Background: an optimization exercise with open tools, aiming at small area. Do not read the settings as production practice. RTL that was checked went through simulation tests only; none was proved equivalent to the original. Some runs may be left out. An edit can pass the tests and still lose a function that they never use. The RTL of run 2 was laid out without a check of its function.

`design/flow/design.v`:
```
`timescale 1ns / 1ps
module counter_100M(clk, rst, scale, cnt);
	input clk;
	input rst;
	input [26:0] scale;
	output reg [31:0] cnt;
	always @(posedge clk) begin
		if (rst) cnt <= 0;
		else if( cnt == scale - 1 )	cnt <= 0;
		else cnt <= cnt + 1;
	end
endmodule
module gen_rand_seq(clk, rst, clkCnt, scale, seq);
	input clk;
	input rst;
	input [31:0] clkCnt;
	input [26:0] scale;
	output reg [0:15] seq;
	reg [31:0] cnt;
	reg [31:0] pi;
	reg [5:0] mod;
	reg [31:0] var_r;
	reg [3:0] rand1;
	reg [3:0] rand2;
	reg [3:0] rand3;
	reg [3:0] rand4;
	reg [3:0] rand5;
	reg [3:0] rand6;
	reg [31:0] temp;
	reg [31:0] cnt_n;
	reg [31:0] pi_n;
	reg [5:0] mod_n;
	reg [31:0] var_r_n;
	reg [0:15] seq_n;
	always @ (*) begin
		seq_n = seq;
		pi_n = pi;
		mod_n = mod;
		var_r_n = var_r;
		temp = 0;
		rand1 = 0; rand2 = 0; rand3 = 0; rand4 = 0; rand5 = 0; rand6 = 0;
		if (cnt > 100000000) cnt_n = 0;
		else cnt_n = cnt + var_r;
		if (clkCnt == (scale/2)) begin
			seq_n = 16'b1000000110000001;
			temp = cnt_n;
			rand1 = temp % 8;
			temp = temp + (pi_n % mod_n);
			pi_n = pi_n/10;
			mod_n = mod_n + 1;
			rand2 = temp % 8;
			temp = temp + (pi_n % mod_n);
			pi_n = pi_n/10;
			mod_n = mod_n + 1;
			rand3 = temp % 8;
			temp = temp + (pi_n % mod_n);
			pi_n = pi_n/10;
			mod_n = mod_n + 1;
			rand4 = (temp % 8) + 8;
			temp = temp + (pi_n % mod_n);
			pi_n = pi_n/10;
			mod_n = mod_n + 1;
			rand5 = (temp % 8) + 8;
			temp = temp + (pi_n % mod_n);
			pi_n = pi_n/10;
			mod_n = mod_n + 1;
			rand6 = (temp % 8) + 8;
			temp = temp + (pi_n % mod_n);
			pi_n = pi_n/10;
			mod_n = mod_n + 1;
			seq_n[rand1] = 1;
			seq_n[rand2] = 1;
			seq_n[rand3] = 1;
			seq_n[rand4] = 1;
			seq_n[rand5] = 1;
			seq_n[rand6] = 1;
			pi_n = 314159265;
			mod_n = 3;
			if (var_r > 100000000) var_r_n = 0;
            else var_r_n = var_r + 1;
		end
	end
	always @ (posedge clk) begin
		if (rst) begin
			seq <= 16'b1000000110000001;
			pi <= 314159265;
			mod <= 3;
			cnt <= 0;
			var_r <= 1;
		end
		else begin
			seq <= seq_n;
			pi <= pi_n;
			mod <= mod_n;
			cnt <= cnt_n;
			var_r <= var_r_n;
		end
	end
endmodule
`timescale 1ns / 1ps
module moveCarImmunity (clk, rst, reset, nextRow, headRow, position, attemptMove, moveResult);
	input clk, rst, reset;
	input [5:0] nextRow, headRow;
	input [2:0] position;
	input [1:0] attemptMove;
	output reg [2:0] moveResult;  
	reg [1:0] moveInput;
	reg [2:0] state;
	reg immunity;
	reg [31:0] immuneCount;
	parameter immuneCycles = 4;	
    always @ (posedge clk) begin
		if (rst) begin
			moveResult <= 0;
			moveInput <= 0;
			state <= 0;
			immunity <= 0;
			immuneCount <= 0;
		end
		else
		case (state) 
			0: begin
				if (reset) state <= 1;
				else if (attemptMove && !moveInput) moveInput <= attemptMove;
            end
			1: begin
				state <= 2;
				if (immunity) begin
					if ((immuneCount + 1) == immuneCycles) begin	
						immunity <= 0;
						immuneCount <= 0;
					end
					else immuneCount <= immuneCount + 1;
					case (moveInput)
						2'b00: begin  
							moveResult <= {1'b0, moveInput};
						end
						2'b10: begin  
							if (position != 5) moveResult <= {1'b0, moveInput}; 
							else moveResult <= 3'b000; 
						end
						2'b01: begin  
							if (position != 0) moveResult <= {1'b0, moveInput}; 
							else moveResult <= 3'b000; 
						end		
					endcase
				end  
				else begin  
					case (moveInput)
						2'b00: begin  
							if (nextRow[position]) begin
								moveResult <= {1'b1, moveInput}; 
								immunity <= 1;
							end
							else moveResult <= {1'b0, moveInput};
						end
						2'b10: begin  
							if ((position != 5) && (nextRow[position + 1] || headRow[position + 1])) begin
								moveResult <= {1'b1, moveInput};
								immunity <= 1;
							end
							else if (position != 5) moveResult <= {1'b0, moveInput};
							else if(position == 5 && nextRow[position]) begin
								moveResult <= {1'b1, moveInput};
								immunity <= 1;
							end
							else moveResult <= 3'b000; 
						end
						2'b01: begin  
							if ((position != 0) && (nextRow[position - 1] || headRow[position - 1])) begin
								moveResult <= {1'b1, moveInput};
								immunity <= 1;
							end
							else if (position != 0) moveResult <= {1'b0, moveInput}; 
							else if(position == 0  && nextRow[position]) begin 
								moveResult <= {1'b1, moveInput};
								immunity <= 1;
							end
							else moveResult <= 3'b000; 
						end		
					endcase
				end
			end  
			2: begin
                if (!reset) begin
                    state <= 0;
				    moveInput <= 0;
                end
			end
		endcase
	end
endmodule
`timescale 1ns / 1ps
module format(
    output reg [1:0] OUT,
    input clk,
    input rst,
    input [9:0] xpos
    );
    always @ (posedge clk) begin
        if (rst) OUT <= 0;
        else if (xpos < 9'd400) begin
            OUT <= 2;
        end
        else if (xpos > 10'd600) begin
            OUT <= 1;
        end
        else OUT <= 0;
    end
endmodule
`timescale 1ns / 1ps
module LED_matrix(clk, rst, cnt_100M, wr_seq, wr_seq_nbits, cs, write, data, debug);
	parameter REFRESH = 25000000;
    input clk;
    input rst;
    input [31:0] cnt_100M;
	input [393:0] wr_seq;
	input [31:0] wr_seq_nbits;
	output reg cs;
	output reg write;
	output reg data;
	output reg debug;
	reg [4:0] curr_seq_idx;
	reg setup_complete;
	reg [393:0] seq_to_board;
	reg [31:0] nbits_to_board;
	parameter HT1632_SYS_DIS = 8'H00;
	parameter HT1632_SYS_EN = 8'H01;
	parameter HT1632_LED_OFF = 8'H02;
	parameter HT1632_LED_ON = 8'H03;
	parameter HT1632_BLINK_OFF = 8'H08;
	parameter HT1632_BLINK_ON = 8'H09;
	parameter HT1632_SLAVE_MODE = 8'H10;
	parameter HT1632_MASTER_MODE = 8'H14;
	parameter HT1632_INT_RC = 8'H18;
	parameter HT1632_EXT_CLK = 8'H1C;
	parameter HT1632_PWM_CONTROL = 8'HA0;
	parameter HT1632_COMMON_16NMOS = 8'H24;
	reg [19:0] sequence_val;
	reg [19:0] sequence_nbits;
	always @(*) begin
		sequence_val = 0;
		sequence_nbits = 0;
		case (curr_seq_idx)
			0: begin sequence_val = (( 4 << 8 ) | HT1632_SYS_EN) << 1; sequence_nbits = 12; end
			1: begin sequence_val = (( 4 << 8 ) | HT1632_LED_ON) << 1; sequence_nbits = 12; end
			2: begin sequence_val = (( 4 << 8 ) | HT1632_BLINK_OFF) << 1; sequence_nbits = 12; end
			3: begin sequence_val = (( 4 << 8 ) | HT1632_MASTER_MODE) << 1; sequence_nbits = 12; end
			4: begin sequence_val = (( 4 << 8 ) | HT1632_INT_RC) << 1; sequence_nbits = 12; end
			5: begin sequence_val = (( 4 << 8 ) | HT1632_COMMON_16NMOS) << 1; sequence_nbits = 12; end
			6: begin sequence_val = (( 4 << 8 ) | (HT1632_PWM_CONTROL | 15)) << 1; sequence_nbits = 12; end
			7: begin sequence_val = (( 5 << 15 ) | 8'b11110000); sequence_nbits = 18; end
			default: begin sequence_val = 0; sequence_nbits = 0; end
		endcase
	end
	integer state;
	always @(posedge clk) begin
		if (rst) begin
			debug <= 1;
			cs <= 1;
			write <= 1;
			data <= 0;
			curr_seq_idx <= 0;
			state <= 0;  
			setup_complete <= 0;
		end
		else
		case(state)
			0:  
				begin
				   if(!setup_complete)  begin
                       seq_to_board <= sequence_val;
                       nbits_to_board <= sequence_nbits;
					   state <= 1;  
                   end
                   else begin
					   if(!(cnt_100M % REFRESH)) begin
						   seq_to_board <= wr_seq;
						   nbits_to_board <= wr_seq_nbits;
						   state <= 1;  
					   end
                   end
                end
			1:  
				begin
					cs <= 0;
					state <= 2;  
				end
			2:  
				begin
					nbits_to_board <= nbits_to_board - 1;
					if( (seq_to_board >> (nbits_to_board - 1)) & 1 )
						data <= 1;
					else
						data <= 0;
					write <= 0;
					state <= 3;  
				end
			3:  
				begin
					write <= 1;
					if(nbits_to_board == 0)	state <= 4;  
					else	state <= 2;  
				end
			4:  
				begin
					cs <= 1;
					state <= 5;  
					curr_seq_idx <= curr_seq_idx + 1;
				end
		    5:  
		        begin
                    if( curr_seq_idx >= 7 ) setup_complete <= 1;
                    state <= 0;	 
	            end
	   endcase
	end
endmodule
`timescale 1ns / 1ps
module seven_seg(clk, rst, en, digit, pos, anode, segment);
    input clk;
    input rst;
    input en;
    input [3:0] digit;
	input [3:0] pos;
	output reg [7:0] anode;
	output reg [6:0] segment;
	always @(posedge clk) begin
		if (rst) begin
			anode <= 8'b11111111;
			segment <= 7'b1111111;
		end
		else if (en) begin
		case (digit)
			0: segment <= 7'b1000000;
			1: segment <= 7'b1111001;
			2: segment <= 7'b0100100;
			3: segment <= 7'b0110000;
			4: segment <= 7'b0011001;
			5: segment <= 7'b0010010;
			6: segment <= 7'b0000010;
			7: segment <= 7'b1111000;
			8: segment <= 7'b0000000;
			9: segment <= 7'b0010000;
		endcase
		case (pos)
		     1: anode <= 8'b11111110;
		     2: anode <= 8'b11111101;
		     3: anode <= 8'b11111011;
		     4: anode <= 8'b11110111;
		     5: anode <= 8'b11101111;
		     6: anode <= 8'b11011111;
		     7: anode <= 8'b10111111;
		     8: anode <= 8'b01111111;
		endcase
		end
	end
endmodule
`timescale 1ns / 1ps
module segmain(anode, segment, clk_100MHz, rst, wins1, wins2);
	parameter SEG_DIV = 100000;
	output [7:0] anode;
	output [6:0] segment;
	input clk_100MHz;
	input rst;
	input [5:0] wins1;
	input [5:0] wins2;
    reg clk_for_7seg;
	reg [3:0] pos;
	reg [3:0] digit;
	reg [31:0] cnt;
	reg [31:0] num;
	integer state;
	wire tick = (cnt == SEG_DIV) && !clk_for_7seg;
	seven_seg seven_seg(
		.clk(clk_100MHz),
		.rst(rst),
		.en(tick),
		.digit(digit),
		.pos(pos),
		.anode(anode),
		.segment(segment)
	);
	always @(posedge clk_100MHz) begin
	   if (rst) begin
			cnt <= 0;
			clk_for_7seg <= 0;
	   end
	   else if( cnt == SEG_DIV)	begin
			cnt <= 0;
			clk_for_7seg <= !clk_for_7seg;
		end
		else begin
		  cnt <= cnt + 1;
	    end
	end
	reg [3:0] pos_n;
	reg [3:0] digit_n;
	reg [31:0] num_n;
	integer state_n;
	always @(*) begin
	       pos_n = pos;
	       digit_n = digit;
	       num_n = num;
	       state_n = state;
	       case(state)
	       0: begin
	           pos_n = 1;
	           num_n = wins2;
	           digit_n = num_n%10;
	           num_n = num_n/10;
	           state_n = state + 1;
	        end
	        1: begin
	           pos_n = 2;
	           digit_n = num_n%10;
	           num_n = num_n/10;
	           state_n = state + 1;
	        end
	        2: begin
	           pos_n = 5;
	           if(num_n == 0) begin
	               num_n = wins1;
	           end
	           digit_n = num_n%10;
	           num_n = num_n/10;
	           state_n = state + 1;
	        end
	        3: begin
	           pos_n = 6;
	           digit_n = num_n%10;
	           num_n = num_n/10;
	           state_n = 0;
	        end
	      endcase
	end
	always @(posedge clk_100MHz) begin
		if (rst) begin
			digit <= 0;
			pos <= 1;
			num <= 0;
			state <= 0;
		end
		else if (tick) begin
			digit <= digit_n;
			pos <= pos_n;
			num <= num_n;
			state <= state_n;
		end
	end
endmodule
`timescale 1ns / 1ps
module car_dash(clk, RST, Buttons, SW, JSTK_X, cs, write, data, debug, anode, segment);
    input clk;
    input RST;                   
    input [1:0] Buttons;         
    input [15:0] SW;             
    input [9:0] JSTK_X;          
    output cs, write, data, debug;
    output [7:0] anode;
    output [6:0] segment;
	parameter SCALE = 2000;
	parameter SEG_DIV = 49;
	reg [3:0] state;
	reg [5:0] wins1;
	reg [5:0] wins2;
    wire [31:0] cnt_100M;
    wire [0:15] rand_seq;
    reg [1:0] get_rand;
	reg moveReset;
	wire [5:0] headRow1;
	wire [5:0] nextRow1;
	wire [5:0] headRow2;
	wire [5:0] nextRow2;
    reg [3:0] headpos1;
	reg [3:0] headpos2;
	wire [2:0] headIn1, headIn2;
	wire [2:0] nextMove1;
	wire [2:0] nextMove2;
    parameter headStart1 = 12;
    parameter headStart2 = 4;
    parameter nextPlace = 15;
    parameter headPlace = 16;
    parameter tailPlace = 17;
    wire [1:0] Joystick;				 
	reg [393:0] seq;
	reg [31:0] seq_nbits;
	parameter ROWS = 16;
	parameter COLS = 24;
	parameter MATRIX_TOTAL = ROWS * COLS;  
	(* mem2reg *) reg [31:0] game_matrix [0:ROWS*COLS-1];
	integer i, j;
    assign headIn1 = ((headpos1-3)%6);
    assign headIn2 = ((headpos2 - 1)% 6);
    wire po5, po4, po3, po2, po1, po0, pt5, pt4, pt3, pt2, pt1, pt0;
    wire pon5, pon4, pon3, pon2, pon1, pon0, ptn5, ptn4, ptn3, ptn2, ptn1, ptn0;
    assign pt5 = ((game_matrix[6*COLS+headPlace] == 100) ? 0 : game_matrix[6*COLS+headPlace]);
    assign pt4 = ((game_matrix[5*COLS+headPlace] == 100) ? 0 : game_matrix[5*COLS+headPlace]);
    assign pt3 = ((game_matrix[4*COLS+headPlace] == 100) ? 0 : game_matrix[4*COLS+headPlace]);
    assign pt2 = ((game_matrix[3*COLS+headPlace] == 100) ? 0 : game_matrix[3*COLS+headPlace]);
    assign pt1 = ((game_matrix[2*COLS+headPlace] == 100) ? 0 : game_matrix[2*COLS+headPlace]);
    assign pt0 = ((game_matrix[1*COLS+headPlace] == 100) ? 0 : game_matrix[1*COLS+headPlace]);
    assign headRow2 = {pt5, pt4, pt3, pt2, pt1, pt0};
    assign ptn5 = game_matrix[6*COLS+nextPlace];
    assign ptn4 = game_matrix[5*COLS+nextPlace];
    assign ptn3 = game_matrix[4*COLS+nextPlace];
    assign ptn2 = game_matrix[3*COLS+nextPlace];
    assign ptn1 = game_matrix[2*COLS+nextPlace];
    assign ptn0 = game_matrix[1*COLS+nextPlace];
    assign nextRow2 = {ptn5, ptn4, ptn3, ptn2, ptn1, ptn0};
    assign po5 = ((game_matrix[14*COLS+headPlace] == 100) ? 0 : game_matrix[14*COLS+headPlace]);
    assign po4 = ((game_matrix[13*COLS+headPlace] == 100) ? 0 : game_matrix[13*COLS+headPlace]);
    assign po3 = ((game_matrix[12*COLS+headPlace] == 100) ? 0 : game_matrix[12*COLS+headPlace]);
    assign po2 = ((game_matrix[11*COLS+headPlace] == 100) ? 0 : game_matrix[11*COLS+headPlace]);
    assign po1 = ((game_matrix[10*COLS+headPlace] == 100) ? 0 : game_matrix[10*COLS+headPlace]);
    assign po0 = ((game_matrix[9*COLS+headPlace] == 100) ? 0 : game_matrix[9*COLS+headPlace]);
    assign headRow1 = {po5, po4, po3, po2, po1, po0};
    assign pon5 = game_matrix[14*COLS+nextPlace];
    assign pon4 = game_matrix[13*COLS+nextPlace];
    assign pon3 = game_matrix[12*COLS+nextPlace];
    assign pon2 = game_matrix[11*COLS+nextPlace];
    assign pon1 = game_matrix[10*COLS+nextPlace];
    assign pon0 = game_matrix[9*COLS+nextPlace];
    assign nextRow1 = {pon5, pon4, pon3, pon2, pon1, pon0};
	counter_100M counter(
		clk,
		RST,
		SCALE,
		cnt_100M
    );
    gen_rand_seq rand_gen(
        clk,
        RST,
        cnt_100M,
        SCALE,
        rand_seq
    );
    moveCarImmunity player1(
        clk,
        RST,
        moveReset,
        nextRow1,
        headRow1,
        headIn1,
        Buttons,
        nextMove1
    );
    moveCarImmunity player2(
        clk,
        RST,
        moveReset,
        nextRow2,
        headRow2,
        headIn2,
        Joystick,
        nextMove2
    );
    format my_format(
       .xpos(JSTK_X),
       .clk(clk),
       .rst(RST),
       .OUT(Joystick)
       );
	LED_matrix #(.REFRESH(SCALE/4)) mat(
		.clk(clk),
		.rst(RST),
		.cnt_100M(cnt_100M),
		.wr_seq(seq),
		.wr_seq_nbits(seq_nbits),
		.cs(cs),
		.write(write),
		.data(data),
		.debug(debug)
    );
    segmain #(.SEG_DIV(SEG_DIV)) main_for_7_seg(
        .anode(anode),
        .segment(segment),
        .clk_100MHz(clk),
        .rst(RST),
        .wins1(wins1),
        .wins2(wins2)
    );
    reg [393:0] seq_comb;
    integer a, b, L, fr, fc;
    always @(*) begin
        seq_comb = 5 << (7 + MATRIX_TOTAL);
        for( a=0; a<ROWS; a = a + 1 ) begin
            for( b=0; b<COLS; b = b + 1 ) begin
                L = a*3 + b/8;
                fr = (L%16)/2 + 8*(L%2);
                fc = 8*(L/16) + b%8;
                if(game_matrix[fr*COLS+fc] == 0)	seq_comb[MATRIX_TOTAL-1 - (a*COLS+b)] = 1'b0;
                else    seq_comb[MATRIX_TOTAL-1 - (a*COLS+b)] = 1'b1;
            end
        end
    end
	always @ (posedge clk) begin
		if (RST) begin
			seq_nbits <= 394;
			get_rand <= 0;
			for( i=0; i<ROWS; i = i + 1 ) begin
				for( j=0; j<COLS; j = j + 1 ) begin
					if (i == 0 || i == 7 || i == 8 || i == 15)
						game_matrix[i*COLS+j] <= 2;
					else if ((i == headStart1 || i == headStart2) && (j == headPlace || j == tailPlace))
						game_matrix[i*COLS+j] <= 100;
					else
						game_matrix[i*COLS+j] <= 0;
				end
			end
			seq <= {10'b1010000000, 24'hffff00, 24'h000000, 24'h000000, 24'h000000,
			        24'h0000ff, 24'hffffff, 24'h000000, 24'h000000, 24'h000000, 24'h000000,
			        24'hffffff, 24'hff0000, 24'h000000, 24'h000000, 24'h000000, 24'h00ffff};
			headpos1 <= headStart1;
			headpos2 <= headStart2;
			state <= 0;
			moveReset <= 0;
			wins1 <= 0;
			wins2 <= 0;
		end
		else
		case (state)
			0: begin
				if (cnt_100M == ((SCALE/2)-6)) begin  
					state <= 1;
					moveReset <= 1;
				end
				else if ((cnt_100M == ((SCALE/2)+(SCALE/10)))) moveReset <= 0;
			end
			1: begin
				state <= 2;
				for( i=0; i<ROWS; i = i + 1 ) begin
					if (i == headpos1 || i == headpos2) begin
						game_matrix[i*COLS+headPlace] <= 0;
						game_matrix[i*COLS+tailPlace] <= 0;
					end
				end
			end
			2: begin
				state <= 3;
				for( j=COLS-1; j > 0; j = j - 1 ) begin
				   for( i=0; i < ROWS; i = i + 1 ) begin
						 game_matrix[i*COLS+j] <= game_matrix[i*COLS+j-1];
				   end
				end
			end
			3: begin
				state <= 4;
				for( i=0; i < ROWS; i = i + 1 ) begin
					if (i == 0 || i == 7 || i == 8 || i == 15) game_matrix[i*COLS] <= 2;
					else begin
						if (get_rand == 3) begin
							if (SW[i]) game_matrix[i*COLS] <= 1;
							else game_matrix[i*COLS] <= rand_seq[i];
						end
						else game_matrix[i*COLS] <= 0;
					end
				end
			end
			4: begin
				state <= 5;
				if (nextMove1[2])  wins2 <= wins2 + 1;
				case (nextMove1[1:0])
					2'b00: headpos1 <= headpos1;
					2'b01: headpos1 <= headpos1 - 1;
					2'b10: headpos1 <= headpos1 + 1;
				endcase
				if (nextMove2[2]) wins1 <= wins1 + 1;
				case (nextMove2[1:0])
					2'b00: headpos2 <= headpos2;
					2'b01: headpos2 <= headpos2 - 1;
					2'b10: headpos2 <= headpos2 + 1;
				endcase
			end
			5: begin
				state <= 6;
				for( i=0; i<ROWS; i = i + 1 ) begin
					if (i == headpos1 || i == headpos2) begin
						game_matrix[i*COLS+headPlace] <= 100;
						game_matrix[i*COLS+tailPlace] <= 100;
					end
				end
			end
			6: begin
				if (cnt_100M == (SCALE/2)) begin
					state <= 0;
					seq <= seq_comb;
					if (get_rand == 3) get_rand <= 0;
					else get_rand <= get_rand + 1;
				end
			end
        endcase
	end
endmodule
```
`design/flow/run.sh`:
```
#!/bin/bash
# synth_recipe.tcl (not shown) runs the flow's synth.tcl, then flattens the netlist and writes it again
# the make line also repeats each setting of config.mk as NAME=value (left out here)
make -C /OpenROAD-flow-scripts/flow DESIGN_CONFIG=/design/flow/config.mk WORK_HOME=/design/flow/orfs CLKGATE_MAP_FILE= SYNTH_SCRIPT=/design/flow/synth_recipe.tcl finish
```
`design/flow/config.mk`:
```
export PLATFORM = sky130hd
export DESIGN_NAME = car_dash
export DESIGN_NICKNAME = car_dash
export VERILOG_FILES = /design/flow/design.v
export SDC_FILE = /design/flow/constraint.sdc
export NUM_CORES = 8
export LEC_CHECK = 0
export CAP_MARGIN = 20
export CORE_MARGIN = 2
export CORE_UTILIZATION = 40
export SLEW_MARGIN = 20
```
`design/flow/constraint.sdc`:
```
create_clock -name core_clock -period 40.0 [get_ports {clk}]
set_input_delay 8.0000 -clock core_clock [delete_from_list [all_inputs] [get_ports {clk}]]
set_output_delay 8.0000 -clock core_clock [all_outputs]
set_load 0.01 [all_outputs]
```
**Run 1: signal wires on met1**

Drawn at 1 px/µm. Cells faint in the background.
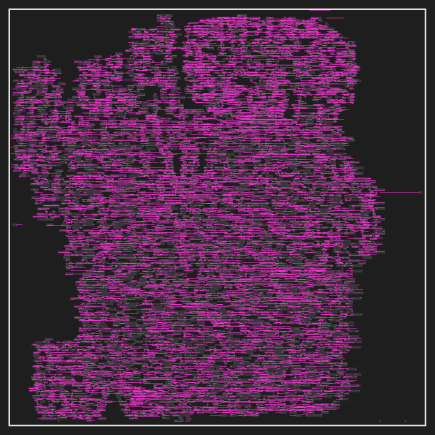
The wires run mostly horizontal. The longest straight run is 71.8 µm. 7,134 nets have wire on it.
final WL: 150,000 µm
met1 usage: 0.231
vias: 51.7k

**Run 1: sequential cells coloured by instance or generate block**

Drawn at 1.5 px/µm. Other sequential cells in the stronger grey, the rest of the logic in the fainter grey.
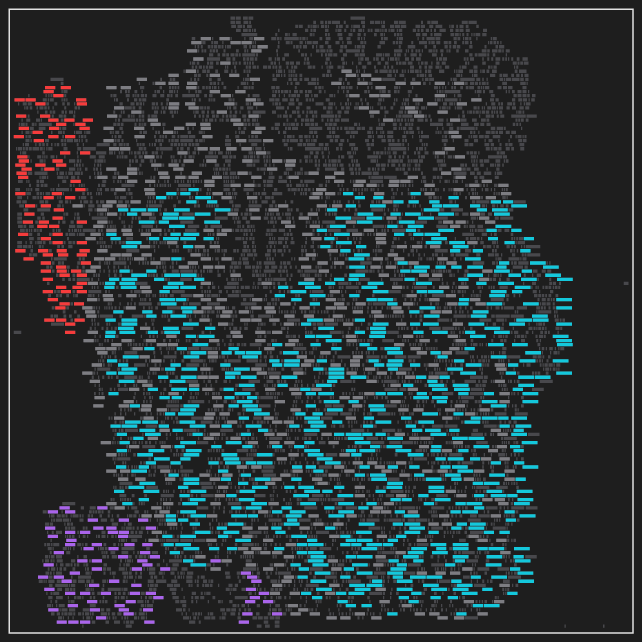
Red is main_for_7_seg, sequential cells 89. Cyan is mat, sequential cells 685. Purple is rand_gen, sequential cells 76, where lower left.
Another 597 sequential cells are not coloured.
fin util: 0.445
die area: 172,000 µm²
Post-Layout Cell Count: 9,643

**Run 1: clock nets**

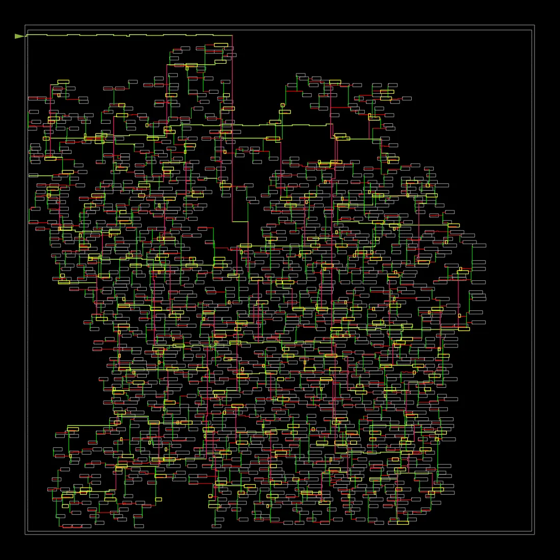
CTS Buf Count: 153
clock buffers: 236
Clock Skew: 23.6 ps

==> run summary, run 1 <==
outcome=no timing/DRC/antenna violations; initial antenna violation count=0; Clk Latency, worst-skew pair=790 ps; Synth Instances=7,553; Worst path slowest cell=a21oi_1; Iter 0 DRT Violations=3,418; compound-gate portion of the synthesized area=0.150; core area=167,000 µm²; crit path capture=mat.seq_to_board[191]$_SDFFCE_PN0P_; Setup CP Type=reg2reg; Worst Tran Pin Value=1120 ps; Reg clk slew, reported paths=60 ps; layout cells sized above 1=0.0723; number of global-route vias before repair=48.7k; worst endpoint required time=40,390 ps; setup bufs post-CTS=0; Antenna Cells=0; GP Congestion=0.820; Fmax achieved=43.8 MHz; Post-Synth Simple-Gate Area=0.229; Crit Reg-Reg Endpoint=mat.seq_to_board[191]$_SDFFCE_PN0P_; CTS H-tree depth=4; antenna viol nets, final=0; Hold Path Stages=2; Vias/cell=5.36
[run 1: registers in the layout, indices dropped and copies added, names as in the netlist, 32 cells and up, named ones only]
| register | count |
|---|---|
| counter.cnt | 32 |
| game_matrix | 448 |
| main_for_7_seg.cnt | 32 |
| main_for_7_seg.state | 32 |
| mat.nbits_to_board | 32 |
| mat.seq_to_board | 321 |
| mat.wr_seq | 320 |
| player1.immuneCount | 32 |
| player2.immuneCount | 32 |
| rand_gen.cnt | 32 |
| rand_gen.var_r | 32 |
[run 1: Yosys cell counts, types with 51 or more instances]
| master | number | area (µm²) |
|---|---|---|
| mux4_2 | 107 | 2410 |
| nor2_1 | 619 | 2320 |
| clkbuf_1 | 434 | 1630 |
| nand3_1 | 131 | 656 |
| and2_1 | 369 | 2310 |
| a21oi_1 | 818 | 4090 |
| o21ai_0 | 165 | 826 |
| nand2_1 | 1447 | 5430 |
| edfxtp_1 | 353 | 10600 |
| nand3b_1 | 51 | 383 |
| a22oi_1 | 65 | 488 |
| xnor2_1 | 154 | 1350 |
| nor3_1 | 305 | 1530 |
| ha_1 | 105 | 1310 |
| xor2_1 | 116 | 1020 |
| o21bai_1 | 62 | 465 |
| dfxtp_1 | 1094 | 21900 |
| inv_1 | 95 | 357 |
| nor4_1 | 56 | 350 |
| and3_1 | 94 | 588 |
[run 1: final cells by class]
class | count | area share
Timing Repair Buffer | 92 | 0.0124
Sequential cell | 1447 | 0.436
Tap cell | 2204 | 0.0370
Inverter | 98 | 0.00494
Multi-Input combinational cell | 5518 | 0.441
Clock inverter | 48 | 0.00662
Clock buffer | 236 | 0.0615
[run 1: stage by stage]
stage	instance area [µm²]	instances
6_report	74500	9643
3_3_place_gp	69400	9358
5_1_grt	74500	9643
4_1_cts	74400	9642
2_1_floorplan	67500	7554
3_5_place_dp	69400	9358
[run 1: critical path, delay by kind of cell (launching register included)]
| kind | cells | cell delay (ps) |
|---|---|---|
| flip-flops | 1 | 630 |
| XOR/XNOR | 3 | 1810 |
| AND/OR/NAND/NOR | 14 | 5020 |
| buffers and inverters | 2 | 1300 |
| AO/OA/AOI/OAI | 36 | 12040 |
| multiplexers | 3 | 990 |
| adder cells (fa/ha/maj) | 1 | 380 |
**Run 1: port wiring**

Drawn at 1 px/µm.
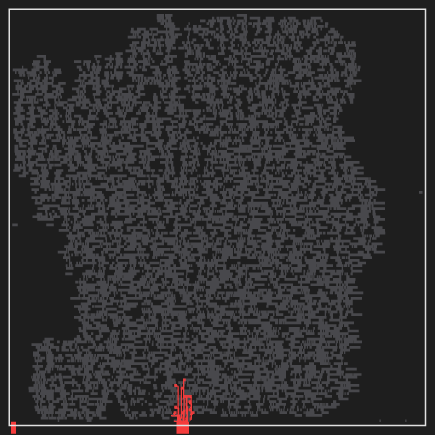

==> run 2: a larger rewrite; changed files in full <==
==> design/flow/design.v <==
`timescale 1ns / 1ps
module car_dash(clk, RST, Buttons, SW, JSTK_X, cs, write, data, debug, anode, segment);
    input clk;
    input RST;
    input [1:0] Buttons;
    input [15:0] SW;
    input [9:0] JSTK_X;
    output cs, write, data, debug;
    output [7:0] anode;
    output [6:0] segment;
    parameter [27:0] M = 28'd100000000;
    reg [9:0] y;
    reg h;
    reg [6:0] z;
    reg [1:0] z2;
    reg S;       
    reg F;       
    wire yw = (y == 10'd999);
    always @(posedge clk) begin
        if (RST) begin
            y <= 10'd478;
            h <= 1'b1;
        end else begin
            y <= yw ? 10'd0 : y + 10'd1;
            if (yw) h <= ~h;
        end
    end
    wire zw = (z == 7'd99);
    always @(posedge clk) begin
        if (RST) begin
            z <= 7'd50;
            z2 <= 2'd0;
            S <= 1'b0;
        end else begin
            z <= zw ? 7'd0 : z + 7'd1;
            if (zw) z2 <= z2 + 2'd1;
            if (z2[1]) S <= 1'b1;
        end
    end
    wire g0 = ~h;
    wire t_eval  = g0 && (y == 10'd474);    
    wire t_sw    = g0 && (y == 10'd475);    
    wire t_tick  = g0 && (y == 10'd478);    
    wire t_rand  = g0 && (y == 10'd479);    
    wire t_clr   = g0 && (y == 10'd678);    
    wire t_upd   = g0 && (y == 10'd768);    
    wire dis1    = g0 && (y >= 10'd473) && (y <= 10'd679);   
    wire dis2    = g0 && (y >= 10'd472) && (y <= 10'd678);   
    reg [27:0] d;
    reg [26:0] V;
    always @(posedge clk) begin
        if (RST) begin
            d <= M;
            V <= 27'd1;
        end else begin
            d <= d[27] ? M : d - {1'b0, V};
            if (t_tick) V <= (V > M[26:0]) ? 27'd0 : V + 27'd1;
        end
    end
    wire [2:0] u = 3'd0 - d[2:0];     
    reg [1:0] g;                     
    reg [3:0] hp1, hp2;
    reg [11:0] O [0:5];              
    reg [6:0] B [0:3];               
    reg [11:0] P;                    
    wire [7:0] lo_hot = (8'd1 << u) | (8'd1 << (u + 3'd2));
    wire [7:0] hi_hot = (8'd1 << (u + 3'd4)) | (8'd1 << (u + 3'd1)) | (8'd1 << (u + 3'd7));
    wire [11:0] rnd_col = {hi_hot[6:1], lo_hot[6:1]};
    wire [11:0] sw_col = {SW[14:9], SW[6:1]};
    always @(posedge clk) begin
        if (t_rand && g == 2'd2) P <= rnd_col;
        else if (t_sw && g == 2'd3) P <= P | sw_col;
    end
    reg [2:0] mR1, mR2;      
    reg [1:0] mi1, mi2;      
    reg I1, I2;              
    reg [1:0] C1, C2;        
    function [2:0] pos1;     
        input [3:0] hp;
        case (hp)
            4'd0: pos1 = 3'd1; 4'd1: pos1 = 3'd2; 4'd2: pos1 = 3'd3; 4'd3: pos1 = 3'd0;
            4'd4: pos1 = 3'd1; 4'd5: pos1 = 3'd2; 4'd6: pos1 = 3'd3; 4'd7: pos1 = 3'd4;
            4'd8: pos1 = 3'd5; 4'd9: pos1 = 3'd0; 4'd10: pos1 = 3'd1; 4'd11: pos1 = 3'd2;
            4'd12: pos1 = 3'd3; 4'd13: pos1 = 3'd4; 4'd14: pos1 = 3'd5; default: pos1 = 3'd0;
        endcase
    endfunction
    function [2:0] pos2;     
        input [3:0] hp;
        case (hp)
            4'd0: pos2 = 3'd3; 4'd1: pos2 = 3'd0; 4'd2: pos2 = 3'd1; 4'd3: pos2 = 3'd2;
            4'd4: pos2 = 3'd3; 4'd5: pos2 = 3'd4; 4'd6: pos2 = 3'd5; 4'd7: pos2 = 3'd0;
            4'd8: pos2 = 3'd1; 4'd9: pos2 = 3'd2; 4'd10: pos2 = 3'd3; 4'd11: pos2 = 3'd4;
            4'd12: pos2 = 3'd5; 4'd13: pos2 = 3'd0; 4'd14: pos2 = 3'd1; default: pos2 = 3'd2;
        endcase
    endfunction
    function [5:0] evalmove;
        input [2:0] mR;
        input I;
        input [1:0] C;
        input [1:0] mi;
        input [2:0] p;
        input [5:0] nr, hr;
        reg [2:0] r;
        reg In;
        reg [1:0] Cn;
        reg [6:0] nx, hx;
        begin
            r = mR; In = I; Cn = C;
            nx = {1'b0, nr}; hx = {1'b0, hr};
            if (I) begin
                if (C == 2'd3) begin In = 1'b0; Cn = 2'd0; end
                else Cn = C + 2'd1;
                case (mi)
                    2'b00: r = 3'b000;
                    2'b10: r = (p != 3'd5) ? 3'b010 : 3'b000;
                    2'b01: r = (p != 3'd0) ? 3'b001 : 3'b000;
                    default: r = mR;
                endcase
            end else begin
                case (mi)
                    2'b00: begin
                        if (nx[p]) begin r = 3'b100; In = 1'b1; end
                        else r = 3'b000;
                    end
                    2'b10: begin
                        if (p != 3'd5) begin
                            if (nx[p + 3'd1] || hx[p + 3'd1]) begin r = 3'b110; In = 1'b1; end
                            else r = 3'b010;
                        end else begin
                            if (nx[5]) begin r = 3'b110; In = 1'b1; end
                            else r = 3'b000;
                        end
                    end
                    2'b01: begin
                        if (p != 3'd0) begin
                            if (nx[p - 3'd1] || hx[p - 3'd1]) begin r = 3'b101; In = 1'b1; end
                            else r = 3'b001;
                        end else begin
                            if (nx[0]) begin r = 3'b101; In = 1'b1; end
                            else r = 3'b000;
                        end
                    end
                    default: r = mR;
                endcase
            end
            evalmove = {r, In, Cn};
        end
    endfunction
    wire [5:0] nr1 = (g == 2'd3) ? O[3][11:6] : 6'd0;
    wire [5:0] hr1 = (g == 2'd0) ? O[4][11:6] : 6'd0;
    wire [5:0] nr2 = (g == 2'd3) ? O[3][5:0] : 6'd0;
    wire [5:0] hr2 = (g == 2'd0) ? O[4][5:0] : 6'd0;
    wire [5:0] ev1 = evalmove(mR1, I1, C1, mi1, pos1(hp1), nr1, hr1);
    wire [5:0] ev2 = evalmove(mR2, I2, C2, mi2, pos2(hp2), nr2, hr2);
    wire [1:0] joy = (JSTK_X < 10'd400) ? 2'd2 : (JSTK_X > 10'd600) ? 2'd1 : 2'd0;
    always @(posedge clk) begin
        if (RST) begin
            mR1 <= 0; mR2 <= 0; mi1 <= 0; mi2 <= 0;
            I1 <= 0; I2 <= 0; C1 <= 0; C2 <= 0;
        end else begin
            if (t_eval) begin
                {mR1, I1, C1} <= ev1;
                {mR2, I2, C2} <= ev2;
            end
            if (t_clr) begin
                mi1 <= 2'd0;
                mi2 <= 2'd0;
            end else begin
                if (!dis1 && mi1 == 2'd0) mi1 <= Buttons;
                if (!dis2 && mi2 == 2'd0) mi2 <= joy;
            end
        end
    end
    reg [5:0] wins1, wins2;
    always @(posedge clk) begin
        if (RST) begin
            wins1 <= 0;
            wins2 <= 0;
        end else begin
            if (t_tick && mR2[2]) wins1 <= wins1 + 6'd1;
            if (t_clr && mR1[2]) wins2 <= wins2 + 6'd1;
        end
    end
    function [3:0] step;
        input [3:0] hp;
        input [1:0] mv;
        case (mv)
            2'b01: step = hp - 4'd1;
            2'b10: step = hp + 4'd1;
            default: step = hp;
        endcase
    endfunction
    wire [3:0] hp1n = step(hp1, mR1[1:0]);
    wire [3:0] hp2n = step(hp2, mR2[1:0]);
    wire [1:0] gn = g + 2'd1;
    function [3:0] orow;
        input integer q;
        orow = (q < 6) ? q + 1 : q + 3;
    endfunction
    function [3:0] brow;
        input integer q;
        brow = (q == 0) ? 4'd0 : (q == 1) ? 4'd7 : (q == 2) ? 4'd8 : 4'd15;
    endfunction
    integer k, q;
    always @(posedge clk) begin
        if (RST) begin
            hp1 <= 4'd12;
            hp2 <= 4'd4;
            g <= 2'd0;
            F <= 1'b0;
            for (k = 0; k < 6; k = k + 1) O[k] <= 12'd0;
            for (q = 0; q < 4; q = q + 1) B[q] <= 7'h7f;
        end else if (t_upd) begin
            hp1 <= hp1n;
            hp2 <= hp2n;
            g <= gn;
            F <= 1'b1;
            if (g == 2'd3) begin
                for (k = 1; k < 6; k = k + 1) O[k] <= O[k-1];
                O[0] <= P;
            end
            for (q = 0; q < 12; q = q + 1) begin
                if (gn[1] == 1'b0 && (orow(q) == hp1n || orow(q) == hp2n))
                    O[4][q] <= 1'b0;
            end
            for (q = 0; q < 4; q = q + 1) begin
                if (brow(q) == hp1 || brow(q) == hp2)
                    B[q] <= {B[q][5:1], 2'b00};
                else
                    B[q] <= {B[q][5:0], 1'b1};
            end
        end
    end
    wire [3:0] fr = {y[4], y[7:5]};    
    wire [1:0] cg = y[9:8];            
    wire [2:0] cj = y[3:1];            
    wire border = (fr[2:0] == 3'd0) || (fr[2:0] == 3'd7);
    wire car = F && cg == 2'd2 && cj[2:1] == 2'd0 && (fr == hp1 || fr == hp2);
    wire [1:0] bq = {fr[3], fr[0]};    
    wire bcell = (cg != 2'd2 || cj == 3'd0) ? 1'b1 : B[bq][cj - 3'd1];
    wire [3:0] oq = fr[3] ? {1'b0, fr[2:0]} + 4'd5 : {1'b0, fr[2:0]} - 4'd1;
    wire [11:0] ocol = O[{cg, cj[2]}];
    wire ocell = (cj[1:0] == g) && ocol[oq];
    wire cellv = car || (border ? bcell : ocell);
    wire su = !F && h && (y >= 10'd478) && (y < 10'd980);
    wire [9:0] t = y - 10'd478;
    reg su_cs, su_wr, su_send, su_bit;
    reg [4:0] so;
    reg [2:0] si;
    reg [3:0] sb;
    reg [11:0] cmd;
    integer tt;
    always @(*) begin
        su_cs = 1'b1; su_wr = 1'b1; su_send = 1'b0; su_bit = 1'b0;
        si = 0; so = 0; sb = 0; cmd = 0;
        if (t < 10'd196) begin
            tt = t;
            si = tt / 28;
            so = tt % 28;
            case (si)
                3'd0: cmd = {3'b100, 8'h01, 1'b0};
                3'd1: cmd = {3'b100, 8'h03, 1'b0};
                3'd2: cmd = {3'b100, 8'h08, 1'b0};
                3'd3: cmd = {3'b100, 8'h14, 1'b0};
                3'd4: cmd = {3'b100, 8'h18, 1'b0};
                3'd5: cmd = {3'b100, 8'h24, 1'b0};
                default: cmd = {3'b100, 8'haf, 1'b0};
            endcase
            su_cs = !(so >= 5'd2 && so <= 5'd26);
            su_wr = !(so[0] && so >= 5'd3 && so <= 5'd25);
            su_send = !so[0] && so >= 5'd2 && so <= 5'd24;
            sb = 4'd11 - (so[4:1] - 4'd1);
            su_bit = cmd[sb];
        end
    end
    wire fr_cs = !((y >= 10'd980) || (y <= 10'd768));
    wire fr_wr = !(y[0] && ((y >= 10'd981) || (y <= 10'd767)));
    wire fr_hdr = (y >= 10'd980);
    wire fr_send = !y[0] && ((y >= 10'd980) || (y <= 10'd766));
    wire fr_bit = fr_hdr ? (y == 10'd980 || y == 10'd984) : cellv;
    reg data_r;
    always @(posedge clk) begin
        if (RST) data_r <= 1'b0;
        else if (su) begin
            if (su_send) data_r <= su_bit;
        end else if (fr_send) data_r <= fr_bit;
    end
    assign cs = su ? su_cs : fr_cs;
    assign write = su ? su_wr : fr_wr;
    assign data = data_r;
    assign debug = 1'b1;
    wire [1:0] st = z2 ^ 2'b10;                   
    wire [5:0] wsel = st[1] ? wins1 : wins2;
    wire [3:0] dig = st[0] ? wsel / 6'd10 : wsel % 6'd10;
    reg [6:0] seg7;
    always @(*) begin
        case (dig)
            4'd0: seg7 = 7'b1000000;
            4'd1: seg7 = 7'b1111001;
            4'd2: seg7 = 7'b0100100;
            4'd3: seg7 = 7'b0110000;
            4'd4: seg7 = 7'b0011001;
            4'd5: seg7 = 7'b0010010;
            4'd6: seg7 = 7'b0000010;
            4'd7: seg7 = 7'b1111000;
            4'd8: seg7 = 7'b0000000;
            default: seg7 = 7'b0010000;
        endcase
    end
    reg [7:0] an;
    always @(*) begin
        case (st)
            2'd0: an = 8'b11111110;
            2'd1: an = 8'b11111101;
            2'd2: an = 8'b11101111;
            default: an = 8'b11011111;
        endcase
    end
    wire j0 = !S && z2 == 2'd0;
    wire j1 = !S && z2 == 2'd1;
    assign anode = j0 ? 8'hff : j1 ? 8'hfe : an;
    assign segment = j0 ? 7'h7f : j1 ? 7'b1000000 : seg7;
endmodule
**Run 2: port wiring**

Drawn at 2 px/µm.
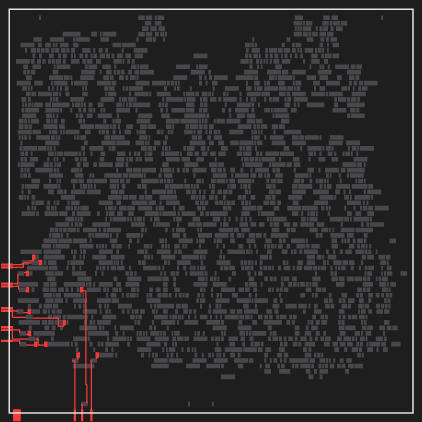
Red is SW, bits 16, direction input, end cells 12, buffers 12, wire 239 µm.
port bufs: 39
IO Pins: 49

==> run 2 against run 1 <==
  * Sequential share of layout area decreased by 16 points
  * Area after synthesis decreased by 77%
  * Clock-buffer cell count decreased by 198
  * Core utilization decreased by 0.083 points
  * Clock skew decreased by 12 ps
  * Fmax increased by 37%
  * Cell count decreased by 74%
  * Hold slack improved by 5.4 ps
  * Still clean
  * Die area decreased by 77%
  * Final area decreased by 77%
==> run summary, run 2 <==
number of global-route vias before repair=13.3k; Reg clk slew, reported paths=60 ps; core area=38,500 µm²; antenna viol nets, final=0; setup bufs post-CTS=0; final WL=39,200 µm; fin util=0.444; Synth top cells by count=nand2_1, dfxtp_1, a21oi_1; Critical path buffers and inverters=4; CTS Buf Count=27; RSZ-0062 raised after global routing=false; Setup-failing EPs final=0; most numerous cell in the Yosys netlist=nand2_1; layout cells sized above 1=0.0654; CTS H-tree depth=1; Setup CP Type=reg2out; CTS sink cnt=234; vias=13.9k; Hold Path Stages=1; CP top delay family=simple AND/OR/NAND/NOR gates; GP Congestion=0.866; compound-gate portion of the synthesized area=0.214; Vias/cell=5.62; synth top area cells=dfxtp_1, ha_1, nand2_1; Yosys top cell by area=dfxtp_1; worst endpoint required time=32,000 ps; Worst path slowest cell=dfxtp_1; Post-Synth Simple-Gate Area=0.219; Synth Flop Type=dfxtp_1; Fmax achieved=59.8 MHz; Antenna Cells=0; Synth Instances=1,970; Clk Latency, worst-skew pair=550 ps; Iter 0 DRT Violations=1,149; number of synthesized flops with an enable pin=12; placed cell count=2,427; die area=40,400 µm²; max reg flops=72; commonest non-fill, non-tap cells in the layout=nand2_1, dfxtp_1, a21oi_1, nor2_1; Clock Skew=11.5 ps; critical path depth in cells=27; largest register by flop count=O; Post-Layout Cell Count=2,476; outcome=no timing/DRC/antenna violations; Worst Tran Pin Value=1010 ps; crit-path max FO=16; initial antenna violation count=2; most common cell after layout, fill and taps aside=nand2_1; Synth top area share=0.286; relative slew slack=0.324
**Run 2: I/O pins on the die edge**

Drawn at 2 px/µm. Pins as bars across the die edge, other pins in grey.
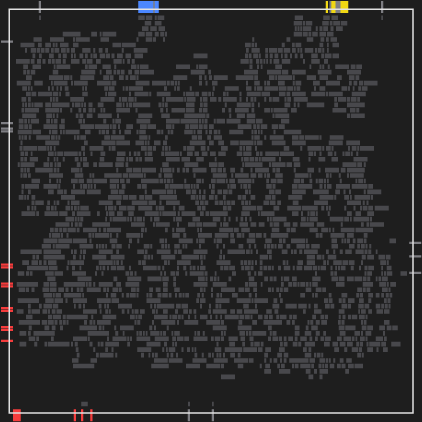
Yellow is segment, pins 7, direction output, edge top. Blue is JSTK_X, pins 10, direction input, edge top.
die height: 201 µm
Die X: 201 µm

run 2: cell count changes in the layout (fill, tap and decap cells not counted), sizes merged, moves of 84 or more:
| cell | before | now |
|---|---|---|
| dfxtp | 1094 | 222 |
| and2 | 370 | 5 |
| nor3 | 305 | 80 |
| a21oi | 822 | 160 |
| clkbuf | 236 | 38 |
| edfxtp | 353 | 12 |
| mux4 | 107 | 7 |
| o21ai | 185 | 88 |
| xor2 | 117 | 33 |
| nor2 | 623 | 147 |
| nand3 | 132 | 45 |
| nand2 | 1449 | 296 |
run 2: layout make-up:
cell class / instances / area (µm²)
Clock buffer: 38 / 777
Inverter: 104 / 390
Tap cell: 518 / 648
Fill cell: 3849 / 21400
Timing Repair Buffer: 52 / 485
Clock inverter: 11 / 101
Sequential cell: 234 / 4800
Multi-Input combinational cell: 1519 / 9870
run 2: cell families after synthesis:
| logic type | count (synthesis) |
|---|---|
| AO/OA/AOI/OAI | 500 |
| XOR/XNOR | 107 |
| adder cells (fa/ha/maj) | 106 |
| buffers and inverters | 221 |
| flip-flops | 234 |
| multiplexers | 70 |
| other | 1 |
| AND/OR/NAND/NOR | 731 |
run 2: path summary, 6_finish.rpt:
check	end	slack (ps)	start
worst min-delay path	z[0]$_SDFF_PP0_	450	z[0]$_SDFF_PP0_
worst max register to register	data_r$_SDFFE_PP0P_	31960	y[2]$_SDFF_PP1_
worst min register to register	z[0]$_SDFF_PP0_	450	z[0]$_SDFF_PP0_
worst max-delay path	cs	23270	y[2]$_SDFF_PP1_
run 2: layer usage:
metal  track usage  vias up
met1         0.254     6610
met3        0.0262       60
met5             0        -
met4        0.0500        4
li1              -     6950
met2         0.327      285
run 2: through the flow:
| step | area [µm²] | setup slack, ps |
|---|---|---|
| final | 17100 | 23270 |
| after global routing | 17100 | 22800 |
| after CTS | 17100 | 23340 |
| after detailed placement | 16200 | 23970 |
| after global placement | 16200 | 23980 |
| after floorplan | 15600 | 25980 |
==> run 3: a larger rewrite; changed files in full <==
removed: design/flow/run.sh
==> design/flow/design.v <==
`timescale 1ns / 1ps
module car_dash(clk, RST, Buttons, SW, JSTK_X, cs, write, data, debug, anode, segment);
    input clk;
    input RST;
    input [1:0] Buttons;
    input [15:0] SW;
    input [9:0] JSTK_X;
    output cs, write, data, debug;
    output [7:0] anode;
    output [6:0] segment;
    parameter [27:0] M = 28'd100000000;
    wire [9:0] y;
    wire h, S, F;
    wire [1:0] z2;
    cd_time u_time(.clk(clk), .RST(RST), .y(y), .h(h), .z2(z2), .S(S));
    wire q59     = !h && (y[9:3] == 7'd59);           
    wire blk1    = q59 && (y[2:0] == 3'd1);           
    wire blk2    = q59 && (y[2:0] <= 3'd2);           
    wire t_eval1 = q59 && (y[2:0] == 3'd2);           
    wire t_eval2 = q59 && (y[2:0] == 3'd3);           
    wire t_sw    = q59 && (y[2:0] == 3'd3);           
    wire t_tick  = q59 && (y[2:0] == 3'd6);           
    wire t_rand  = q59 && (y[2:0] == 3'd7);           
    wire q339    = !h && (y[9:1] == 9'd339);          
    wire t_clr2  = q339 && !y[0];                     
    wire t_clr1  = q339 && y[0];                      
    wire y768    = (y == 10'd768);
    wire t_upd   = !h && (y == 10'd776);              
    wire bstep   = !h && (y[9:3] == 7'd96) && (y[2] || (y[1] && y[0]));    
    wire live    = F || !h;                           
    wire clrph   = !F && h && (y[9:3] == 7'd60);      
    wire rot     = live && ((y[9:2] == 8'd60) || (y[9:2] == 8'd124) || (y[9:2] == 8'd188));
    wire brot    = live && (y[9:8] == 2'd2) && ((y[7:5] == 3'd0) || (y[7:5] == 3'd7)) && (y[3:1] != 3'd0) && !y[0];
    wire [2:0] w;
    cd_rand #(.M(M)) u_rand(.clk(clk), .RST(RST), .tick(t_tick), .w(w));
    wire [1:0] g;
    wire [11:0] P;
    cd_newcol u_newcol(.clk(clk), .w(w), .SW(SW), .ldr(t_rand && g == 2'd2), .lds(t_sw && g == 2'd3), .P(P));
    wire [11:0] W0, W1, W2;
    wire [3:0] Bt;
    wire [3:0] hp1, hp2;
    wire [2:0] mR1, mR2;
    cd_matrix u_mat(.clk(clk), .RST(RST), .t_upd(t_upd), .clrph(clrph), .rot(rot), .bstep(bstep), .brot(brot), .P(P),
                    .mv1(mR1[1:0]), .mv2(mR2[1:0]), .hp1(hp1), .hp2(hp2), .g(g), .F(F),
                    .W0(W0), .W1(W1), .W2(W2), .Bt(Bt));
    wire [11:0] nr = (g == 2'd3) ? W1 : 12'd0;
    wire [11:0] orow = (g == 2'd3) ? W1 : (g == 2'd0) ? W2 : 12'd0;
    cd_cars u_cars(.clk(clk), .RST(RST), .t_eval1(t_eval1), .t_eval2(t_eval2), .blk1(blk1), .blk2(blk2), .clr1(t_clr1), .clr2(t_clr2),
                   .Buttons(Buttons), .JSTK_X(JSTK_X), .hp1(hp1), .hp2(hp2), .nr(nr), .orow(orow), .mR1(mR1), .mR2(mR2));
    wire [3:0] w1o, w2o;
    wire [2:0] w1t, w2t;
    cd_score u_score(.clk(clk), .RST(RST), .inc1(t_tick && mR2[2]), .inc2(t_clr2 && mR1[2]),
                     .w1o(w1o), .w1t(w1t), .w2o(w2o), .w2t(w2t));
    wire cellv;
    cd_cell u_cell(.y(y), .g(g), .F(F), .hp1(hp1), .hp2(hp2), .W0(W0), .W1(W1), .Bt(Bt), .cellv(cellv));
    cd_led u_led(.clk(clk), .RST(RST), .y(y), .live(live), .y768(y768), .cellv(cellv),
                 .cs(cs), .write(write), .data(data));
    assign debug = 1'b1;
    cd_disp u_disp(.z2(z2), .S(S), .w1o(w1o), .w1t(w1t), .w2o(w2o), .w2t(w2t), .anode(anode), .segment(segment));
endmodule
module cd_time(input clk, input RST, output reg [9:0] y, output reg h, output reg [1:0] z2, output reg S);
    genvar gi;
    reg [6:0] z;
    wire [9:0] yc;
    assign yc[0] = 1'b1;
    for (gi = 1; gi < 10; gi = gi + 1) begin : g_yc
        assign yc[gi] = yc[gi-1] & y[gi-1];
    end
    wire yw = (&y[9:5]) & (&y[2:0]);                  
    wire zw = (z == 7'd93);
    always @(posedge clk) begin
        if (RST) begin
            y <= 10'd478;
            h <= 1'b1;
            z <= 7'd122;
            z2 <= 2'd0;
            S <= 1'b0;
        end else begin
            y <= yw ? 10'd0 : (y ^ yc);
            h <= h ^ yw;
            z <= zw ? 7'd1 : {z[5:0], z[6] ^ z[5]};
            z2 <= {z2[1] ^ (z2[0] & zw), z2[0] ^ zw};
            S <= S | z2[1];
        end
    end
endmodule
module cd_rand #(parameter [27:0] M = 28'd100000000) (input clk, input RST, input tick, output [2:0] w);
    localparam [26:0] M1 = M + 1;
    localparam [27:0] E0 = -(M + 1);
    genvar gi;
    reg [27:0] e;
    reg [26:0] V;
    wire [27:0] vx = {1'b0, V};
    wire [28:0] ec;
    wire [27:0] es;
    assign ec[0] = 1'b0;
    for (gi = 0; gi < 28; gi = gi + 1) begin : g_e
        assign es[gi] = e[gi] ^ vx[gi] ^ ec[gi];
        assign ec[gi+1] = (e[gi] & vx[gi]) | (ec[gi] & (e[gi] ^ vx[gi]));
    end
    wire [27:0] vc;
    assign vc[0] = tick;
    for (gi = 1; gi < 27; gi = gi + 1) begin : g_v
        assign vc[gi] = vc[gi-1] & V[gi-1];
    end
    wire vwrap = tick && ((V & M1) == M1);            
    always @(posedge clk) begin
        if (RST || !e[27]) e <= E0;
        else e <= es;
        if (RST) V <= 27'd1;
        else if (vwrap) V <= 27'd0;
        else V <= V ^ vc[26:0];
    end
    assign w = e[2:0];
endmodule
module cd_newcol(input clk, input [2:0] w, input [15:0] SW, input ldr, input lds, output reg [11:0] P);
    reg [11:0] rnd_col;
    integer q;
    always @(*) begin
        for (q = 1; q <= 6; q = q + 1) begin
            rnd_col[q-1] = (w == q - 1) || (w == ((q - 3) & 7));
            rnd_col[q+5] = (w == ((q - 5) & 7)) || (w == ((q - 2) & 7)) || (w == q);
        end
    end
    wire [11:0] sw_col = {SW[14:9], SW[6:1]};
    always @(posedge clk) begin
        if (ldr) P <= rnd_col;
        else if (lds) P <= P | sw_col;
    end
endmodule
module cd_matrix(input clk, input RST, input t_upd, input clrph, input rot, input bstep, input brot,
                 input [11:0] P, input [1:0] mv1, input [1:0] mv2,
                 output reg [3:0] hp1, output reg [3:0] hp2, output reg [1:0] g, output reg F,
                 output [11:0] W0, output [11:0] W1, output [11:0] W2, output [3:0] Bt);
    reg [11:0] OP [0:5];             
    reg [6:0] b [0:3];
    assign W0 = OP[0];
    assign W1 = OP[1];
    assign W2 = OP[2];
    assign Bt = {b[3][0], b[2][0], b[1][0], b[0][0]};
    function [3:0] step;
        input [3:0] hp;
        input [1:0] mv;
        case (mv)
            2'b01: step = hp - 4'd1;
            2'b10: step = hp + 4'd1;
            default: step = hp;
        endcase
    endfunction
    wire [3:0] hp1n = step(hp1, mv1);
    wire [3:0] hp2n = step(hp2, mv2);
    wire [1:0] gn = {g[1] ^ g[0], !g[0]};
    function [3:0] orow;
        input integer q;
        orow = (q < 6) ? q + 1 : q + 3;
    endfunction
    function [3:0] brow;
        input integer q;
        brow = (q == 0) ? 4'd0 : (q == 1) ? 4'd7 : (q == 2) ? 4'd8 : 4'd15;
    endfunction
    wire ins = t_upd && (g == 2'd3);
    wire shO = ins || clrph || rot;
    wire clr4 = t_upd && !gn[1];
    wire bfix = t_upd || clrph;
    wire ben = bfix || bstep || brot;
    integer k, q;
    always @(posedge clk) begin
        if (RST) begin
            hp1 <= 4'd12;
            hp2 <= 4'd4;
            g <= 2'd0;
            F <= 1'b0;
        end else if (t_upd) begin
            hp1 <= hp1n;
            hp2 <= hp2n;
            g <= gn;
            F <= 1'b1;
        end
    end
    always @(posedge clk) begin
        if (shO) begin
            for (k = 1; k < 6; k = k + 1) OP[k] <= OP[k-1];
            OP[0] <= rot ? OP[5] : (P & {12{F}});
        end
        if (clr4) begin
            for (q = 0; q < 12; q = q + 1) begin
                if (orow(q) == hp1n || orow(q) == hp2n)
                    OP[4][q] <= 1'b0;
                else if (shO)
                    OP[4][q] <= OP[3][q];
            end
        end
        if (ben) begin
            for (q = 0; q < 4; q = q + 1) begin
                b[q][0] <= bfix ? !(brow(q) == hp1 || brow(q) == hp2) : b[q][1];
                b[q][1] <= b[q][2] & !(bfix && (brow(q) == hp1 || brow(q) == hp2));
                for (k = 2; k < 6; k = k + 1) b[q][k] <= b[q][k+1];
                b[q][6] <= b[q][0];
            end
        end
    end
endmodule
module cd_cars(input clk, input RST, input t_eval1, input t_eval2, input blk1, input blk2, input clr1, input clr2,
               input [1:0] Buttons, input [9:0] JSTK_X, input [3:0] hp1, input [3:0] hp2,
               input [11:0] nr, input [11:0] orow, output reg [2:0] mR1, output reg [2:0] mR2);
    reg [1:0] mi1, mi2;      
    reg I1, I2;              
    reg [1:0] C1, C2;        
    function [2:0] pos;
        input pl2;
        input [3:0] hp;
        case ({pl2, hp})
            5'd0: pos = 3'd1; 5'd1: pos = 3'd2; 5'd2: pos = 3'd3; 5'd3: pos = 3'd0;
            5'd4: pos = 3'd1; 5'd5: pos = 3'd2; 5'd6: pos = 3'd3; 5'd7: pos = 3'd4;
            5'd8: pos = 3'd5; 5'd9: pos = 3'd0; 5'd10: pos = 3'd1; 5'd11: pos = 3'd2;
            5'd12: pos = 3'd3; 5'd13: pos = 3'd4; 5'd14: pos = 3'd5; 5'd15: pos = 3'd0;
            5'd16: pos = 3'd3; 5'd17: pos = 3'd0; 5'd18: pos = 3'd1; 5'd19: pos = 3'd2;
            5'd20: pos = 3'd3; 5'd21: pos = 3'd4; 5'd22: pos = 3'd5; 5'd23: pos = 3'd0;
            5'd24: pos = 3'd1; 5'd25: pos = 3'd2; 5'd26: pos = 3'd3; 5'd27: pos = 3'd4;
            5'd28: pos = 3'd5; 5'd29: pos = 3'd0; 5'd30: pos = 3'd1; default: pos = 3'd2;
        endcase
    endfunction
    function sel6;
        input [5:0] v;
        input [2:0] i;
        case (i)
            3'd0: sel6 = v[0]; 3'd1: sel6 = v[1]; 3'd2: sel6 = v[2];
            3'd3: sel6 = v[3]; 3'd4: sel6 = v[4]; 3'd5: sel6 = v[5];
            default: sel6 = 1'bx;
        endcase
    endfunction
    wire pl2 = t_eval2;
    wire [2:0] mR = pl2 ? mR2 : mR1;
    wire I = pl2 ? I2 : I1;
    wire [1:0] C = pl2 ? C2 : C1;
    wire [1:0] mi = pl2 ? mi2 : mi1;
    wire [2:0] p = pos(pl2, pl2 ? hp2 : hp1);
    wire [5:0] nx = pl2 ? nr[5:0] : nr[11:6];
    wire [5:0] ox = pl2 ? orow[5:0] : orow[11:6];
    wire p5 = (p == 3'd5);
    wire p0 = (p == 3'd0);
    wire a = sel6(nx, p);
    wire up = p5 ? a : sel6(ox, p + 3'd1);
    wire dn = p0 ? a : sel6(ox, p - 3'd1);
    wire crash = !I && ((mi == 2'b00 && a) || (mi == 2'b10 && up) || (mi == 2'b01 && dn));
    wire [2:0] mRn = (mi == 2'b11) ? mR : {crash, mi[1] & (!p5 | crash), mi[0] & (!p0 | crash)};
    wire In = I ? (C != 2'd3) : crash;
    wire [1:0] Cn = C + {1'b0, I};
    wire [9:0] x = JSTK_X;
    wire jlo = !x[9] && (!x[8] || !x[7] || (!x[6] && !x[5] && !x[4]));                   
    wire jhi = x[9] && (x[8] || x[7] || (x[6] && (x[5] || (x[4] && x[3] && (x[2] || x[1] || x[0])))));  
    wire [1:0] joy = {jlo, jhi};
    wire cap1 = !blk1 && !(mi1[1] || mi1[0]);
    wire cap2 = !blk2 && !(mi2[1] || mi2[0]);
    always @(posedge clk) begin
        if (RST) begin
            mR1 <= 0; mR2 <= 0; mi1 <= 0; mi2 <= 0;
            I1 <= 0; I2 <= 0; C1 <= 0; C2 <= 0;
        end else begin
            if (t_eval1) {mR1, I1, C1} <= {mRn, In, Cn};
            if (t_eval2) {mR2, I2, C2} <= {mRn, In, Cn};
            mi1 <= {2{!clr1}} & (mi1 | ({2{cap1}} & Buttons));
            mi2 <= {2{!clr2}} & (mi2 | ({2{cap2}} & joy));
        end
    end
endmodule
module cd_score(input clk, input RST, input inc1, input inc2,
                output reg [3:0] w1o, output reg [2:0] w1t, output reg [3:0] w2o, output reg [2:0] w2t);
    function [6:0] bcdinc;
        input inc;
        input [2:0] t;
        input [3:0] o;
        reg w63, o9;
        begin
            w63 = t[2] & t[1] & !o[2] & o[1] & o[0];
            o9 = o[3] & o[0];
            bcdinc[0] = o[0] ^ inc;
            bcdinc[1] = o[1] ^ (inc & o[0] & !o[3]);
            bcdinc[2] = o[2] ^ (inc & o[1] & o[0] & !w63);
            bcdinc[3] = o[3] ^ (inc & ((o[2] & o[1] & o[0]) | o9));
            bcdinc[4] = t[0] ^ (inc & o9);
            bcdinc[5] = t[1] ^ (inc & ((o9 & t[0]) | w63));
            bcdinc[6] = t[2] ^ (inc & ((o9 & t[0] & t[1]) | w63));
        end
    endfunction
    always @(posedge clk) begin
        if (RST) begin
            w1o <= 0; w1t <= 0; w2o <= 0; w2t <= 0;
        end else begin
            {w1t, w1o} <= bcdinc(inc1, w1t, w1o);
            {w2t, w2o} <= bcdinc(inc2, w2t, w2o);
        end
    end
endmodule
module cd_cell(input [9:0] y, input [1:0] g, input F, input [3:0] hp1, input [3:0] hp2,
               input [11:0] W0, input [11:0] W1, input [3:0] Bt, output cellv);
    wire [3:0] fr = {y[4], y[7:5]};    
    wire [1:0] cg = y[9:8];            
    wire [2:0] cj = y[3:1];            
    wire border = (fr[2:0] == 3'd0) || (fr[2:0] == 3'd7);
    wire c2 = cg[1] && !cg[0];
    wire car = F && c2 && cj[2:1] == 2'd0 && (fr == hp1 || fr == hp2);
    wire [1:0] bq = {fr[3], fr[0]};    
    wire bcell = !c2 || (cj == 3'd0) || Bt[bq];
    reg [11:0] ocol;
    reg ob;
    always @(*) begin
        ocol = cj[2] ? W1 : W0;
        case (fr)
            4'd1: ob = ocol[0]; 4'd2: ob = ocol[1]; 4'd3: ob = ocol[2];
            4'd4: ob = ocol[3]; 4'd5: ob = ocol[4]; 4'd6: ob = ocol[5];
            4'd9: ob = ocol[6]; 4'd10: ob = ocol[7]; 4'd11: ob = ocol[8];
            4'd12: ob = ocol[9]; 4'd13: ob = ocol[10]; 4'd14: ob = ocol[11];
            default: ob = 1'bx;
        endcase
    end
    wire ocell = (cj[1:0] == g) && ob;
    assign cellv = car || (border ? bcell : ocell);
endmodule
module cd_led(input clk, input RST, input [9:0] y, input live, input y768, input cellv,
              output cs, output write, output data);
    wire fA = (&y[9:6]) & (y[5] | (y[4] & (y[3] | y[2])));      
    wire fB = live && !(y[9] && y[8] && (y[7:0] != 8'd0));      
    wire fr_on = fA || fB;
    wire fr_send = fr_on && !y[0] && !y768;
    wire fr_hdr = fA && !y[5] && !y[1] && (y[3] ^ y[2]);       
    wire fr_bit = fA ? fr_hdr : cellv;
    reg [2:0] sq, si;
    wire sdone = &si;
    wire [1:0] t4 = y[1:0] ^ 2'd2;
    wire st3 = (t4 == 2'd3);
    always @(posedge clk) begin
        if (RST) begin
            sq <= 3'd0;
            si <= 3'd0;
        end else if (!sdone && st3) begin
            if (sq == 3'd6) begin
                sq <= 3'd0;
                si <= si + 3'd1;
            end else sq <= sq + 3'd1;
        end
    end
    wire smid = (sq != 3'd0) && (sq != 3'd6);
    wire s_cs = !sdone && ((sq == 3'd0 && t4[1]) || smid || (sq == 3'd6 && t4 != 2'd3));
    wire s_on = !sdone && ((sq == 3'd0 && t4[1]) || smid || (sq == 3'd6 && !t4[1]));
    wire s_wr = s_on && t4[0];
    wire s_send = s_on && !t4[0];
    reg [7:0] cmd;
    always @(*) begin
        case (si)
            3'd0: cmd = 8'h01;
            3'd1: cmd = 8'h03;
            3'd2: cmd = 8'h08;
            3'd3: cmd = 8'h14;
            3'd4: cmd = 8'h18;
            3'd5: cmd = 8'h24;
            default: cmd = 8'haf;
        endcase
    end
    wire [3:0] sb = {sq, t4[1]};
    reg s_bit;
    always @(*) begin
        case (sb)
            4'd1: s_bit = 1'b1;
            4'd4: s_bit = cmd[7];
            4'd5: s_bit = cmd[6];
            4'd6: s_bit = cmd[5];
            4'd7: s_bit = cmd[4];
            4'd8: s_bit = cmd[3];
            4'd9: s_bit = cmd[2];
            4'd10: s_bit = cmd[1];
            4'd11: s_bit = cmd[0];
            default: s_bit = 1'b0;
        endcase
    end
    reg data_r;
    always @(posedge clk) begin
        if (RST) data_r <= 1'b0;
        else if (fr_send) data_r <= fr_bit;
        else if (s_send) data_r <= s_bit;
    end
    assign cs = !(fr_on || s_cs);
    assign write = !((fr_on && y[0]) || s_wr);
    assign data = data_r;
endmodule
module cd_disp(input [1:0] z2, input S, input [3:0] w1o, input [2:0] w1t, input [3:0] w2o, input [2:0] w2t,
               output [7:0] anode, output [6:0] segment);
    wire [1:0] st = z2 ^ 2'b10;                   
    reg [3:0] dig;
    always @(*) begin
        case (st)
            2'd0: dig = w2o;
            2'd1: dig = {1'b0, w2t};
            2'd2: dig = w1o;
            default: dig = {1'b0, w1t};
        endcase
    end
    reg [6:0] seg7;
    always @(*) begin
        case (dig)
            4'd0: seg7 = 7'b1000000;
            4'd1: seg7 = 7'b1111001;
            4'd2: seg7 = 7'b0100100;
            4'd3: seg7 = 7'b0110000;
            4'd4: seg7 = 7'b0011001;
            4'd5: seg7 = 7'b0010010;
            4'd6: seg7 = 7'b0000010;
            4'd7: seg7 = 7'b1111000;
            4'd8: seg7 = 7'b0000000;
            4'd9: seg7 = 7'b0010000;
            default: seg7 = 7'bxxxxxxx;
        endcase
    end
    reg [7:0] an;
    always @(*) begin
        case (st)
            2'd0: an = 8'b11111110;
            2'd1: an = 8'b11111101;
            2'd2: an = 8'b11101111;
            default: an = 8'b11011111;
        endcase
    end
    wire j0 = !S && z2 == 2'd0;
    wire j1 = !S && z2 == 2'd1;
    assign anode = j0 ? 8'hff : j1 ? 8'hfe : an;
    assign segment = j0 ? 7'h7f : j1 ? 7'b1000000 : seg7;
endmodule
==> design/flow/flow/run.sh <==
#!/bin/bash
# Own layout flow: the standard synthesis, then the combinational logic between the
# standard synthesis's registers is mapped again by ABC with an area-oriented script (the
# registers, their names and cell types are kept), then the standard layout steps run on
# that netlist with small port buffers and a clock tree of small buffers.
# Each tool's full output goes to a log file of its own in the work folder (log_*.txt).
set -euo pipefail
WORK=$(pwd)
PLAT=${FLOW_PLATFORM:-sky130hd}
RES=$WORK/orfs/results/$PLAT/car_dash/base
LIB=$FLOW_HOME/platforms/$PLAT/lib/sky130_fd_sc_hd__tt_025C_1v80.lib

# 1. the standard synthesis
bash standard.sh synth > log_1_std_synth.txt 2>&1

# 2. map the combinational logic again
cp $RES/1_2_yosys.v $WORK/std_synth.v
SEQ=$(awk '/^  sky130_fd_sc_hd__/{t=$1} /\.CLK\(/{print t}' $WORK/std_synth.v | sort -u | tr '\n' ' ')
DONTUSE=$(grep -o -- "-dont_use [A-Za-z0-9_]*" $WORK/orfs/logs/$PLAT/car_dash/base/1_2_yosys.log | sort -u | tr '\n' ' ')
sed -e "s#@LIB@#$LIB#g" -e "s#@IN@#$WORK/std_synth.v#g" -e "s#@OUT@#$WORK/resyn.v#g" \
    -e "s#@TOP@#${FLOW_TOP:-car_dash}#g" -e "s#@ABC@#$WORK/flow/area.abc#g" -e "s#@DONTUSE@#$DONTUSE#g" -e "s#@SEQ@#$SEQ sky130_fd_sc_hd__conb_1#g" \
    flow/resyn.ys > $WORK/resyn_run.ys
yosys -s $WORK/resyn_run.ys > log_2_resyn.txt 2>&1
cp $WORK/resyn.v $RES/1_2_yosys.v
rm -f $RES/1_synth.odb $RES/1_synth.sdc

# 3. the standard layout steps on the new netlist
bash standard.sh "BUFFER_PORTS_ARGS=-buffer_cell sky130_fd_sc_hd__buf_1" finish > log_3_std_layout.txt 2>&1
test -f out/final.def
==> design/flow/flow/area.abc <==
strash
&get -n
&fraig -x
&put
scorr
dc2
strash
balance -l
resub -K 6 -l
rewrite -l
resub -K 6 -N 2 -l
refactor -l
resub -K 8 -l
balance -l
resub -K 8 -N 2 -l
rewrite -l
resub -K 10 -l
rewrite -z -l
resub -K 10 -N 2 -l
balance -l
resub -K 12 -l
refactor -z -l
resub -K 12 -N 2 -l
rewrite -z -l
balance -l
&get -n
&dch -f
&nf -p
&put
==> design/flow/flow/resyn.ys <==
# map the standard synthesis's combinational logic again; registers stay as they are
read_liberty -ignore_miss_func @LIB@
read_verilog -defer @IN@
hierarchy -top @TOP@
setattr -mod -set keep_hierarchy 1 @SEQ@
flatten
blackbox @SEQ@
opt_clean -purge
abc -liberty @LIB@ @DONTUSE@ -script @ABC@
opt_clean -purge
setundef -zero
hilomap -singleton -hicell sky130_fd_sc_hd__conb_1 HI -locell sky130_fd_sc_hd__conb_1 LO
insbuf -buf sky130_fd_sc_hd__buf_1 A X
opt_clean -purge
rename -enumerate -pattern rs_%_
read_liberty -lib -nooverwrite @LIB@
check -assert
tee -o resyn_stat.txt stat -liberty @LIB@ -top @TOP@
write_verilog -noattr -nohex -nodec -selected @OUT@
==> design/flow/standard.sh <==
#!/bin/bash
# synth_recipe.tcl (not shown) runs the flow's synth.tcl, then flattens the netlist and writes it again
# the make line also repeats each setting of config.mk as NAME=value (left out here)
make -C /OpenROAD-flow-scripts/flow DESIGN_CONFIG=/design/flow/config.mk WORK_HOME=/design/flow/orfs CLKGATE_MAP_FILE= SYNTH_SCRIPT=/design/flow/synth_recipe.tcl "${@:-finish}"
==> design/flow/config.mk <==
export PLATFORM = sky130hd
export DESIGN_NAME = car_dash
export DESIGN_NICKNAME = car_dash
export VERILOG_FILES = /design/flow/design.v
export SDC_FILE = /design/flow/constraint.sdc
export NUM_CORES = 8
export LEC_CHECK = 0
export ABC_AREA = 1
export CAP_MARGIN = 20
export CORE_MARGIN = 2
export CORE_UTILIZATION = 40
export CTS_BUF_LIST = sky130_fd_sc_hd__clkbuf_8
export CTS_CLUSTER_DIAMETER = 45
export CTS_CLUSTER_SIZE = 20
export SLEW_MARGIN = 20
**Run 3: port wiring**

Drawn at 2 px/µm.
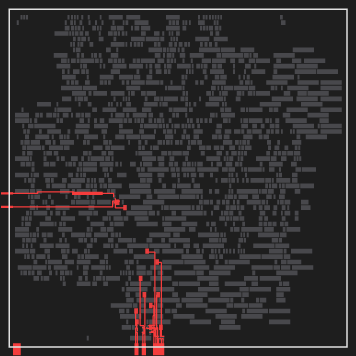

**Run 3: CTS result over the die**

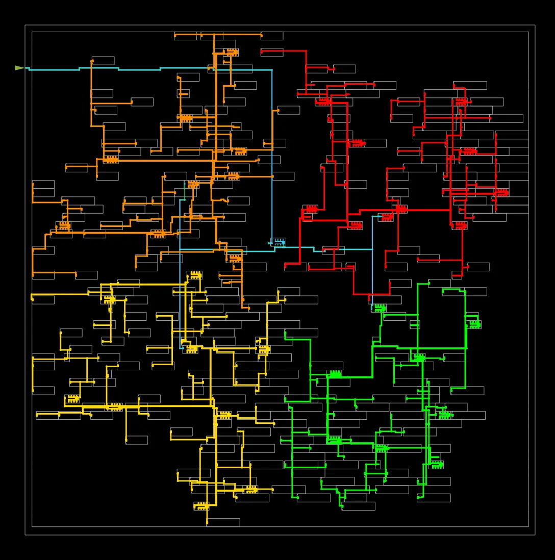
Seq cells: 236
root buf cell: clkbuf_8
CTS H-tree depth: 2
CTS Buf Count: 37

==> run 3 against run 2 <==
  * Flip-flop and latch count is 2 higher
  * Cell count fell by 37%
  * Critical path depth decreased by 17
  * Clock-buffer cell count increased by 2
  * Critical path type unchanged
  * Largest cell class is now flip-flops and latches
  * Highest routed layer unchanged
==> run summary, run 3 <==
multi-input logic area=5020 µm²; Setup-failing EPs final=0; largest register by flop count=u_mat.OP; final WL=25,100 µm; port bufs=39; die height=168 µm; Critical path buffers and inverters=2; initial antenna violation count=2; crit path cell chain=nor2b_1 -> a22oi_1 -> o21ai_0 -> o21a_1 -> nor2_1 -> nor3_1 -> clkinv_1 -> a21boi_0 -> o21ai_0 -> buf_1; crit-path max FO=11; GP Congestion=0.870; crit path capture=segment[4]; Reg clk slew, reported paths=70 ps; antenna viol nets, final=0; placed cell count=1,489; Post-DP Area=11,400 µm²; register area=5730 µm²; max reg flops=72; wire per inst=16.1 µm; setup bufs post-CTS=0; Die X=168 µm; Vias/cell=5.49; Crit Reg-Reg Endpoint=u_cars.mR1[0]$_SDFFE_PP0P_; core area=26,700 µm²; relative slew slack=0.350; layout cells sized above 1=0.0641; Clk Latency, worst-skew pair=540 ps; final non-filler cell area=12,300 µm²; gr usage total=0.178; critical path depth in cells=10; outcome=no timing/DRC/antenna violations; most common cell after layout, fill and taps aside=dfxtp_1; RSZ-0062 raised after global routing=false; Clock Skew=25.3 ps; commonest non-fill, non-tap cells in the layout=dfxtp_1, nor2_1, nand2_1, edfxtp_1, a21oi_1; IO Pins=49; Post-Layout Cell Count=1,558; Fmax achieved=92.4 MHz; Worst Tran Pin Value=974 ps; CP top delay family=compound AO/OA/AOI/OAI gates; Setup CP Type=reg2out; Iter 0 DRT Violations=539; CTS sink cnt=236; vias=8,561; RR Startpoint=u_time.y[6]$_SDFF_PP1_; Reg2Reg Setup Slack=33,520 ps; die area=28,300 µm²; number of global-route vias before repair=8,394
==> run 3: metal layers <==
| metal | up-vias | global-route usage | wire length, µm |
|---|---|---|---|
| met5 | - | 0 | 13 |
| met3 | 52 | 0.0313 | 1060 |
| met2 | 145 | 0.311 | 12100 |
| met1 | 4068 | 0.226 | 11300 |
| li1 | 4294 | - | - |
| met4 | 2 | 0.0562 | 544 |
==> run 3: how the worst min path moves through the flow <==
stage                                  from  depth (start not counted)                 endpoint  slack (ps)
floorplan           u_mat.b[0][3]$_DFFE_PP_                          0  u_mat.b[0][2]$_DFFE_PP_         400
global placement    u_mat.b[0][4]$_DFFE_PP_                          0  u_mat.b[0][3]$_DFFE_PP_         400
detailed placement  u_mat.b[1][3]$_DFFE_PP_                          0  u_mat.b[1][2]$_DFFE_PP_         400
CTS                 u_mat.b[1][4]$_DFFE_PP_                          0  u_mat.b[1][3]$_DFFE_PP_         430
global route        u_mat.b[3][6]$_DFFE_PP_                          0  u_mat.b[3][5]$_DFFE_PP_         440
finish              u_mat.b[3][5]$_DFFE_PP_                          0  u_mat.b[3][4]$_DFFE_PP_         420
==> run 3: stage by stage <==
step	setup slack, ps	util
5_1_grt	28740	0.460
3_3_place_gp	29730	0.428
3_5_place_dp	29710	0.428
6_report	29180	0.461
4_1_cts	29150	0.460
2_1_floorplan	30140	-
==> run 3: cell type report <==
type | count | area share
antenna | 1 | 0.000203
clock buffer | 40 | 0.0447
clock inverter | 28 | 0.0261
inverter | 13 | 0.00396
multi-input combinational | 851 | 0.408
sequential | 236 | 0.465
tap | 341 | 0.0347
timing repair buffer | 48 | 0.0175
==> run 3: worst register-to-register path: stages (launching register included) <==
cell	delay, ps
dfxtp_1	340
buf_4	230
nor2b_1	420
nand2_1	160
nor4b_1	820
nor2b_1	350
nand3_1	330
nor2_1	240
or2_0	460
nand2_1	160
xnor2_1	180
nor3_1	260
nor3_1	90
nor3_1	670
nand2b_1	210
o32ai_1	340
nor4b_1	90
nor2_1	210
nand4_1	210
a221o_1	400
a211oi_1	220
**Run 3: clock nets**

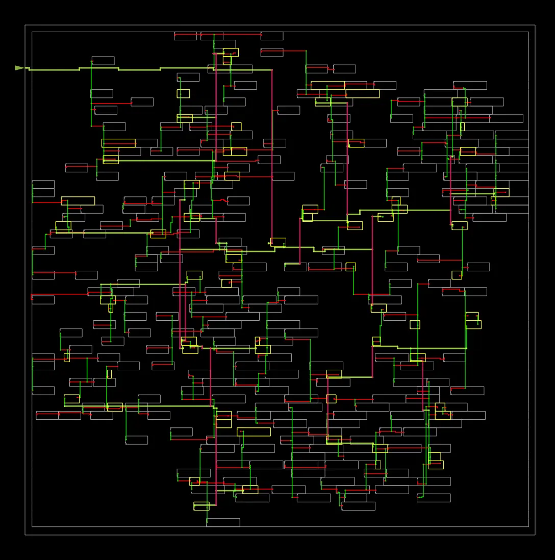

--- run 4 (diff from run 3) ---
--- a/design/flow/config.mk
+++ b/design/flow/config.mk
@@ -12,4 +12,4 @@
 export CTS_BUF_LIST = sky130_fd_sc_hd__clkbuf_8
-export CTS_CLUSTER_DIAMETER = 45
-export CTS_CLUSTER_SIZE = 20
+export CTS_CLUSTER_DIAMETER = 60
+export CTS_CLUSTER_SIZE = 16
 export SLEW_MARGIN = 20
**Run 4: clock nets**

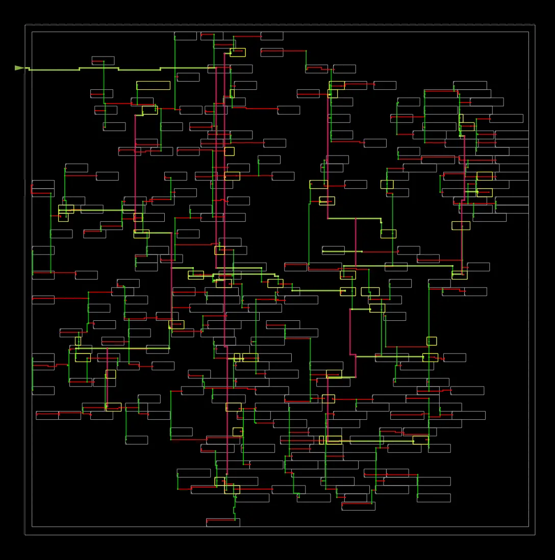
CTS Buf Count: 26
CTS sink cnt: 236
clock buffers: 28
Clock Skew: 16.8 ps

**Run 4: I/O pins on the die edge**

Drawn at 3 px/µm. Pins as bars across the die edge, other pins in grey.
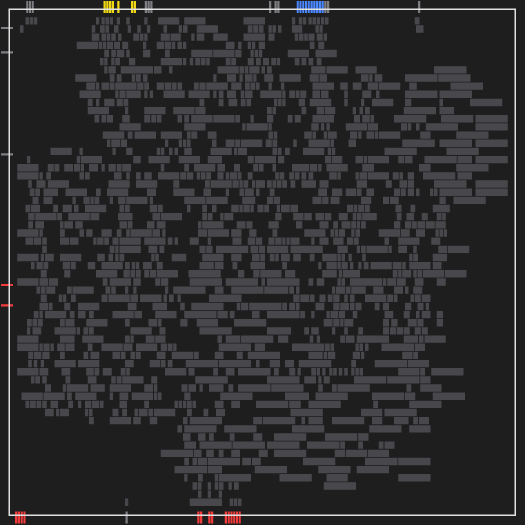
Blue is JSTK_X, pins 10, direction input, edge top. Yellow is segment, pins 7, direction output, edge top.
All pins by edge: 29 top, 15 bottom, 5 left.
die height: 168 µm
Die X: 168 µm

==> run 4 against run 3 <==
  * Still clean
  * Non-clock buffer count is the same
  * Routed wire length is 0.75% lower
  * Synthesized cell count unchanged
  * Cell count shrank 1.3%
  * Sequential share of layout area increased by 1.1 points
  * Hold slack improved by 2.5 ps
  * Fmax is 0.13% lower
  * Clock skew fell by 8.5 ps
  * Flip-flop and latch count unchanged
  * Core utilization down 1.1 points
  * Critical endpoint unchanged
  * Highest routed layer unchanged
==> run summary, run 4 <==
port bufs=39; Synth Instances=1,100; CTS H-tree depth=1; Reg clk slew, reported paths=100 ps; vias=8,526; outcome=no timing/DRC/antenna violations; root buf cell=clkbuf_8; Vias/cell=5.54; worst slack, placed=29,710 ps; setup bufs post-CTS=0; Iter 0 DRT Violations=606; gr usage total=0.176; Setup CP Type=reg2out; crit-path max FO=11; Worst Tran Pin Value=977 ps; placed cell count=1,489; antenna viol nets, final=0; initial antenna violation count=2; relative slew slack=0.349; most common cell after layout, fill and taps aside=dfxtp_1
==> run 4: critical path, stage by stage (launching register included) <==
cell and delay (ps):
dfxtp_1 520, nor2b_1 350, a22oi_1 110, o21ai_0 140
o21a_1 200, nor2_1 80, nor3_1 190, clkinv_1 100
a21boi_0 290, o21ai_0 140, buf_1 150
==> run 4: worst paths after layout <==
| path | from | endpoint | slack [ps] |
|---|---|---|---|
| max | u_time.z2[1]$_SDFF_PP0_ | segment[4] | 29170 |
| min | u_mat.b[3][5]$_DFFE_PP_ | u_mat.b[3][4]$_DFFE_PP_ | 430 |
| max reg2reg | u_time.y[6]$_SDFF_PP1_ | u_cars.mR1[0]$_SDFFE_PP0P_ | 33610 |
| min reg2reg | u_mat.b[3][5]$_DFFE_PP_ | u_mat.b[3][4]$_DFFE_PP_ | 430 |
==> run 4: routing by layer <==
| metal | up-vias | part of all wire | GRT usage |
|---|---|---|---|
| met3 | 50 | 0.042 | 0.0249 |
| met1 | 4027 | 0.45 | 0.225 |
| met5 | - | 0.00052 | 0 |
| li1 | 4261 | - | - |
| met2 | 186 | 0.48 | 0.308 |
| met4 | 2 | 0.027 | 0.0521 |
==> run 4: layout make-up <==
cell class	instances	area, µm²	share of cell area
multi-input cells	851	5020	0.417
diodes	1	2.50	0.000208
repair buffers	48	215	0.0179
clock buffers	28	385	0.0321
clock inverters	20	200	0.0167
inverters	13	48.8	0.00406
well taps	341	427	0.0355
flip-flops and latches	236	5730	0.476
==> run 4: per-stage QoR <==
step           hold WS, ps
2_1_floorplan          400
3_3_place_gp           404
3_5_place_dp           405
4_1_cts                430
5_1_grt                444
6_report               427
**Run 4: CTS result over the die**

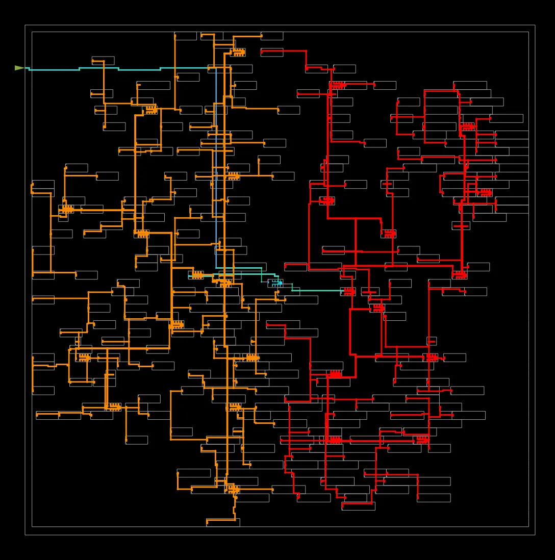

--- run 5 (diff from run 4) ---
==> design/flow/flow/run.sh (replaced) <==
#!/bin/bash
# Own layout flow: the standard synthesis, then the combinational logic between the
# standard synthesis's registers is mapped again by ABC with area-oriented scripts (several are
# tried and the smallest netlist is kept; the registers, their names and cell types are kept),
# then the standard layout steps run on that netlist, with small port buffers.
# Each tool's full output goes to a log file of its own in the work folder (log_*.txt).
set -euo pipefail
WORK=$(pwd)
PLAT=${FLOW_PLATFORM:-sky130hd}
RES=$WORK/orfs/results/$PLAT/car_dash/base
LIB=$FLOW_HOME/platforms/$PLAT/lib/sky130_fd_sc_hd__tt_025C_1v80.lib

# 1. the standard synthesis
bash standard.sh synth > log_1_std_synth.txt 2>&1

# 2. map the combinational logic again, with each ABC script in flow/abc_*.abc
cp $RES/1_2_yosys.v $WORK/std_synth.v
SEQ=$(awk '/^  sky130_fd_sc_hd__/{t=$1} /\.CLK\(/{print t}' $WORK/std_synth.v | sort -u | tr '\n' ' ')
DONTUSE=$(grep -o -- "-dont_use [A-Za-z0-9_]*" $WORK/orfs/logs/$PLAT/car_dash/base/1_2_yosys.log | sort -u | tr '\n' ' ')
for A in flow/abc_*.abc; do
  N=$(basename $A .abc)
  sed -e "s#@LIB@#$LIB#g" -e "s#@IN@#$WORK/std_synth.v#g" -e "s#@OUT@#$WORK/resyn_$N.v#g" \
      -e "s#@TOP@#${FLOW_TOP:-car_dash}#g" -e "s#@ABC@#$WORK/$A#g" -e "s#@DONTUSE@#$DONTUSE#g" \
      -e "s#@SEQ@#$SEQ sky130_fd_sc_hd__conb_1#g" -e "s#@STAT@#$WORK/resyn_$N.stat#g" \
      flow/resyn.ys > $WORK/resyn_$N.ys
  (yosys -s $WORK/resyn_$N.ys > log_2_resyn_$N.txt 2>&1 || rm -f $WORK/resyn_$N.stat) &
done
wait
BEST=""; BESTA=""
for S in $WORK/resyn_*.stat; do
  [[ -f $S ]] || continue
  A=$(grep "Chip area for module" $S | tail -1 | awk '{print $NF}')
  if [[ -z "$BEST" ]] || awk -v a="$A" -v b="$BESTA" 'BEGIN{exit !(a < b)}'; then BEST=${S%.stat}.v; BESTA=$A; fi
done
echo "kept $BEST, area $BESTA" > log_2_resyn_choice.txt
cp $BEST $RES/1_2_yosys.v
rm -f $RES/1_synth.odb $RES/1_synth.sdc

# 3. the standard layout steps on the new netlist
bash standard.sh "BUFFER_PORTS_ARGS=-buffer_cell sky130_fd_sc_hd__buf_1" finish > log_3_std_layout.txt 2>&1
test -f out/final.def
==> design/flow/flow/abc_a.abc (new file) <==
strash
&get -n
&deepsyn -T 120
&put
dch -f
amap
topo
==> design/flow/flow/abc_b.abc (new file) <==
strash
&get -n
&deepsyn -T 120 -S 3
&put
&get -n
&dch -f
&nf -p
&put
==> design/flow/flow/abc_c.abc (new file) <==
strash
&get -n
&fraig -x
&put
scorr
dc2
strash
balance -l
resub -K 6 -l
rewrite -l
resub -K 6 -N 2 -l
refactor -l
resub -K 8 -l
balance -l
resub -K 8 -N 2 -l
rewrite -l
resub -K 10 -l
rewrite -z -l
resub -K 10 -N 2 -l
balance -l
resub -K 12 -l
refactor -z -l
resub -K 12 -N 2 -l
rewrite -z -l
balance -l
&get -n
&dch -f
&nf -p
&put
==> design/flow/flow/abc_d.abc (new file) <==
strash
balance -l
resub -K 6 -l
rewrite -l
resub -K 6 -N 2 -l
refactor -l
resub -K 8 -l
balance -l
resub -K 8 -N 2 -l
rewrite -l
resub -K 10 -l
rewrite -z -l
resub -K 10 -N 2 -l
balance -l
resub -K 12 -l
refactor -z -l
resub -K 12 -N 2 -l
rewrite -z -l
balance -l
dch -f
amap
topo
--- a/design/flow/flow/resyn.ys
+++ b/design/flow/flow/resyn.ys
@@ -17,3 +17,3 @@
 check -assert
-tee -o resyn_stat.txt stat -liberty @LIB@ -top @TOP@
+tee -o @STAT@ stat -liberty @LIB@ -top @TOP@
 write_verilog -noattr -nohex -nodec -selected @OUT@
--- a/design/flow/config.mk
+++ b/design/flow/config.mk
@@ -10,6 +10,6 @@
 export CORE_MARGIN = 2
-export CORE_UTILIZATION = 40
+export CORE_UTILIZATION = 70
 export CTS_BUF_LIST = sky130_fd_sc_hd__clkbuf_8
-export CTS_CLUSTER_DIAMETER = 60
-export CTS_CLUSTER_SIZE = 16
+export CTS_CLUSTER_DIAMETER = 50
+export CTS_CLUSTER_SIZE = 20
 export SLEW_MARGIN = 20
removed: design/flow/flow/area.abc
**Run 5: CTS result over the die**

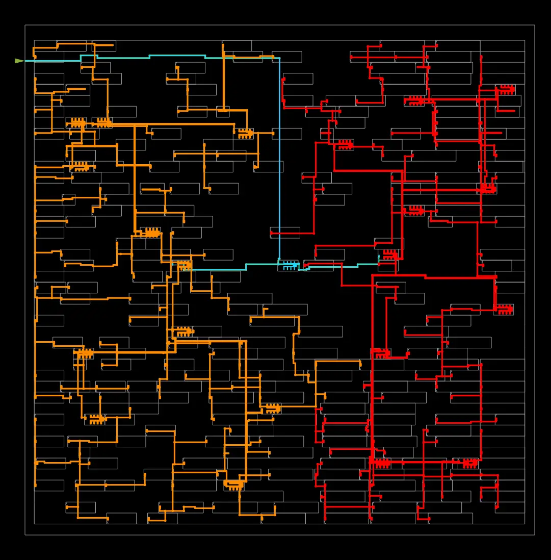
CTS Buf Count: 22
CTS H-tree depth: 1

==> run 5 against run 4 <==
  * Highest routed layer is now met4
  * Fmax rose by 2.4%
  * Sequential share of layout area rose by 2.3 points
  * Core utilization rose by 34 points
  * Largest cell class unchanged
  * Register-to-register slack got worse by 400 ps
  * Area after synthesis fell by 3.1%
  * Hold slack improved by 0.87 ps
  * Global-route usage rose by 14 points
  * Clock skew rose by 11 ps
==> run summary, run 5 <==
outcome=no timing/DRC/antenna violations; crit path cell chain=clkinv_1 -> nand2_1 -> o22ai_1 -> nor2_1 -> clkinv_1 -> or2_0 -> nand3_1 -> nand2_1 -> or2_0 -> buf_1; port bufs=39; Synth Instances=1,166; initial antenna violation count=0; Reg2Reg Setup Slack=33,210 ps; core area=14,500 µm²; highest metal used=met4; Critical path buffers and inverters=3; Fmax achieved=94.5 MHz; final non-filler cell area=11,500 µm²; die area=15,900 µm²; Critical Path Source=u_time.z2[0]$_SDFF_PP0_; Die X=126 µm; Worst Tran Pin Value=893 ps; Fillers=998; WL met2=12,800 µm; Crit Reg-Reg Endpoint=u_rand.e[27]$_SDFF_PP1_; Crit path largest cell delay=460 ps; Clock Skew=27.6 ps; GP Congestion=0.976; GRT busiest layer=met2; Reg clk slew, reported paths=100 ps; Setup-failing EPs final=0; met3 routed WL=1850 µm; setup bufs post-CTS=0; Antenna Cells=0; WL met1=10,200 µm; worst endpoint required time=32,000 ps; Clk Latency, worst-skew pair=560 ps; number of global-route vias before repair=8,697; Final Hold Slack=428 ps
**Run 5: signal wires on met1**

Drawn at 4 px/µm. Cells faint in the background.
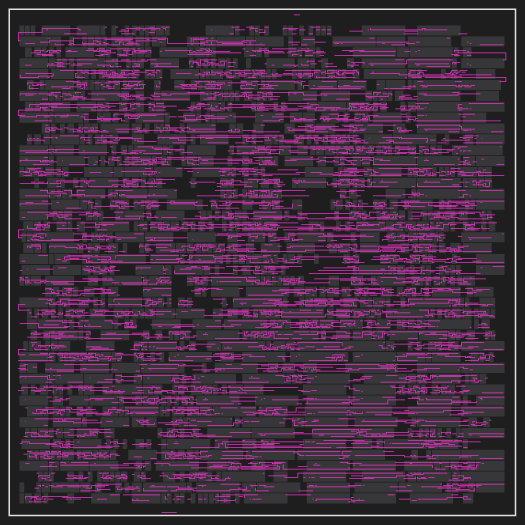
The layer carries 10,200 µm of wire. The layer holds 40% of the routed length. 1,219 nets have wire on it.
final WL: 25,700 µm
vias: 9,168
met1 usage: 0.402

## run 5: cell types whose count changed in the layout (fill, tap and decap cells not counted), moves of 27 or more
| cell | change |
|---|---|
| nor2_1 | +116 |
| a21oi_1 | -33 |
| xor2_1 | -27 |
| xnor2_1 | -28 |
| clkinv_1 | +106 |
| o22ai_1 | +36 |
## run 5: layout make-up
| class | count | area [µm²] | share of cell area |
|---|---|---|---|
| Clock buffer | 23 | 317 | 0.0276 |
| Clock inverter | 17 | 240 | 0.0210 |
| Inverter | 120 | 450 | 0.0393 |
| Multi-Input combinational cell | 810 | 4280 | 0.374 |
| Sequential cell | 236 | 5730 | 0.500 |
| Tap cell | 184 | 230 | 0.0201 |
| Timing Repair Buffer | 48 | 215 | 0.0188 |
## run 5: worst min-delay path by stage
| stage | start | endpoint | depth (start not counted) |
|---|---|---|---|
| finish | u_mat.b[0][5]$_DFFE_PP_ | u_mat.b[0][4]$_DFFE_PP_ | 0 |
| global route | u_mat.b[0][5]$_DFFE_PP_ | u_mat.b[0][4]$_DFFE_PP_ | 0 |
| CTS | u_mat.b[0][5]$_DFFE_PP_ | u_mat.b[0][4]$_DFFE_PP_ | 0 |
| detailed placement | u_mat.b[0][5]$_DFFE_PP_ | u_mat.b[0][4]$_DFFE_PP_ | 0 |
| global placement | u_mat.b[0][5]$_DFFE_PP_ | u_mat.b[0][4]$_DFFE_PP_ | 0 |
| floorplan | u_mat.b[0][3]$_DFFE_PP_ | u_mat.b[0][2]$_DFFE_PP_ | 0 |
## run 5: through the flow
| stage | std cells | util | worst slack, ps |
|---|---|---|---|
| 2_1_floorplan | 1170 | - | 30170 |
| 5_1_grt | 1438 | 0.789 | 29080 |
| 3_5_place_dp | 1398 | 0.750 | 29670 |
| 3_3_place_gp | 1398 | 0.750 | 29750 |
| 4_1_cts | 1438 | 0.789 | 29440 |
| 6_report | 1438 | 0.789 | 29420 |
**Run 5: port wiring**

Drawn at 3 px/µm.
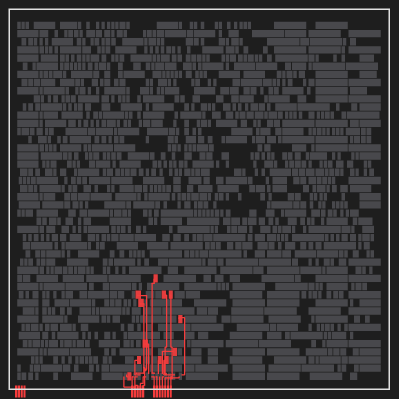

--- run 6 (diff from run 5) ---
--- a/design/flow/design.v
+++ b/design/flow/design.v
@@ -43,2 +43,3 @@
     cd_matrix u_mat(.clk(clk), .RST(RST), .t_upd(t_upd), .clrph(clrph), .rot(rot), .bstep(bstep), .brot(brot), .P(P),
+                    .oclr(oclr), .fr({y[4], y[7:5]}),
                     .mv1(mR1[1:0]), .mv2(mR2[1:0]), .hp1(hp1), .hp2(hp2), .g(g), .F(F),
@@ -53,4 +54,4 @@
                      .w1o(w1o), .w1t(w1t), .w2o(w2o), .w2t(w2t));
-    wire cellv;
-    cd_cell u_cell(.y(y), .g(g), .F(F), .hp1(hp1), .hp2(hp2), .W0(W0), .W1(W1), .Bt(Bt), .cellv(cellv));
+    wire cellv, oclr;
+    cd_cell u_cell(.y(y), .g(g), .F(F), .hp1(hp1), .hp2(hp2), .W0(W0), .W1(W1), .Bt(Bt), .cellv(cellv), .oclr(oclr));
     cd_led u_led(.clk(clk), .RST(RST), .y(y), .live(live), .y768(y768), .cellv(cellv),
@@ -131,2 +132,3 @@
 module cd_matrix(input clk, input RST, input t_upd, input clrph, input rot, input bstep, input brot,
+                 input oclr, input [3:0] fr,
                  input [11:0] P, input [1:0] mv1, input [1:0] mv2,
@@ -162,3 +164,2 @@
     wire shO = ins || clrph || rot;
-    wire clr4 = t_upd && !gn[1];
     wire bfix = t_upd || clrph;
@@ -184,8 +185,6 @@
         end
-        if (clr4) begin
+        if (oclr) begin
             for (q = 0; q < 12; q = q + 1) begin
-                if (orow(q) == hp1n || orow(q) == hp2n)
-                    OP[4][q] <= 1'b0;
-                else if (shO)
-                    OP[4][q] <= OP[3][q];
+                if (orow(q) == fr)
+                    OP[0][q] <= 1'b0;
             end
@@ -295,3 +294,3 @@
 module cd_cell(input [9:0] y, input [1:0] g, input F, input [3:0] hp1, input [3:0] hp2,
-               input [11:0] W0, input [11:0] W1, input [3:0] Bt, output cellv);
+               input [11:0] W0, input [11:0] W1, input [3:0] Bt, output cellv, output oclr);
     wire [3:0] fr = {y[4], y[7:5]};    
@@ -318,2 +317,3 @@
     assign cellv = car || (border ? bcell : ocell);
+    assign oclr = car && (cj[1:0] == g);
 endmodule
**Run 6: port wiring**

Drawn at 3 px/µm.
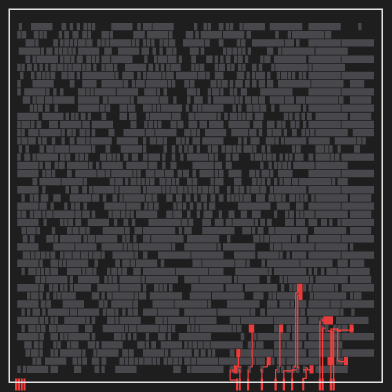

**Run 6: signal wires on met1**

Drawn at 4 px/µm. Cells faint in the background.
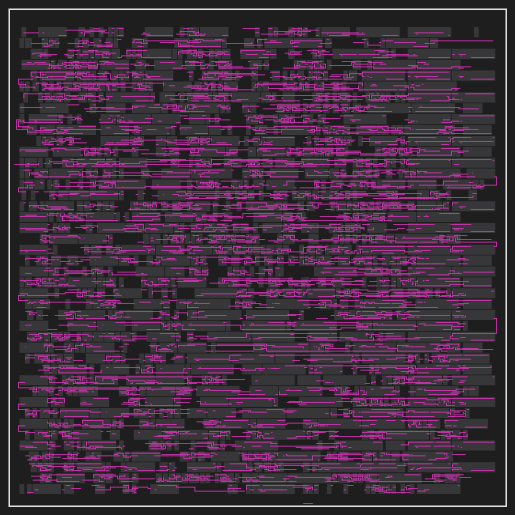
The wires run mostly horizontal. The longest straight run is 39.6 µm. 1,144 nets have wire on it. The layer carries 9,630 µm of wire.
vias: 8,496
met1 usage: 0.396
final WL: 22,800 µm

==> run 6 against run 5 <==
  * Still clean on timing, DRC and antenna
  * Clock-buffer cell count shrank 4
  * Via count shrank 7.3%
  * Final area shrank 4.4%
  * Synthesized cell count shrank 6.2%
  * Critical path depth shrank 3
  * Fmax shrank 3.2%
==> run summary, run 6 <==
Fillers=945; CTS sink cnt=236; final non-filler cell area=11,000 µm²; Clk Latency, worst-skew pair=520 ps; Vias/cell=6.27; crit-path max FO=10; Worst Tran Pin Value=1010 ps; Synth Instances=1,094; IO Pins=49; max reg flops=72; Iter 0 DRT Violations=918; CTS Buf Count=19; outcome=no timing/DRC/antenna violations; layout cells sized above 1=0.0392; RSZ-0062 raised after global routing=false; CTS H-tree depth=1; Die X=124 µm; GP Congestion=0.999; core area=13,900 µm²; die area=15,300 µm²; Antenna Cells=0; most common cell after layout, fill and taps aside=nor2_1; largest register by flop count=u_mat.OP; Setup-failing EPs final=0; CP most frequent cell=clkinv_1; Worst path slowest cell=dfxtp_1; relative slew slack=0.319; fin util=0.787; die height=124 µm; setup bufs post-CTS=0; root buf cell=clkbuf_8; Final Hold Slack=412 ps; wire per inst=16.9 µm; Setup CP Type=reg2out; port bufs=39; Crit path largest cell delay=590 ps; gr usage total=0.303; Clock Skew=15.9 ps; number of global-route vias before repair=7,826; Post-DP Area=10,500 µm²
[run 6: cell type report]
cell class	count	area, µm²	area share
clock buffer	19	262	0.0239
tap	180	225	0.0205
sequential	236	5730	0.522
multi-input combinational	739	3910	0.357
inverter	119	447	0.0407
clock inverter	14	185	0.0169
timing repair buffer	47	208	0.0189
[run 6: routing by layer]
layer  vias up  share of wire  track usage
li1       4104              -            -
met1      3922           0.42        0.396
met2       404           0.48        0.522
met3        66          0.074       0.0499
met4         0          0.027       0.0852
met5         -              0            0
[run 6: worst paths after layout]
check | start | end | slack, ps | depth (start not counted)
worst min-delay path | u_mat.OP[4][8]$_DFFE_PN_ | u_mat.OP[5][8]$_DFFE_PN_ | 410 | 0
worst max register to register | u_rand.e[0]$_SDFF_PP1_ | u_rand.e[27]$_SDFF_PP1_ | 33170 | 50
worst min register to register | u_mat.OP[4][8]$_DFFE_PN_ | u_mat.OP[5][8]$_DFFE_PN_ | 410 | 0
worst max-delay path | u_time.y[7]$_SDFF_PP1_ | cs | 29060 | 7
[run 6: critical path: cells and delay by family (launching register included)]
| family | cells | cell delay (ps) |
|---|---|---|
| simple gates | 1 | 350 |
| flops | 1 | 590 |
| compound gates | 3 | 620 |
| buf+inv | 3 | 850 |
[run 6: metrics by stage]
step	cells	setup slack, ps
finish	1354	29060
global route	1354	28930
floorplan	1098	30120
global placement	1321	29740
CTS	1354	29160
detailed placement	1321	29690
**Run 6: I/O pins on the die edge**

Drawn at 4 px/µm. Pins as bars across the die edge, other pins in grey.
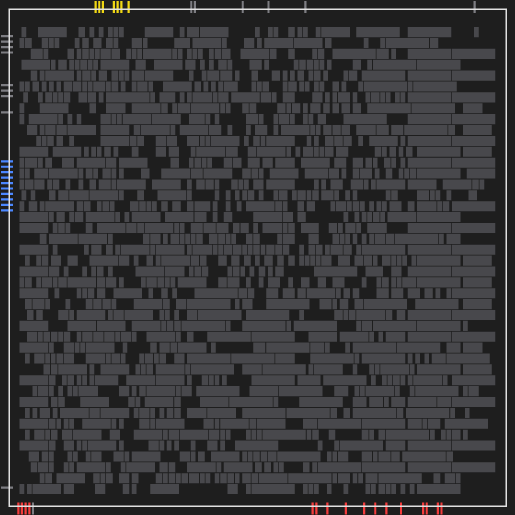

--- run 7 (diff from run 6) ---
--- a/design/flow/config.mk
+++ b/design/flow/config.mk
@@ -8,3 +8,3 @@
 export ABC_AREA = 1
-export CAP_MARGIN = 20
+export CAP_MARGIN = 0
 export CORE_MARGIN = 2
@@ -14,2 +14,2 @@
 export CTS_CLUSTER_SIZE = 20
-export SLEW_MARGIN = 20
+export SLEW_MARGIN = 0
**Run 7: I/O pins on the die edge**

Drawn at 4 px/µm. Pins as bars across the die edge, other pins in grey.
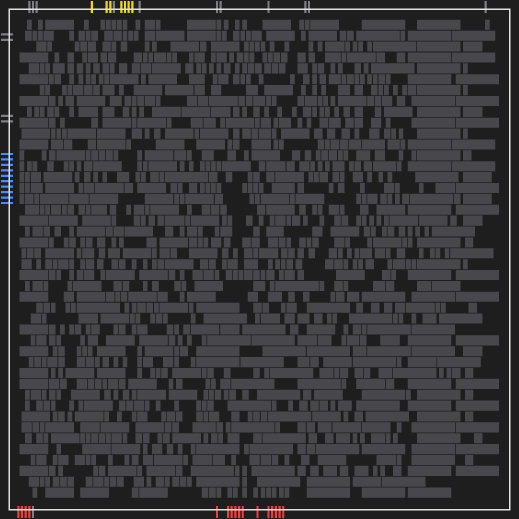
Blue is JSTK_X, pins 10, direction input, edge left. Yellow is segment, pins 7, direction output, edge top.
die height: 125 µm
Die X: 125 µm

**Run 7: CTS result over the die**

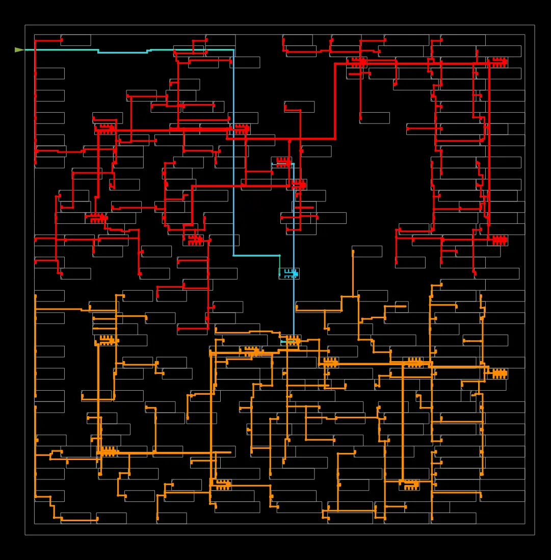
CTS Buf Count: 19

==> run 7 against run 6 <==
  * Final area grew 1.0%
  * Fmax fell by 3.3%
  * Hold slack improved by 14 ps
  * Worst setup slack lost 370 ps
  * Critical path depth increased by 2
  * Sequential share of layout area down 0.52 points
  * Critical endpoint is now write
  * Largest cell class unchanged
  * Highest routed layer unchanged
==> run summary, run 7 <==
GP Congestion=0.934; IO Pins=49; initial antenna violation count=0; gr usage total=0.288; Post-Layout Cell Count=1,388; Iter 0 DRT Violations=749; Clock Skew=25.0 ps; Worst Tran Pin Value=895 ps; Setup-failing EPs final=0; Fmax achieved=88.4 MHz; antenna viol nets, final=0; number of global-route vias before repair=7,826; port bufs=39; Synth Instances=1,129; vias=8,455; Reg clk slew, reported paths=110 ps; outcome=no timing/DRC/antenna violations; die area=15,600 µm²; layout cells sized above 1=0.0316; commonest non-fill, non-tap cells in the layout=nor2_1, dfxtp_1, clkinv_1, edfxtp_1, nand2_1; CTS H-tree depth=1; final WL=22,400 µm; most common cell after layout, fill and taps aside=nor2_1; crit-path max FO=9; Clk Latency, worst-skew pair=530 ps; setup bufs post-CTS=0; worst endpoint required time=32,000 ps; Antenna Cells=0; core area=14,400 µm²; Final Hold Slack=426 ps; relative slew slack=0.401; Vias/cell=6.09; root buf cell=clkbuf_8; RSZ-0062 raised after global routing=false; wire per inst=16.2 µm; Setup CP Type=reg2out
==> run 7: cell types whose count changed in the layout (fill, tap and decap cells not counted), sizes merged, moves of 12 or more <==
| cell | change |
|---|---|
| a21oi | +17 |
| a222oi | -12 |
| nand2 | +15 |
| nor2 | -29 |
| nor2b | +25 |
| o32a | +12 |
==> run 7: through the flow <==
step	instance area [µm²]	utilization	setup slack, ps
after detailed placement	10600	0.740	28730
after CTS	11100	0.771	28810
after global placement	10600	0.740	28720
final	11100	0.771	28690
after floorplan	10200	-	29880
after global routing	11100	0.771	28560
==> run 7: metal layers <==
layer  routed length, µm  up-vias  track usage
li1                    -     4178            -
met1                9910     3932        0.400
met2               10600      297        0.485
met3                1330       48       0.0314
met4                 561        0       0.0826
met5                   0        -            0
==> run 7: worst paths after layout <==
kind                            slack (ps)                    start  depth (start not counted)                       to
worst max-delay path                 28690   u_time.y[7]$_SDFF_PP1_                          9                    write
worst min-delay path                   430  u_mat.b[0][3]$_DFFE_PP_                          0  u_mat.b[0][2]$_DFFE_PP_
worst max register to register       33100   u_time.y[7]$_SDFF_PP1_                         33  u_rand.V[26]$_SDFF_PP0_
worst min register to register         430  u_mat.b[0][3]$_DFFE_PP_                          0  u_mat.b[0][2]$_DFFE_PP_
==> run 7: area by class of cell <==
class | instances | area, µm²
multi-input combinational | 761 | 4010
tap | 184 | 230
clock buffer | 21 | 289
timing repair buffer | 42 | 170
fill | 1041 | 3300
clock inverter | 12 | 155
inverter | 132 | 495
sequential | 236 | 5730
==> run 7: worst max-delay path, cell delays in order, from the launching register on <==
cell	delay, ps
dfxtp_1	580
clkinv_1	370
nor2_1	500
clkinv_1	160
nor2_1	300
clkinv_1	140
a32oi_1	330
o21bai_1	180
nand2_1	70
buf_1	130
--- run 8 (diff from run 7) ---
--- a/design/flow/config.mk
+++ b/design/flow/config.mk
@@ -11,5 +11,5 @@
 export CORE_UTILIZATION = 70
-export CTS_BUF_LIST = sky130_fd_sc_hd__clkbuf_8
-export CTS_CLUSTER_DIAMETER = 50
-export CTS_CLUSTER_SIZE = 20
+export CTS_BUF_LIST = sky130_fd_sc_hd__clkbuf_16
+export CTS_CLUSTER_DIAMETER = 70
+export CTS_CLUSTER_SIZE = 36
 export SLEW_MARGIN = 0
**Run 8: CTS result over the die**

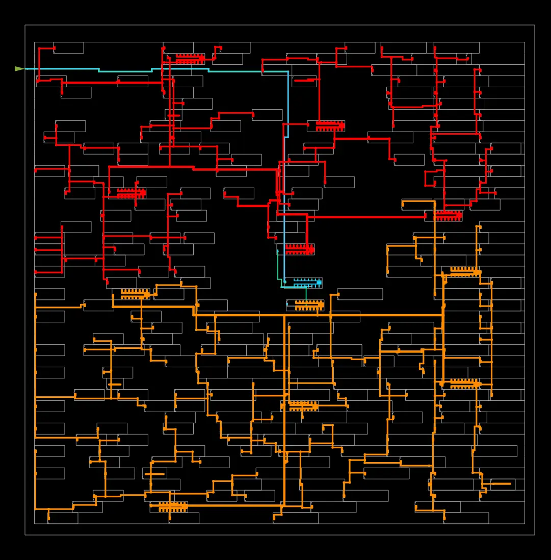
CTS Buf Count: 12
root buf cell: clkbuf_16

==> run 8 against run 7 <==
  * Still clean on timing, DRC and antenna
  * Critical path depth down 2
  * Area after synthesis down 1.5%
  * First-iteration DRC count grew 34%
  * Clock skew is 9.7 ps higher
  * Die area decreased by 1.4%
  * Fmax rose by 4.0%
  * Cell count fell by 3.5%
  * Hold slack got worse by 7.4 ps
==> run summary, run 8 <==
outcome=no timing/DRC/antenna violations; Critical path buffers and inverters=3; max reg flops=72; Worst path slowest cell=dfxtp_1; final WL=22,900 µm; GP Congestion=0.999; wire per inst=17.1 µm; relative slew slack=0.324; antenna viol nets, final=0; worst slack, placed=29,690 ps; Crit path largest cell delay=590 ps; Reg clk slew, reported paths=120 ps; gr usage total=0.301; placed cell count=1,321; Antenna Cells=0; CTS H-tree depth=1; met3 routed WL=1600 µm; vias=8,463; Post-DP Area=10,500 µm²; Setup-failing EPs final=0; setup bufs post-CTS=0; RSZ-0062 raised after global routing=false; CP most frequent cell=clkinv_1; die height=124 µm; core area=13,900 µm²; Final Hold Slack=419 ps; setup ws final=29,120 ps; Post-Layout Cell Count=1,340
**Run 8: clock nets**

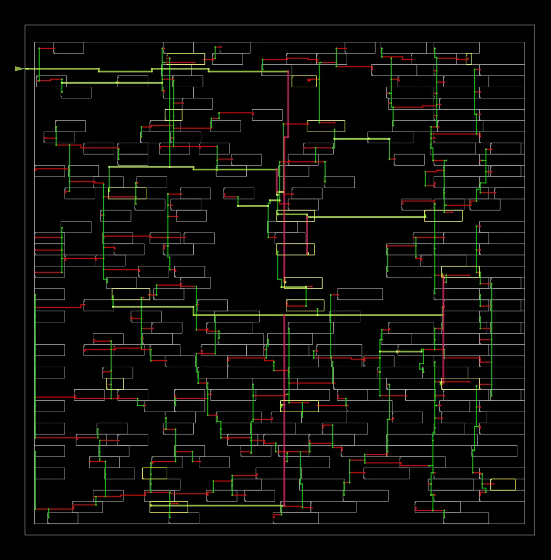
Clk Latency, worst-skew pair: 490 ps

run 8: worst paths after layout:
path | startpoint | end | slack [ps] | cells past startpoint
hold reg to reg | u_mat.OP[3][10]$_DFFE_PN_ | u_mat.OP[4][10]$_DFFE_PN_ | 420 | 0
setup / recovery | u_time.y[7]$_SDFF_PP1_ | cs | 29120 | 7
hold / removal | u_mat.OP[3][10]$_DFFE_PN_ | u_mat.OP[4][10]$_DFFE_PN_ | 420 | 0
setup reg to reg | u_rand.e[0]$_SDFF_PP1_ | u_rand.e[27]$_SDFF_PP1_ | 33210 | 50
run 8: area by class of cell:
| cell class | count | area, µm² |
|---|---|---|
| inverters | 119 | 447 |
| clock inverters | 6 | 75.1 |
| multi-input cells | 739 | 3910 |
| fillers | 949 | 3020 |
| well taps | 180 | 225 |
| repair buffers | 47 | 208 |
| flip-flops and latches | 236 | 5730 |
| clock buffers | 13 | 325 |
run 8: routing by layer:
layer  vias up  track usage
li1       4085            -
met1      3949        0.391
met2       369        0.522
met3        60       0.0462
met4         0       0.0888
met5         -            0
**Run 8: I/O pins on the die edge**

Drawn at 4 px/µm. Pins as bars across the die edge, other pins in grey.
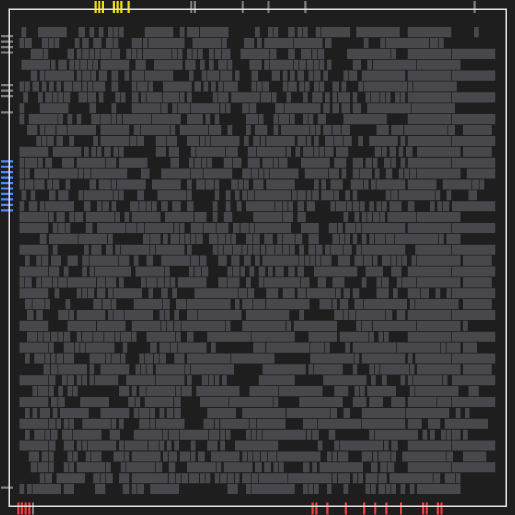

--- run 9 (diff from run 8) ---
--- a/design/flow/design.v
+++ b/design/flow/design.v
@@ -16,6 +16,8 @@
     wire q59     = !h && (y[9:3] == 7'd59);           
-    wire blk1    = q59 && (y[2:0] == 3'd1);           
-    wire blk2    = q59 && (y[2:0] <= 3'd2);           
-    wire t_eval1 = q59 && (y[2:0] == 3'd2);           
-    wire t_eval2 = q59 && (y[2:0] == 3'd3);           
+    wire q60     = !h && (y[9:4] == 6'd30);           
+    wire blk1    = (q59 && (y[2:0] != 3'd0)) || (q60 && (y[3:0] <= 4'd8));    
+    wire blk2    = q59 || (q60 && (y[3:0] <= 4'd9));                          
+    wire t_eval1 = q60 && (y[3:0] == 4'd8);           
+    wire t_eval2 = q60 && (y[3:0] == 4'd9);           
+    wire t_win1  = q60 && (y[3:0] == 4'd15);          
     wire t_sw    = q59 && (y[2:0] == 3'd3);           
@@ -31,3 +33,7 @@
     wire clrph   = !F && h && (y[9:3] == 7'd60);      
-    wire rot     = live && ((y[9:2] == 8'd60) || (y[9:2] == 8'd124) || (y[9:2] == 8'd188));
+    wire [3:0] m = {y[3:1] - {1'b0, g}, y[0]};
+    wire bw = (y[3:1] < {1'b0, g});
+    wire [3:0] vl = y[7:4] - {3'd0, bw};
+    wire rot     = live && (y[9:8] != 2'd3) && m[3] && (m[2:0] != 3'd0) && (m[2:0] != 3'd7)
+                   && (vl >= 4'd2) && (vl <= 4'd13);
     wire brot    = live && (y[9:8] == 2'd2) && ((y[7:5] == 3'd0) || (y[7:5] == 3'd7)) && (y[3:1] != 3'd0) && !y[0];
@@ -38,4 +44,6 @@
     cd_newcol u_newcol(.clk(clk), .w(w), .SW(SW), .ldr(t_rand && g == 2'd2), .lds(t_sw && g == 2'd3), .P(P));
-    wire [11:0] W0, W1, W2;
+    wire [5:0] tap;
+    wire [11:0] W3, W4;
     wire [3:0] Bt;
+    wire cellv, oclr;
     wire [3:0] hp1, hp2;
@@ -43,7 +51,7 @@
     cd_matrix u_mat(.clk(clk), .RST(RST), .t_upd(t_upd), .clrph(clrph), .rot(rot), .bstep(bstep), .brot(brot), .P(P),
-                    .oclr(oclr), .fr({y[4], y[7:5]}),
+                    .oclr(oclr),
                     .mv1(mR1[1:0]), .mv2(mR2[1:0]), .hp1(hp1), .hp2(hp2), .g(g), .F(F),
-                    .W0(W0), .W1(W1), .W2(W2), .Bt(Bt));
-    wire [11:0] nr = (g == 2'd3) ? W1 : 12'd0;
-    wire [11:0] orow = (g == 2'd3) ? W1 : (g == 2'd0) ? W2 : 12'd0;
+                    .tap(tap), .W3(W3), .W4(W4), .Bt(Bt));
+    wire [11:0] nr = (g == 2'd3) ? W3 : 12'd0;
+    wire [11:0] orow = (g == 2'd3) ? W3 : (g == 2'd0) ? W4 : 12'd0;
     cd_cars u_cars(.clk(clk), .RST(RST), .t_eval1(t_eval1), .t_eval2(t_eval2), .blk1(blk1), .blk2(blk2), .clr1(t_clr1), .clr2(t_clr2),
@@ -52,6 +60,5 @@
     wire [2:0] w1t, w2t;
-    cd_score u_score(.clk(clk), .RST(RST), .inc1(t_tick && mR2[2]), .inc2(t_clr2 && mR1[2]),
+    cd_score u_score(.clk(clk), .RST(RST), .inc1(t_win1 && mR2[2]), .inc2(t_clr2 && mR1[2]),
                      .w1o(w1o), .w1t(w1t), .w2o(w2o), .w2t(w2t));
-    wire cellv, oclr;
-    cd_cell u_cell(.y(y), .g(g), .F(F), .hp1(hp1), .hp2(hp2), .W0(W0), .W1(W1), .Bt(Bt), .cellv(cellv), .oclr(oclr));
+    cd_cell u_cell(.y(y), .g(g), .F(F), .hp1(hp1), .hp2(hp2), .tap(tap), .Bt(Bt), .cellv(cellv), .oclr(oclr));
     cd_led u_led(.clk(clk), .RST(RST), .y(y), .live(live), .y768(y768), .cellv(cellv),
@@ -132,11 +139,18 @@
 module cd_matrix(input clk, input RST, input t_upd, input clrph, input rot, input bstep, input brot,
-                 input oclr, input [3:0] fr,
+                 input oclr,
                  input [11:0] P, input [1:0] mv1, input [1:0] mv2,
                  output reg [3:0] hp1, output reg [3:0] hp2, output reg [1:0] g, output reg F,
-                 output [11:0] W0, output [11:0] W1, output [11:0] W2, output [3:0] Bt);
-    reg [11:0] OP [0:5];             
+                 output [5:0] tap, output [11:0] W3, output [11:0] W4, output [3:0] Bt);
+    reg [71:0] Q;
     reg [6:0] b [0:3];
-    assign W0 = OP[0];
-    assign W1 = OP[1];
-    assign W2 = OP[2];
+    function integer rk;
+        input integer q;
+        rk = (q < 6) ? 2 * q : 2 * (q - 6) + 1;
+    endfunction
+    genvar gq;
+    for (gq = 0; gq < 12; gq = gq + 1) begin : g_w
+        assign W3[gq] = Q[6 * (11 - rk(gq)) + 3];
+        assign W4[gq] = Q[6 * (11 - rk(gq)) + 4];
+    end
+    assign tap = Q[71:66];
     assign Bt = {b[3][0], b[2][0], b[1][0], b[0][0]};
@@ -182,11 +196,7 @@
         if (shO) begin
-            for (k = 1; k < 6; k = k + 1) OP[k] <= OP[k-1];
-            OP[0] <= rot ? OP[5] : (P & {12{F}});
-        end
-        if (oclr) begin
-            for (q = 0; q < 12; q = q + 1) begin
-                if (orow(q) == fr)
-                    OP[0][q] <= 1'b0;
-            end
+            Q <= {Q[70:0], Q[71]};
+            if (!rot)
+                for (q = 0; q < 12; q = q + 1) Q[6 * (11 - rk(q))] <= P[q] & F;
         end
+        if (oclr) Q[70] <= 1'b0;
         if (ben) begin
@@ -294,3 +304,3 @@
 module cd_cell(input [9:0] y, input [1:0] g, input F, input [3:0] hp1, input [3:0] hp2,
-               input [11:0] W0, input [11:0] W1, input [3:0] Bt, output cellv, output oclr);
+               input [5:0] tap, input [3:0] Bt, output cellv, output oclr);
     wire [3:0] fr = {y[4], y[7:5]};    
@@ -303,17 +313,6 @@
     wire bcell = !c2 || (cj == 3'd0) || Bt[bq];
-    reg [11:0] ocol;
-    reg ob;
-    always @(*) begin
-        ocol = cj[2] ? W1 : W0;
-        case (fr)
-            4'd1: ob = ocol[0]; 4'd2: ob = ocol[1]; 4'd3: ob = ocol[2];
-            4'd4: ob = ocol[3]; 4'd5: ob = ocol[4]; 4'd6: ob = ocol[5];
-            4'd9: ob = ocol[6]; 4'd10: ob = ocol[7]; 4'd11: ob = ocol[8];
-            4'd12: ob = ocol[9]; 4'd13: ob = ocol[10]; 4'd14: ob = ocol[11];
-            default: ob = 1'bx;
-        endcase
-    end
+    wire ob = tap[{cg, cj[2]}];
     wire ocell = (cj[1:0] == g) && ob;
     assign cellv = car || (border ? bcell : ocell);
-    assign oclr = car && (cj[1:0] == g);
+    assign oclr = car && !border && (cj[1:0] == g);
 endmodule
--- a/design/flow/flow/run.sh
+++ b/design/flow/flow/run.sh
@@ -39,3 +39,6 @@
 # 3. the standard layout steps on the new netlist
-bash standard.sh "BUFFER_PORTS_ARGS=-buffer_cell sky130_fd_sc_hd__buf_1" finish > log_3_std_layout.txt 2>&1
+# flow/cts_args, if there, holds the clock tree synthesis arguments (CTS_ARGS)
+EXTRA=()
+if [[ -f flow/cts_args ]]; then EXTRA+=("CTS_ARGS=$(cat flow/cts_args)"); fi
+bash standard.sh "BUFFER_PORTS_ARGS=-buffer_cell sky130_fd_sc_hd__buf_1" "${EXTRA[@]}" finish > log_3_std_layout.txt 2>&1
 test -f out/final.def
==> design/flow/flow/cts_args (new file) <==
-sink_clustering_enable -repair_clock_nets -sink_clustering_size 20 -sink_clustering_max_diameter 50 -buf_list sky130_fd_sc_hd__clkbuf_8 -dont_use_dummy_load
--- a/design/flow/config.mk
+++ b/design/flow/config.mk
@@ -11,5 +11,5 @@
 export CORE_UTILIZATION = 70
-export CTS_BUF_LIST = sky130_fd_sc_hd__clkbuf_16
-export CTS_CLUSTER_DIAMETER = 70
-export CTS_CLUSTER_SIZE = 36
+export CTS_BUF_LIST = sky130_fd_sc_hd__clkbuf_8
+export CTS_CLUSTER_DIAMETER = 50
+export CTS_CLUSTER_SIZE = 20
 export SLEW_MARGIN = 0
**Run 9: I/O pins on the die edge**

Drawn at 4 px/µm. Pins as bars across the die edge, other pins in grey.
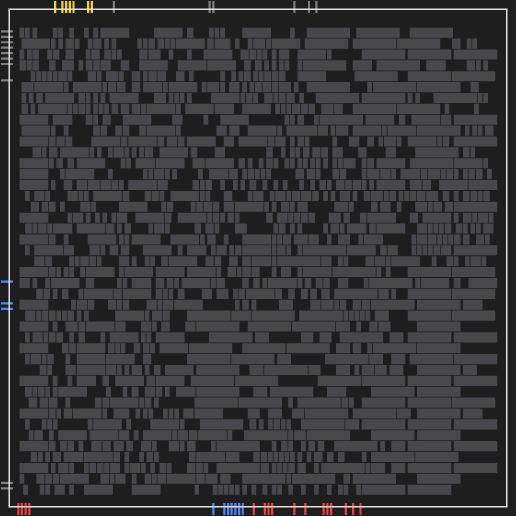
Yellow is segment, pins 7, direction output, edge top. Blue is JSTK_X, pins 10, direction input, edge 7 bottom, 3 left.
die height: 124 µm
Die X: 124 µm

==> run 9 against run 8 <==
  * Register-to-register slack got worse by 410 ps
  * First-iteration DRC count fell by 30%
  * Critical endpoint unchanged
  * Final area fell by 1.1%
  * Area after synthesis rose by 0.25%
  * Core utilization fell by 1.1 points
  * Clock skew rose by 4.0 ps
  * Worst setup slack got worse by 28 ps
  * Critical path type unchanged
  * Die area rose by 0.24%
  * Non-clock buffer count fell by 3
==> run summary, run 9 <==
Iter 0 DRT Violations=707; RSZ-0062 raised after global routing=false; relative slew slack=0.274; final non-filler cell area=10,800 µm²; die area=15,400 µm²; wire per inst=16.1 µm; GP Congestion=0.911; port bufs=39; register area=5840 µm²; CTS H-tree depth=1; Reg2Reg Setup Slack=32,800 ps; worst slack, placed=29,540 ps; most common cell after layout, fill and taps aside=nor2_1; Post-DP Area=10,500 µm²; Setup-failing EPs final=0; post-detail-place hpwl=15,000 µm; gr usage total=0.275; outcome=no timing/DRC/antenna violations; RR Startpoint=u_rand.e[0]$_SDFF_PP1_; Antenna Cells=0; initial antenna violation count=0; crit path capture=cs; multi-input logic area=3810 µm²; Fillers=955; Worst R2R Path Depth=49; Setup CP Type=reg2out; Crit Reg-Reg Endpoint=u_rand.e[27]$_SDFF_PP1_; final WL=21,200 µm; number of global-route vias before repair=7,268; IO Pins=49; commonest non-fill, non-tap cells in the layout=nor2_1, dfxtp_1, clkinv_1, edfxtp_1, nand2_1; core area=14,000 µm²; crit-path max FO=7; setup ws final=29,100 ps; worst endpoint required time=32,000 ps; largest register by flop count=u_mat.Q; vias=8,040; max reg flops=72; Fmax achieved=91.7 MHz; CTS sink cnt=236; root buf cell=clkbuf_8; Reg clk slew, reported paths=110 ps; antenna viol nets, final=0; Synth Instances=1,070; max cap viols=0; layout cells sized above 1=0.0264; Critical Path Source=u_time.y[5]$_SDFF_PP0_; CTS Buf Count=21
**Run 9: clock nets**

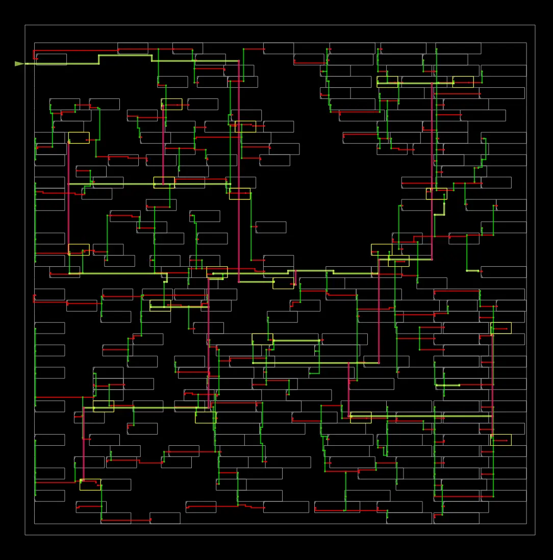
Clock Skew: 38.7 ps
Clk Latency, worst-skew pair: 530 ps

run 9: stage by stage:
stage	cells	hold WS (ps)	utilization
after floorplan	1074	398	-
after global placement	1294	401	0.751
after detailed placement	1294	405	0.751
after CTS	1315	411	0.772
after global routing	1315	409	0.772
final	1315	406	0.772
run 9: critical path, cell delays in order (launching register included):
cell	delay [ps]
dfxtp_1	480
clkinv_1	250
nor3_1	730
nor2_1	170
or3_1	410
nor3_1	150
nor3_1	80
buf_1	130
run 9: layout make-up:
class	instances	share of cell area
flip-flops and latches	236	0.540
multi-input cells	714	0.353
inverters	120	0.0417
clock buffers	21	0.0268
well taps	180	0.0209
repair buffers	44	0.0171
run 9: how the worst min path moves through the flow:
stage | to | slack (ps) | from | cells past startpoint
2_1_floorplan | u_rand.e[0]$_SDFF_PP1_ | 400 | u_rand.e[27]$_SDFF_PP1_ | 1
3_3_place_gp | u_mat.Q[45]$_DFFE_PP_ | 400 | u_mat.Q[44]$_DFFE_PP_ | 0
3_5_place_dp | u_mat.Q[25]$_DFFE_PP_ | 410 | u_mat.Q[24]$_DFFE_PP_ | 0
4_1_cts | u_mat.Q[49]$_DFFE_PP_ | 410 | u_mat.Q[48]$_DFFE_PP_ | 0
5_1_grt | u_mat.Q[49]$_DFFE_PP_ | 410 | u_mat.Q[48]$_DFFE_PP_ | 0
6_report | u_mat.Q[49]$_DFFE_PP_ | 410 | u_mat.Q[48]$_DFFE_PP_ | 0
run 9: routing by layer:
| metal | global-route usage | vias up | wire, µm | share of wire |
|---|---|---|---|---|
| li1 | - | 4038 | - | - |
| met1 | 0.371 | 3705 | 9500 | 0.45 |
| met2 | 0.464 | 259 | 10000 | 0.47 |
| met3 | 0.0467 | 38 | 1300 | 0.061 |
| met4 | 0.0730 | 0 | 367 | 0.017 |
| met5 | 0 | - | 0 | 0 |

==> port drivers added, routing unchanged <==
The results above use ideal ports. As a check the final layouts listed here were re-extracted and re-timed, cells and wires unchanged.
Step 1: set_driving_cell puts a clkbuf_16 on clk and a buf_2 on each other input, an assumption about the parent block.
Step 2, shift: input delay + t, output delay - t, t = (earliest + latest rising clock arrival at the registers) / 2. This alone moves slack from input paths to output paths.
a / b / c = ideal ports / drivers / drivers and shift; a / b = the first two.
run | t, ns | setup WS [ns] | latest minus earliest clock arrival (ns) | pins driven straight from the clock port
run 1 | 0.859 | 17.152 / 17.152 / 17.152 | 0.029 / 0.028 | 1
run 2 | 0.603 | 23.274 / 23.217 / 23.820 | 0.012 / 0.012 | 1
run 3 | 0.571 | 29.181 / 29.138 / 29.709 | 0.025 / 0.026 | 1
run 4 | 0.601 | 29.166 / 29.121 / 29.723 | 0.017 / 0.017 | 1
run 5 | 0.583 | 29.416 / 29.374 / 29.657 | 0.028 / 0.029 | 1
run 6 | 0.552 | 29.064 / 29.026 / 29.578 | 0.018 / 0.018 | 1
run 7 | 0.554 | 28.694 / 28.654 / 28.678 | 0.025 / 0.025 | 1
run 8 | 0.522 | 29.125 / 29.079 / 29.601 | 0.037 / 0.037 | 1
run 9 | 0.547 | 29.096 / 29.057 / 29.534 | 0.043 / 0.042 | 1
After both steps setup and hold are still met in every run listed. For run 7, which loses most, drivers alone change the setup slack by -0.040 ns; drivers and shift together by -0.016 ns.
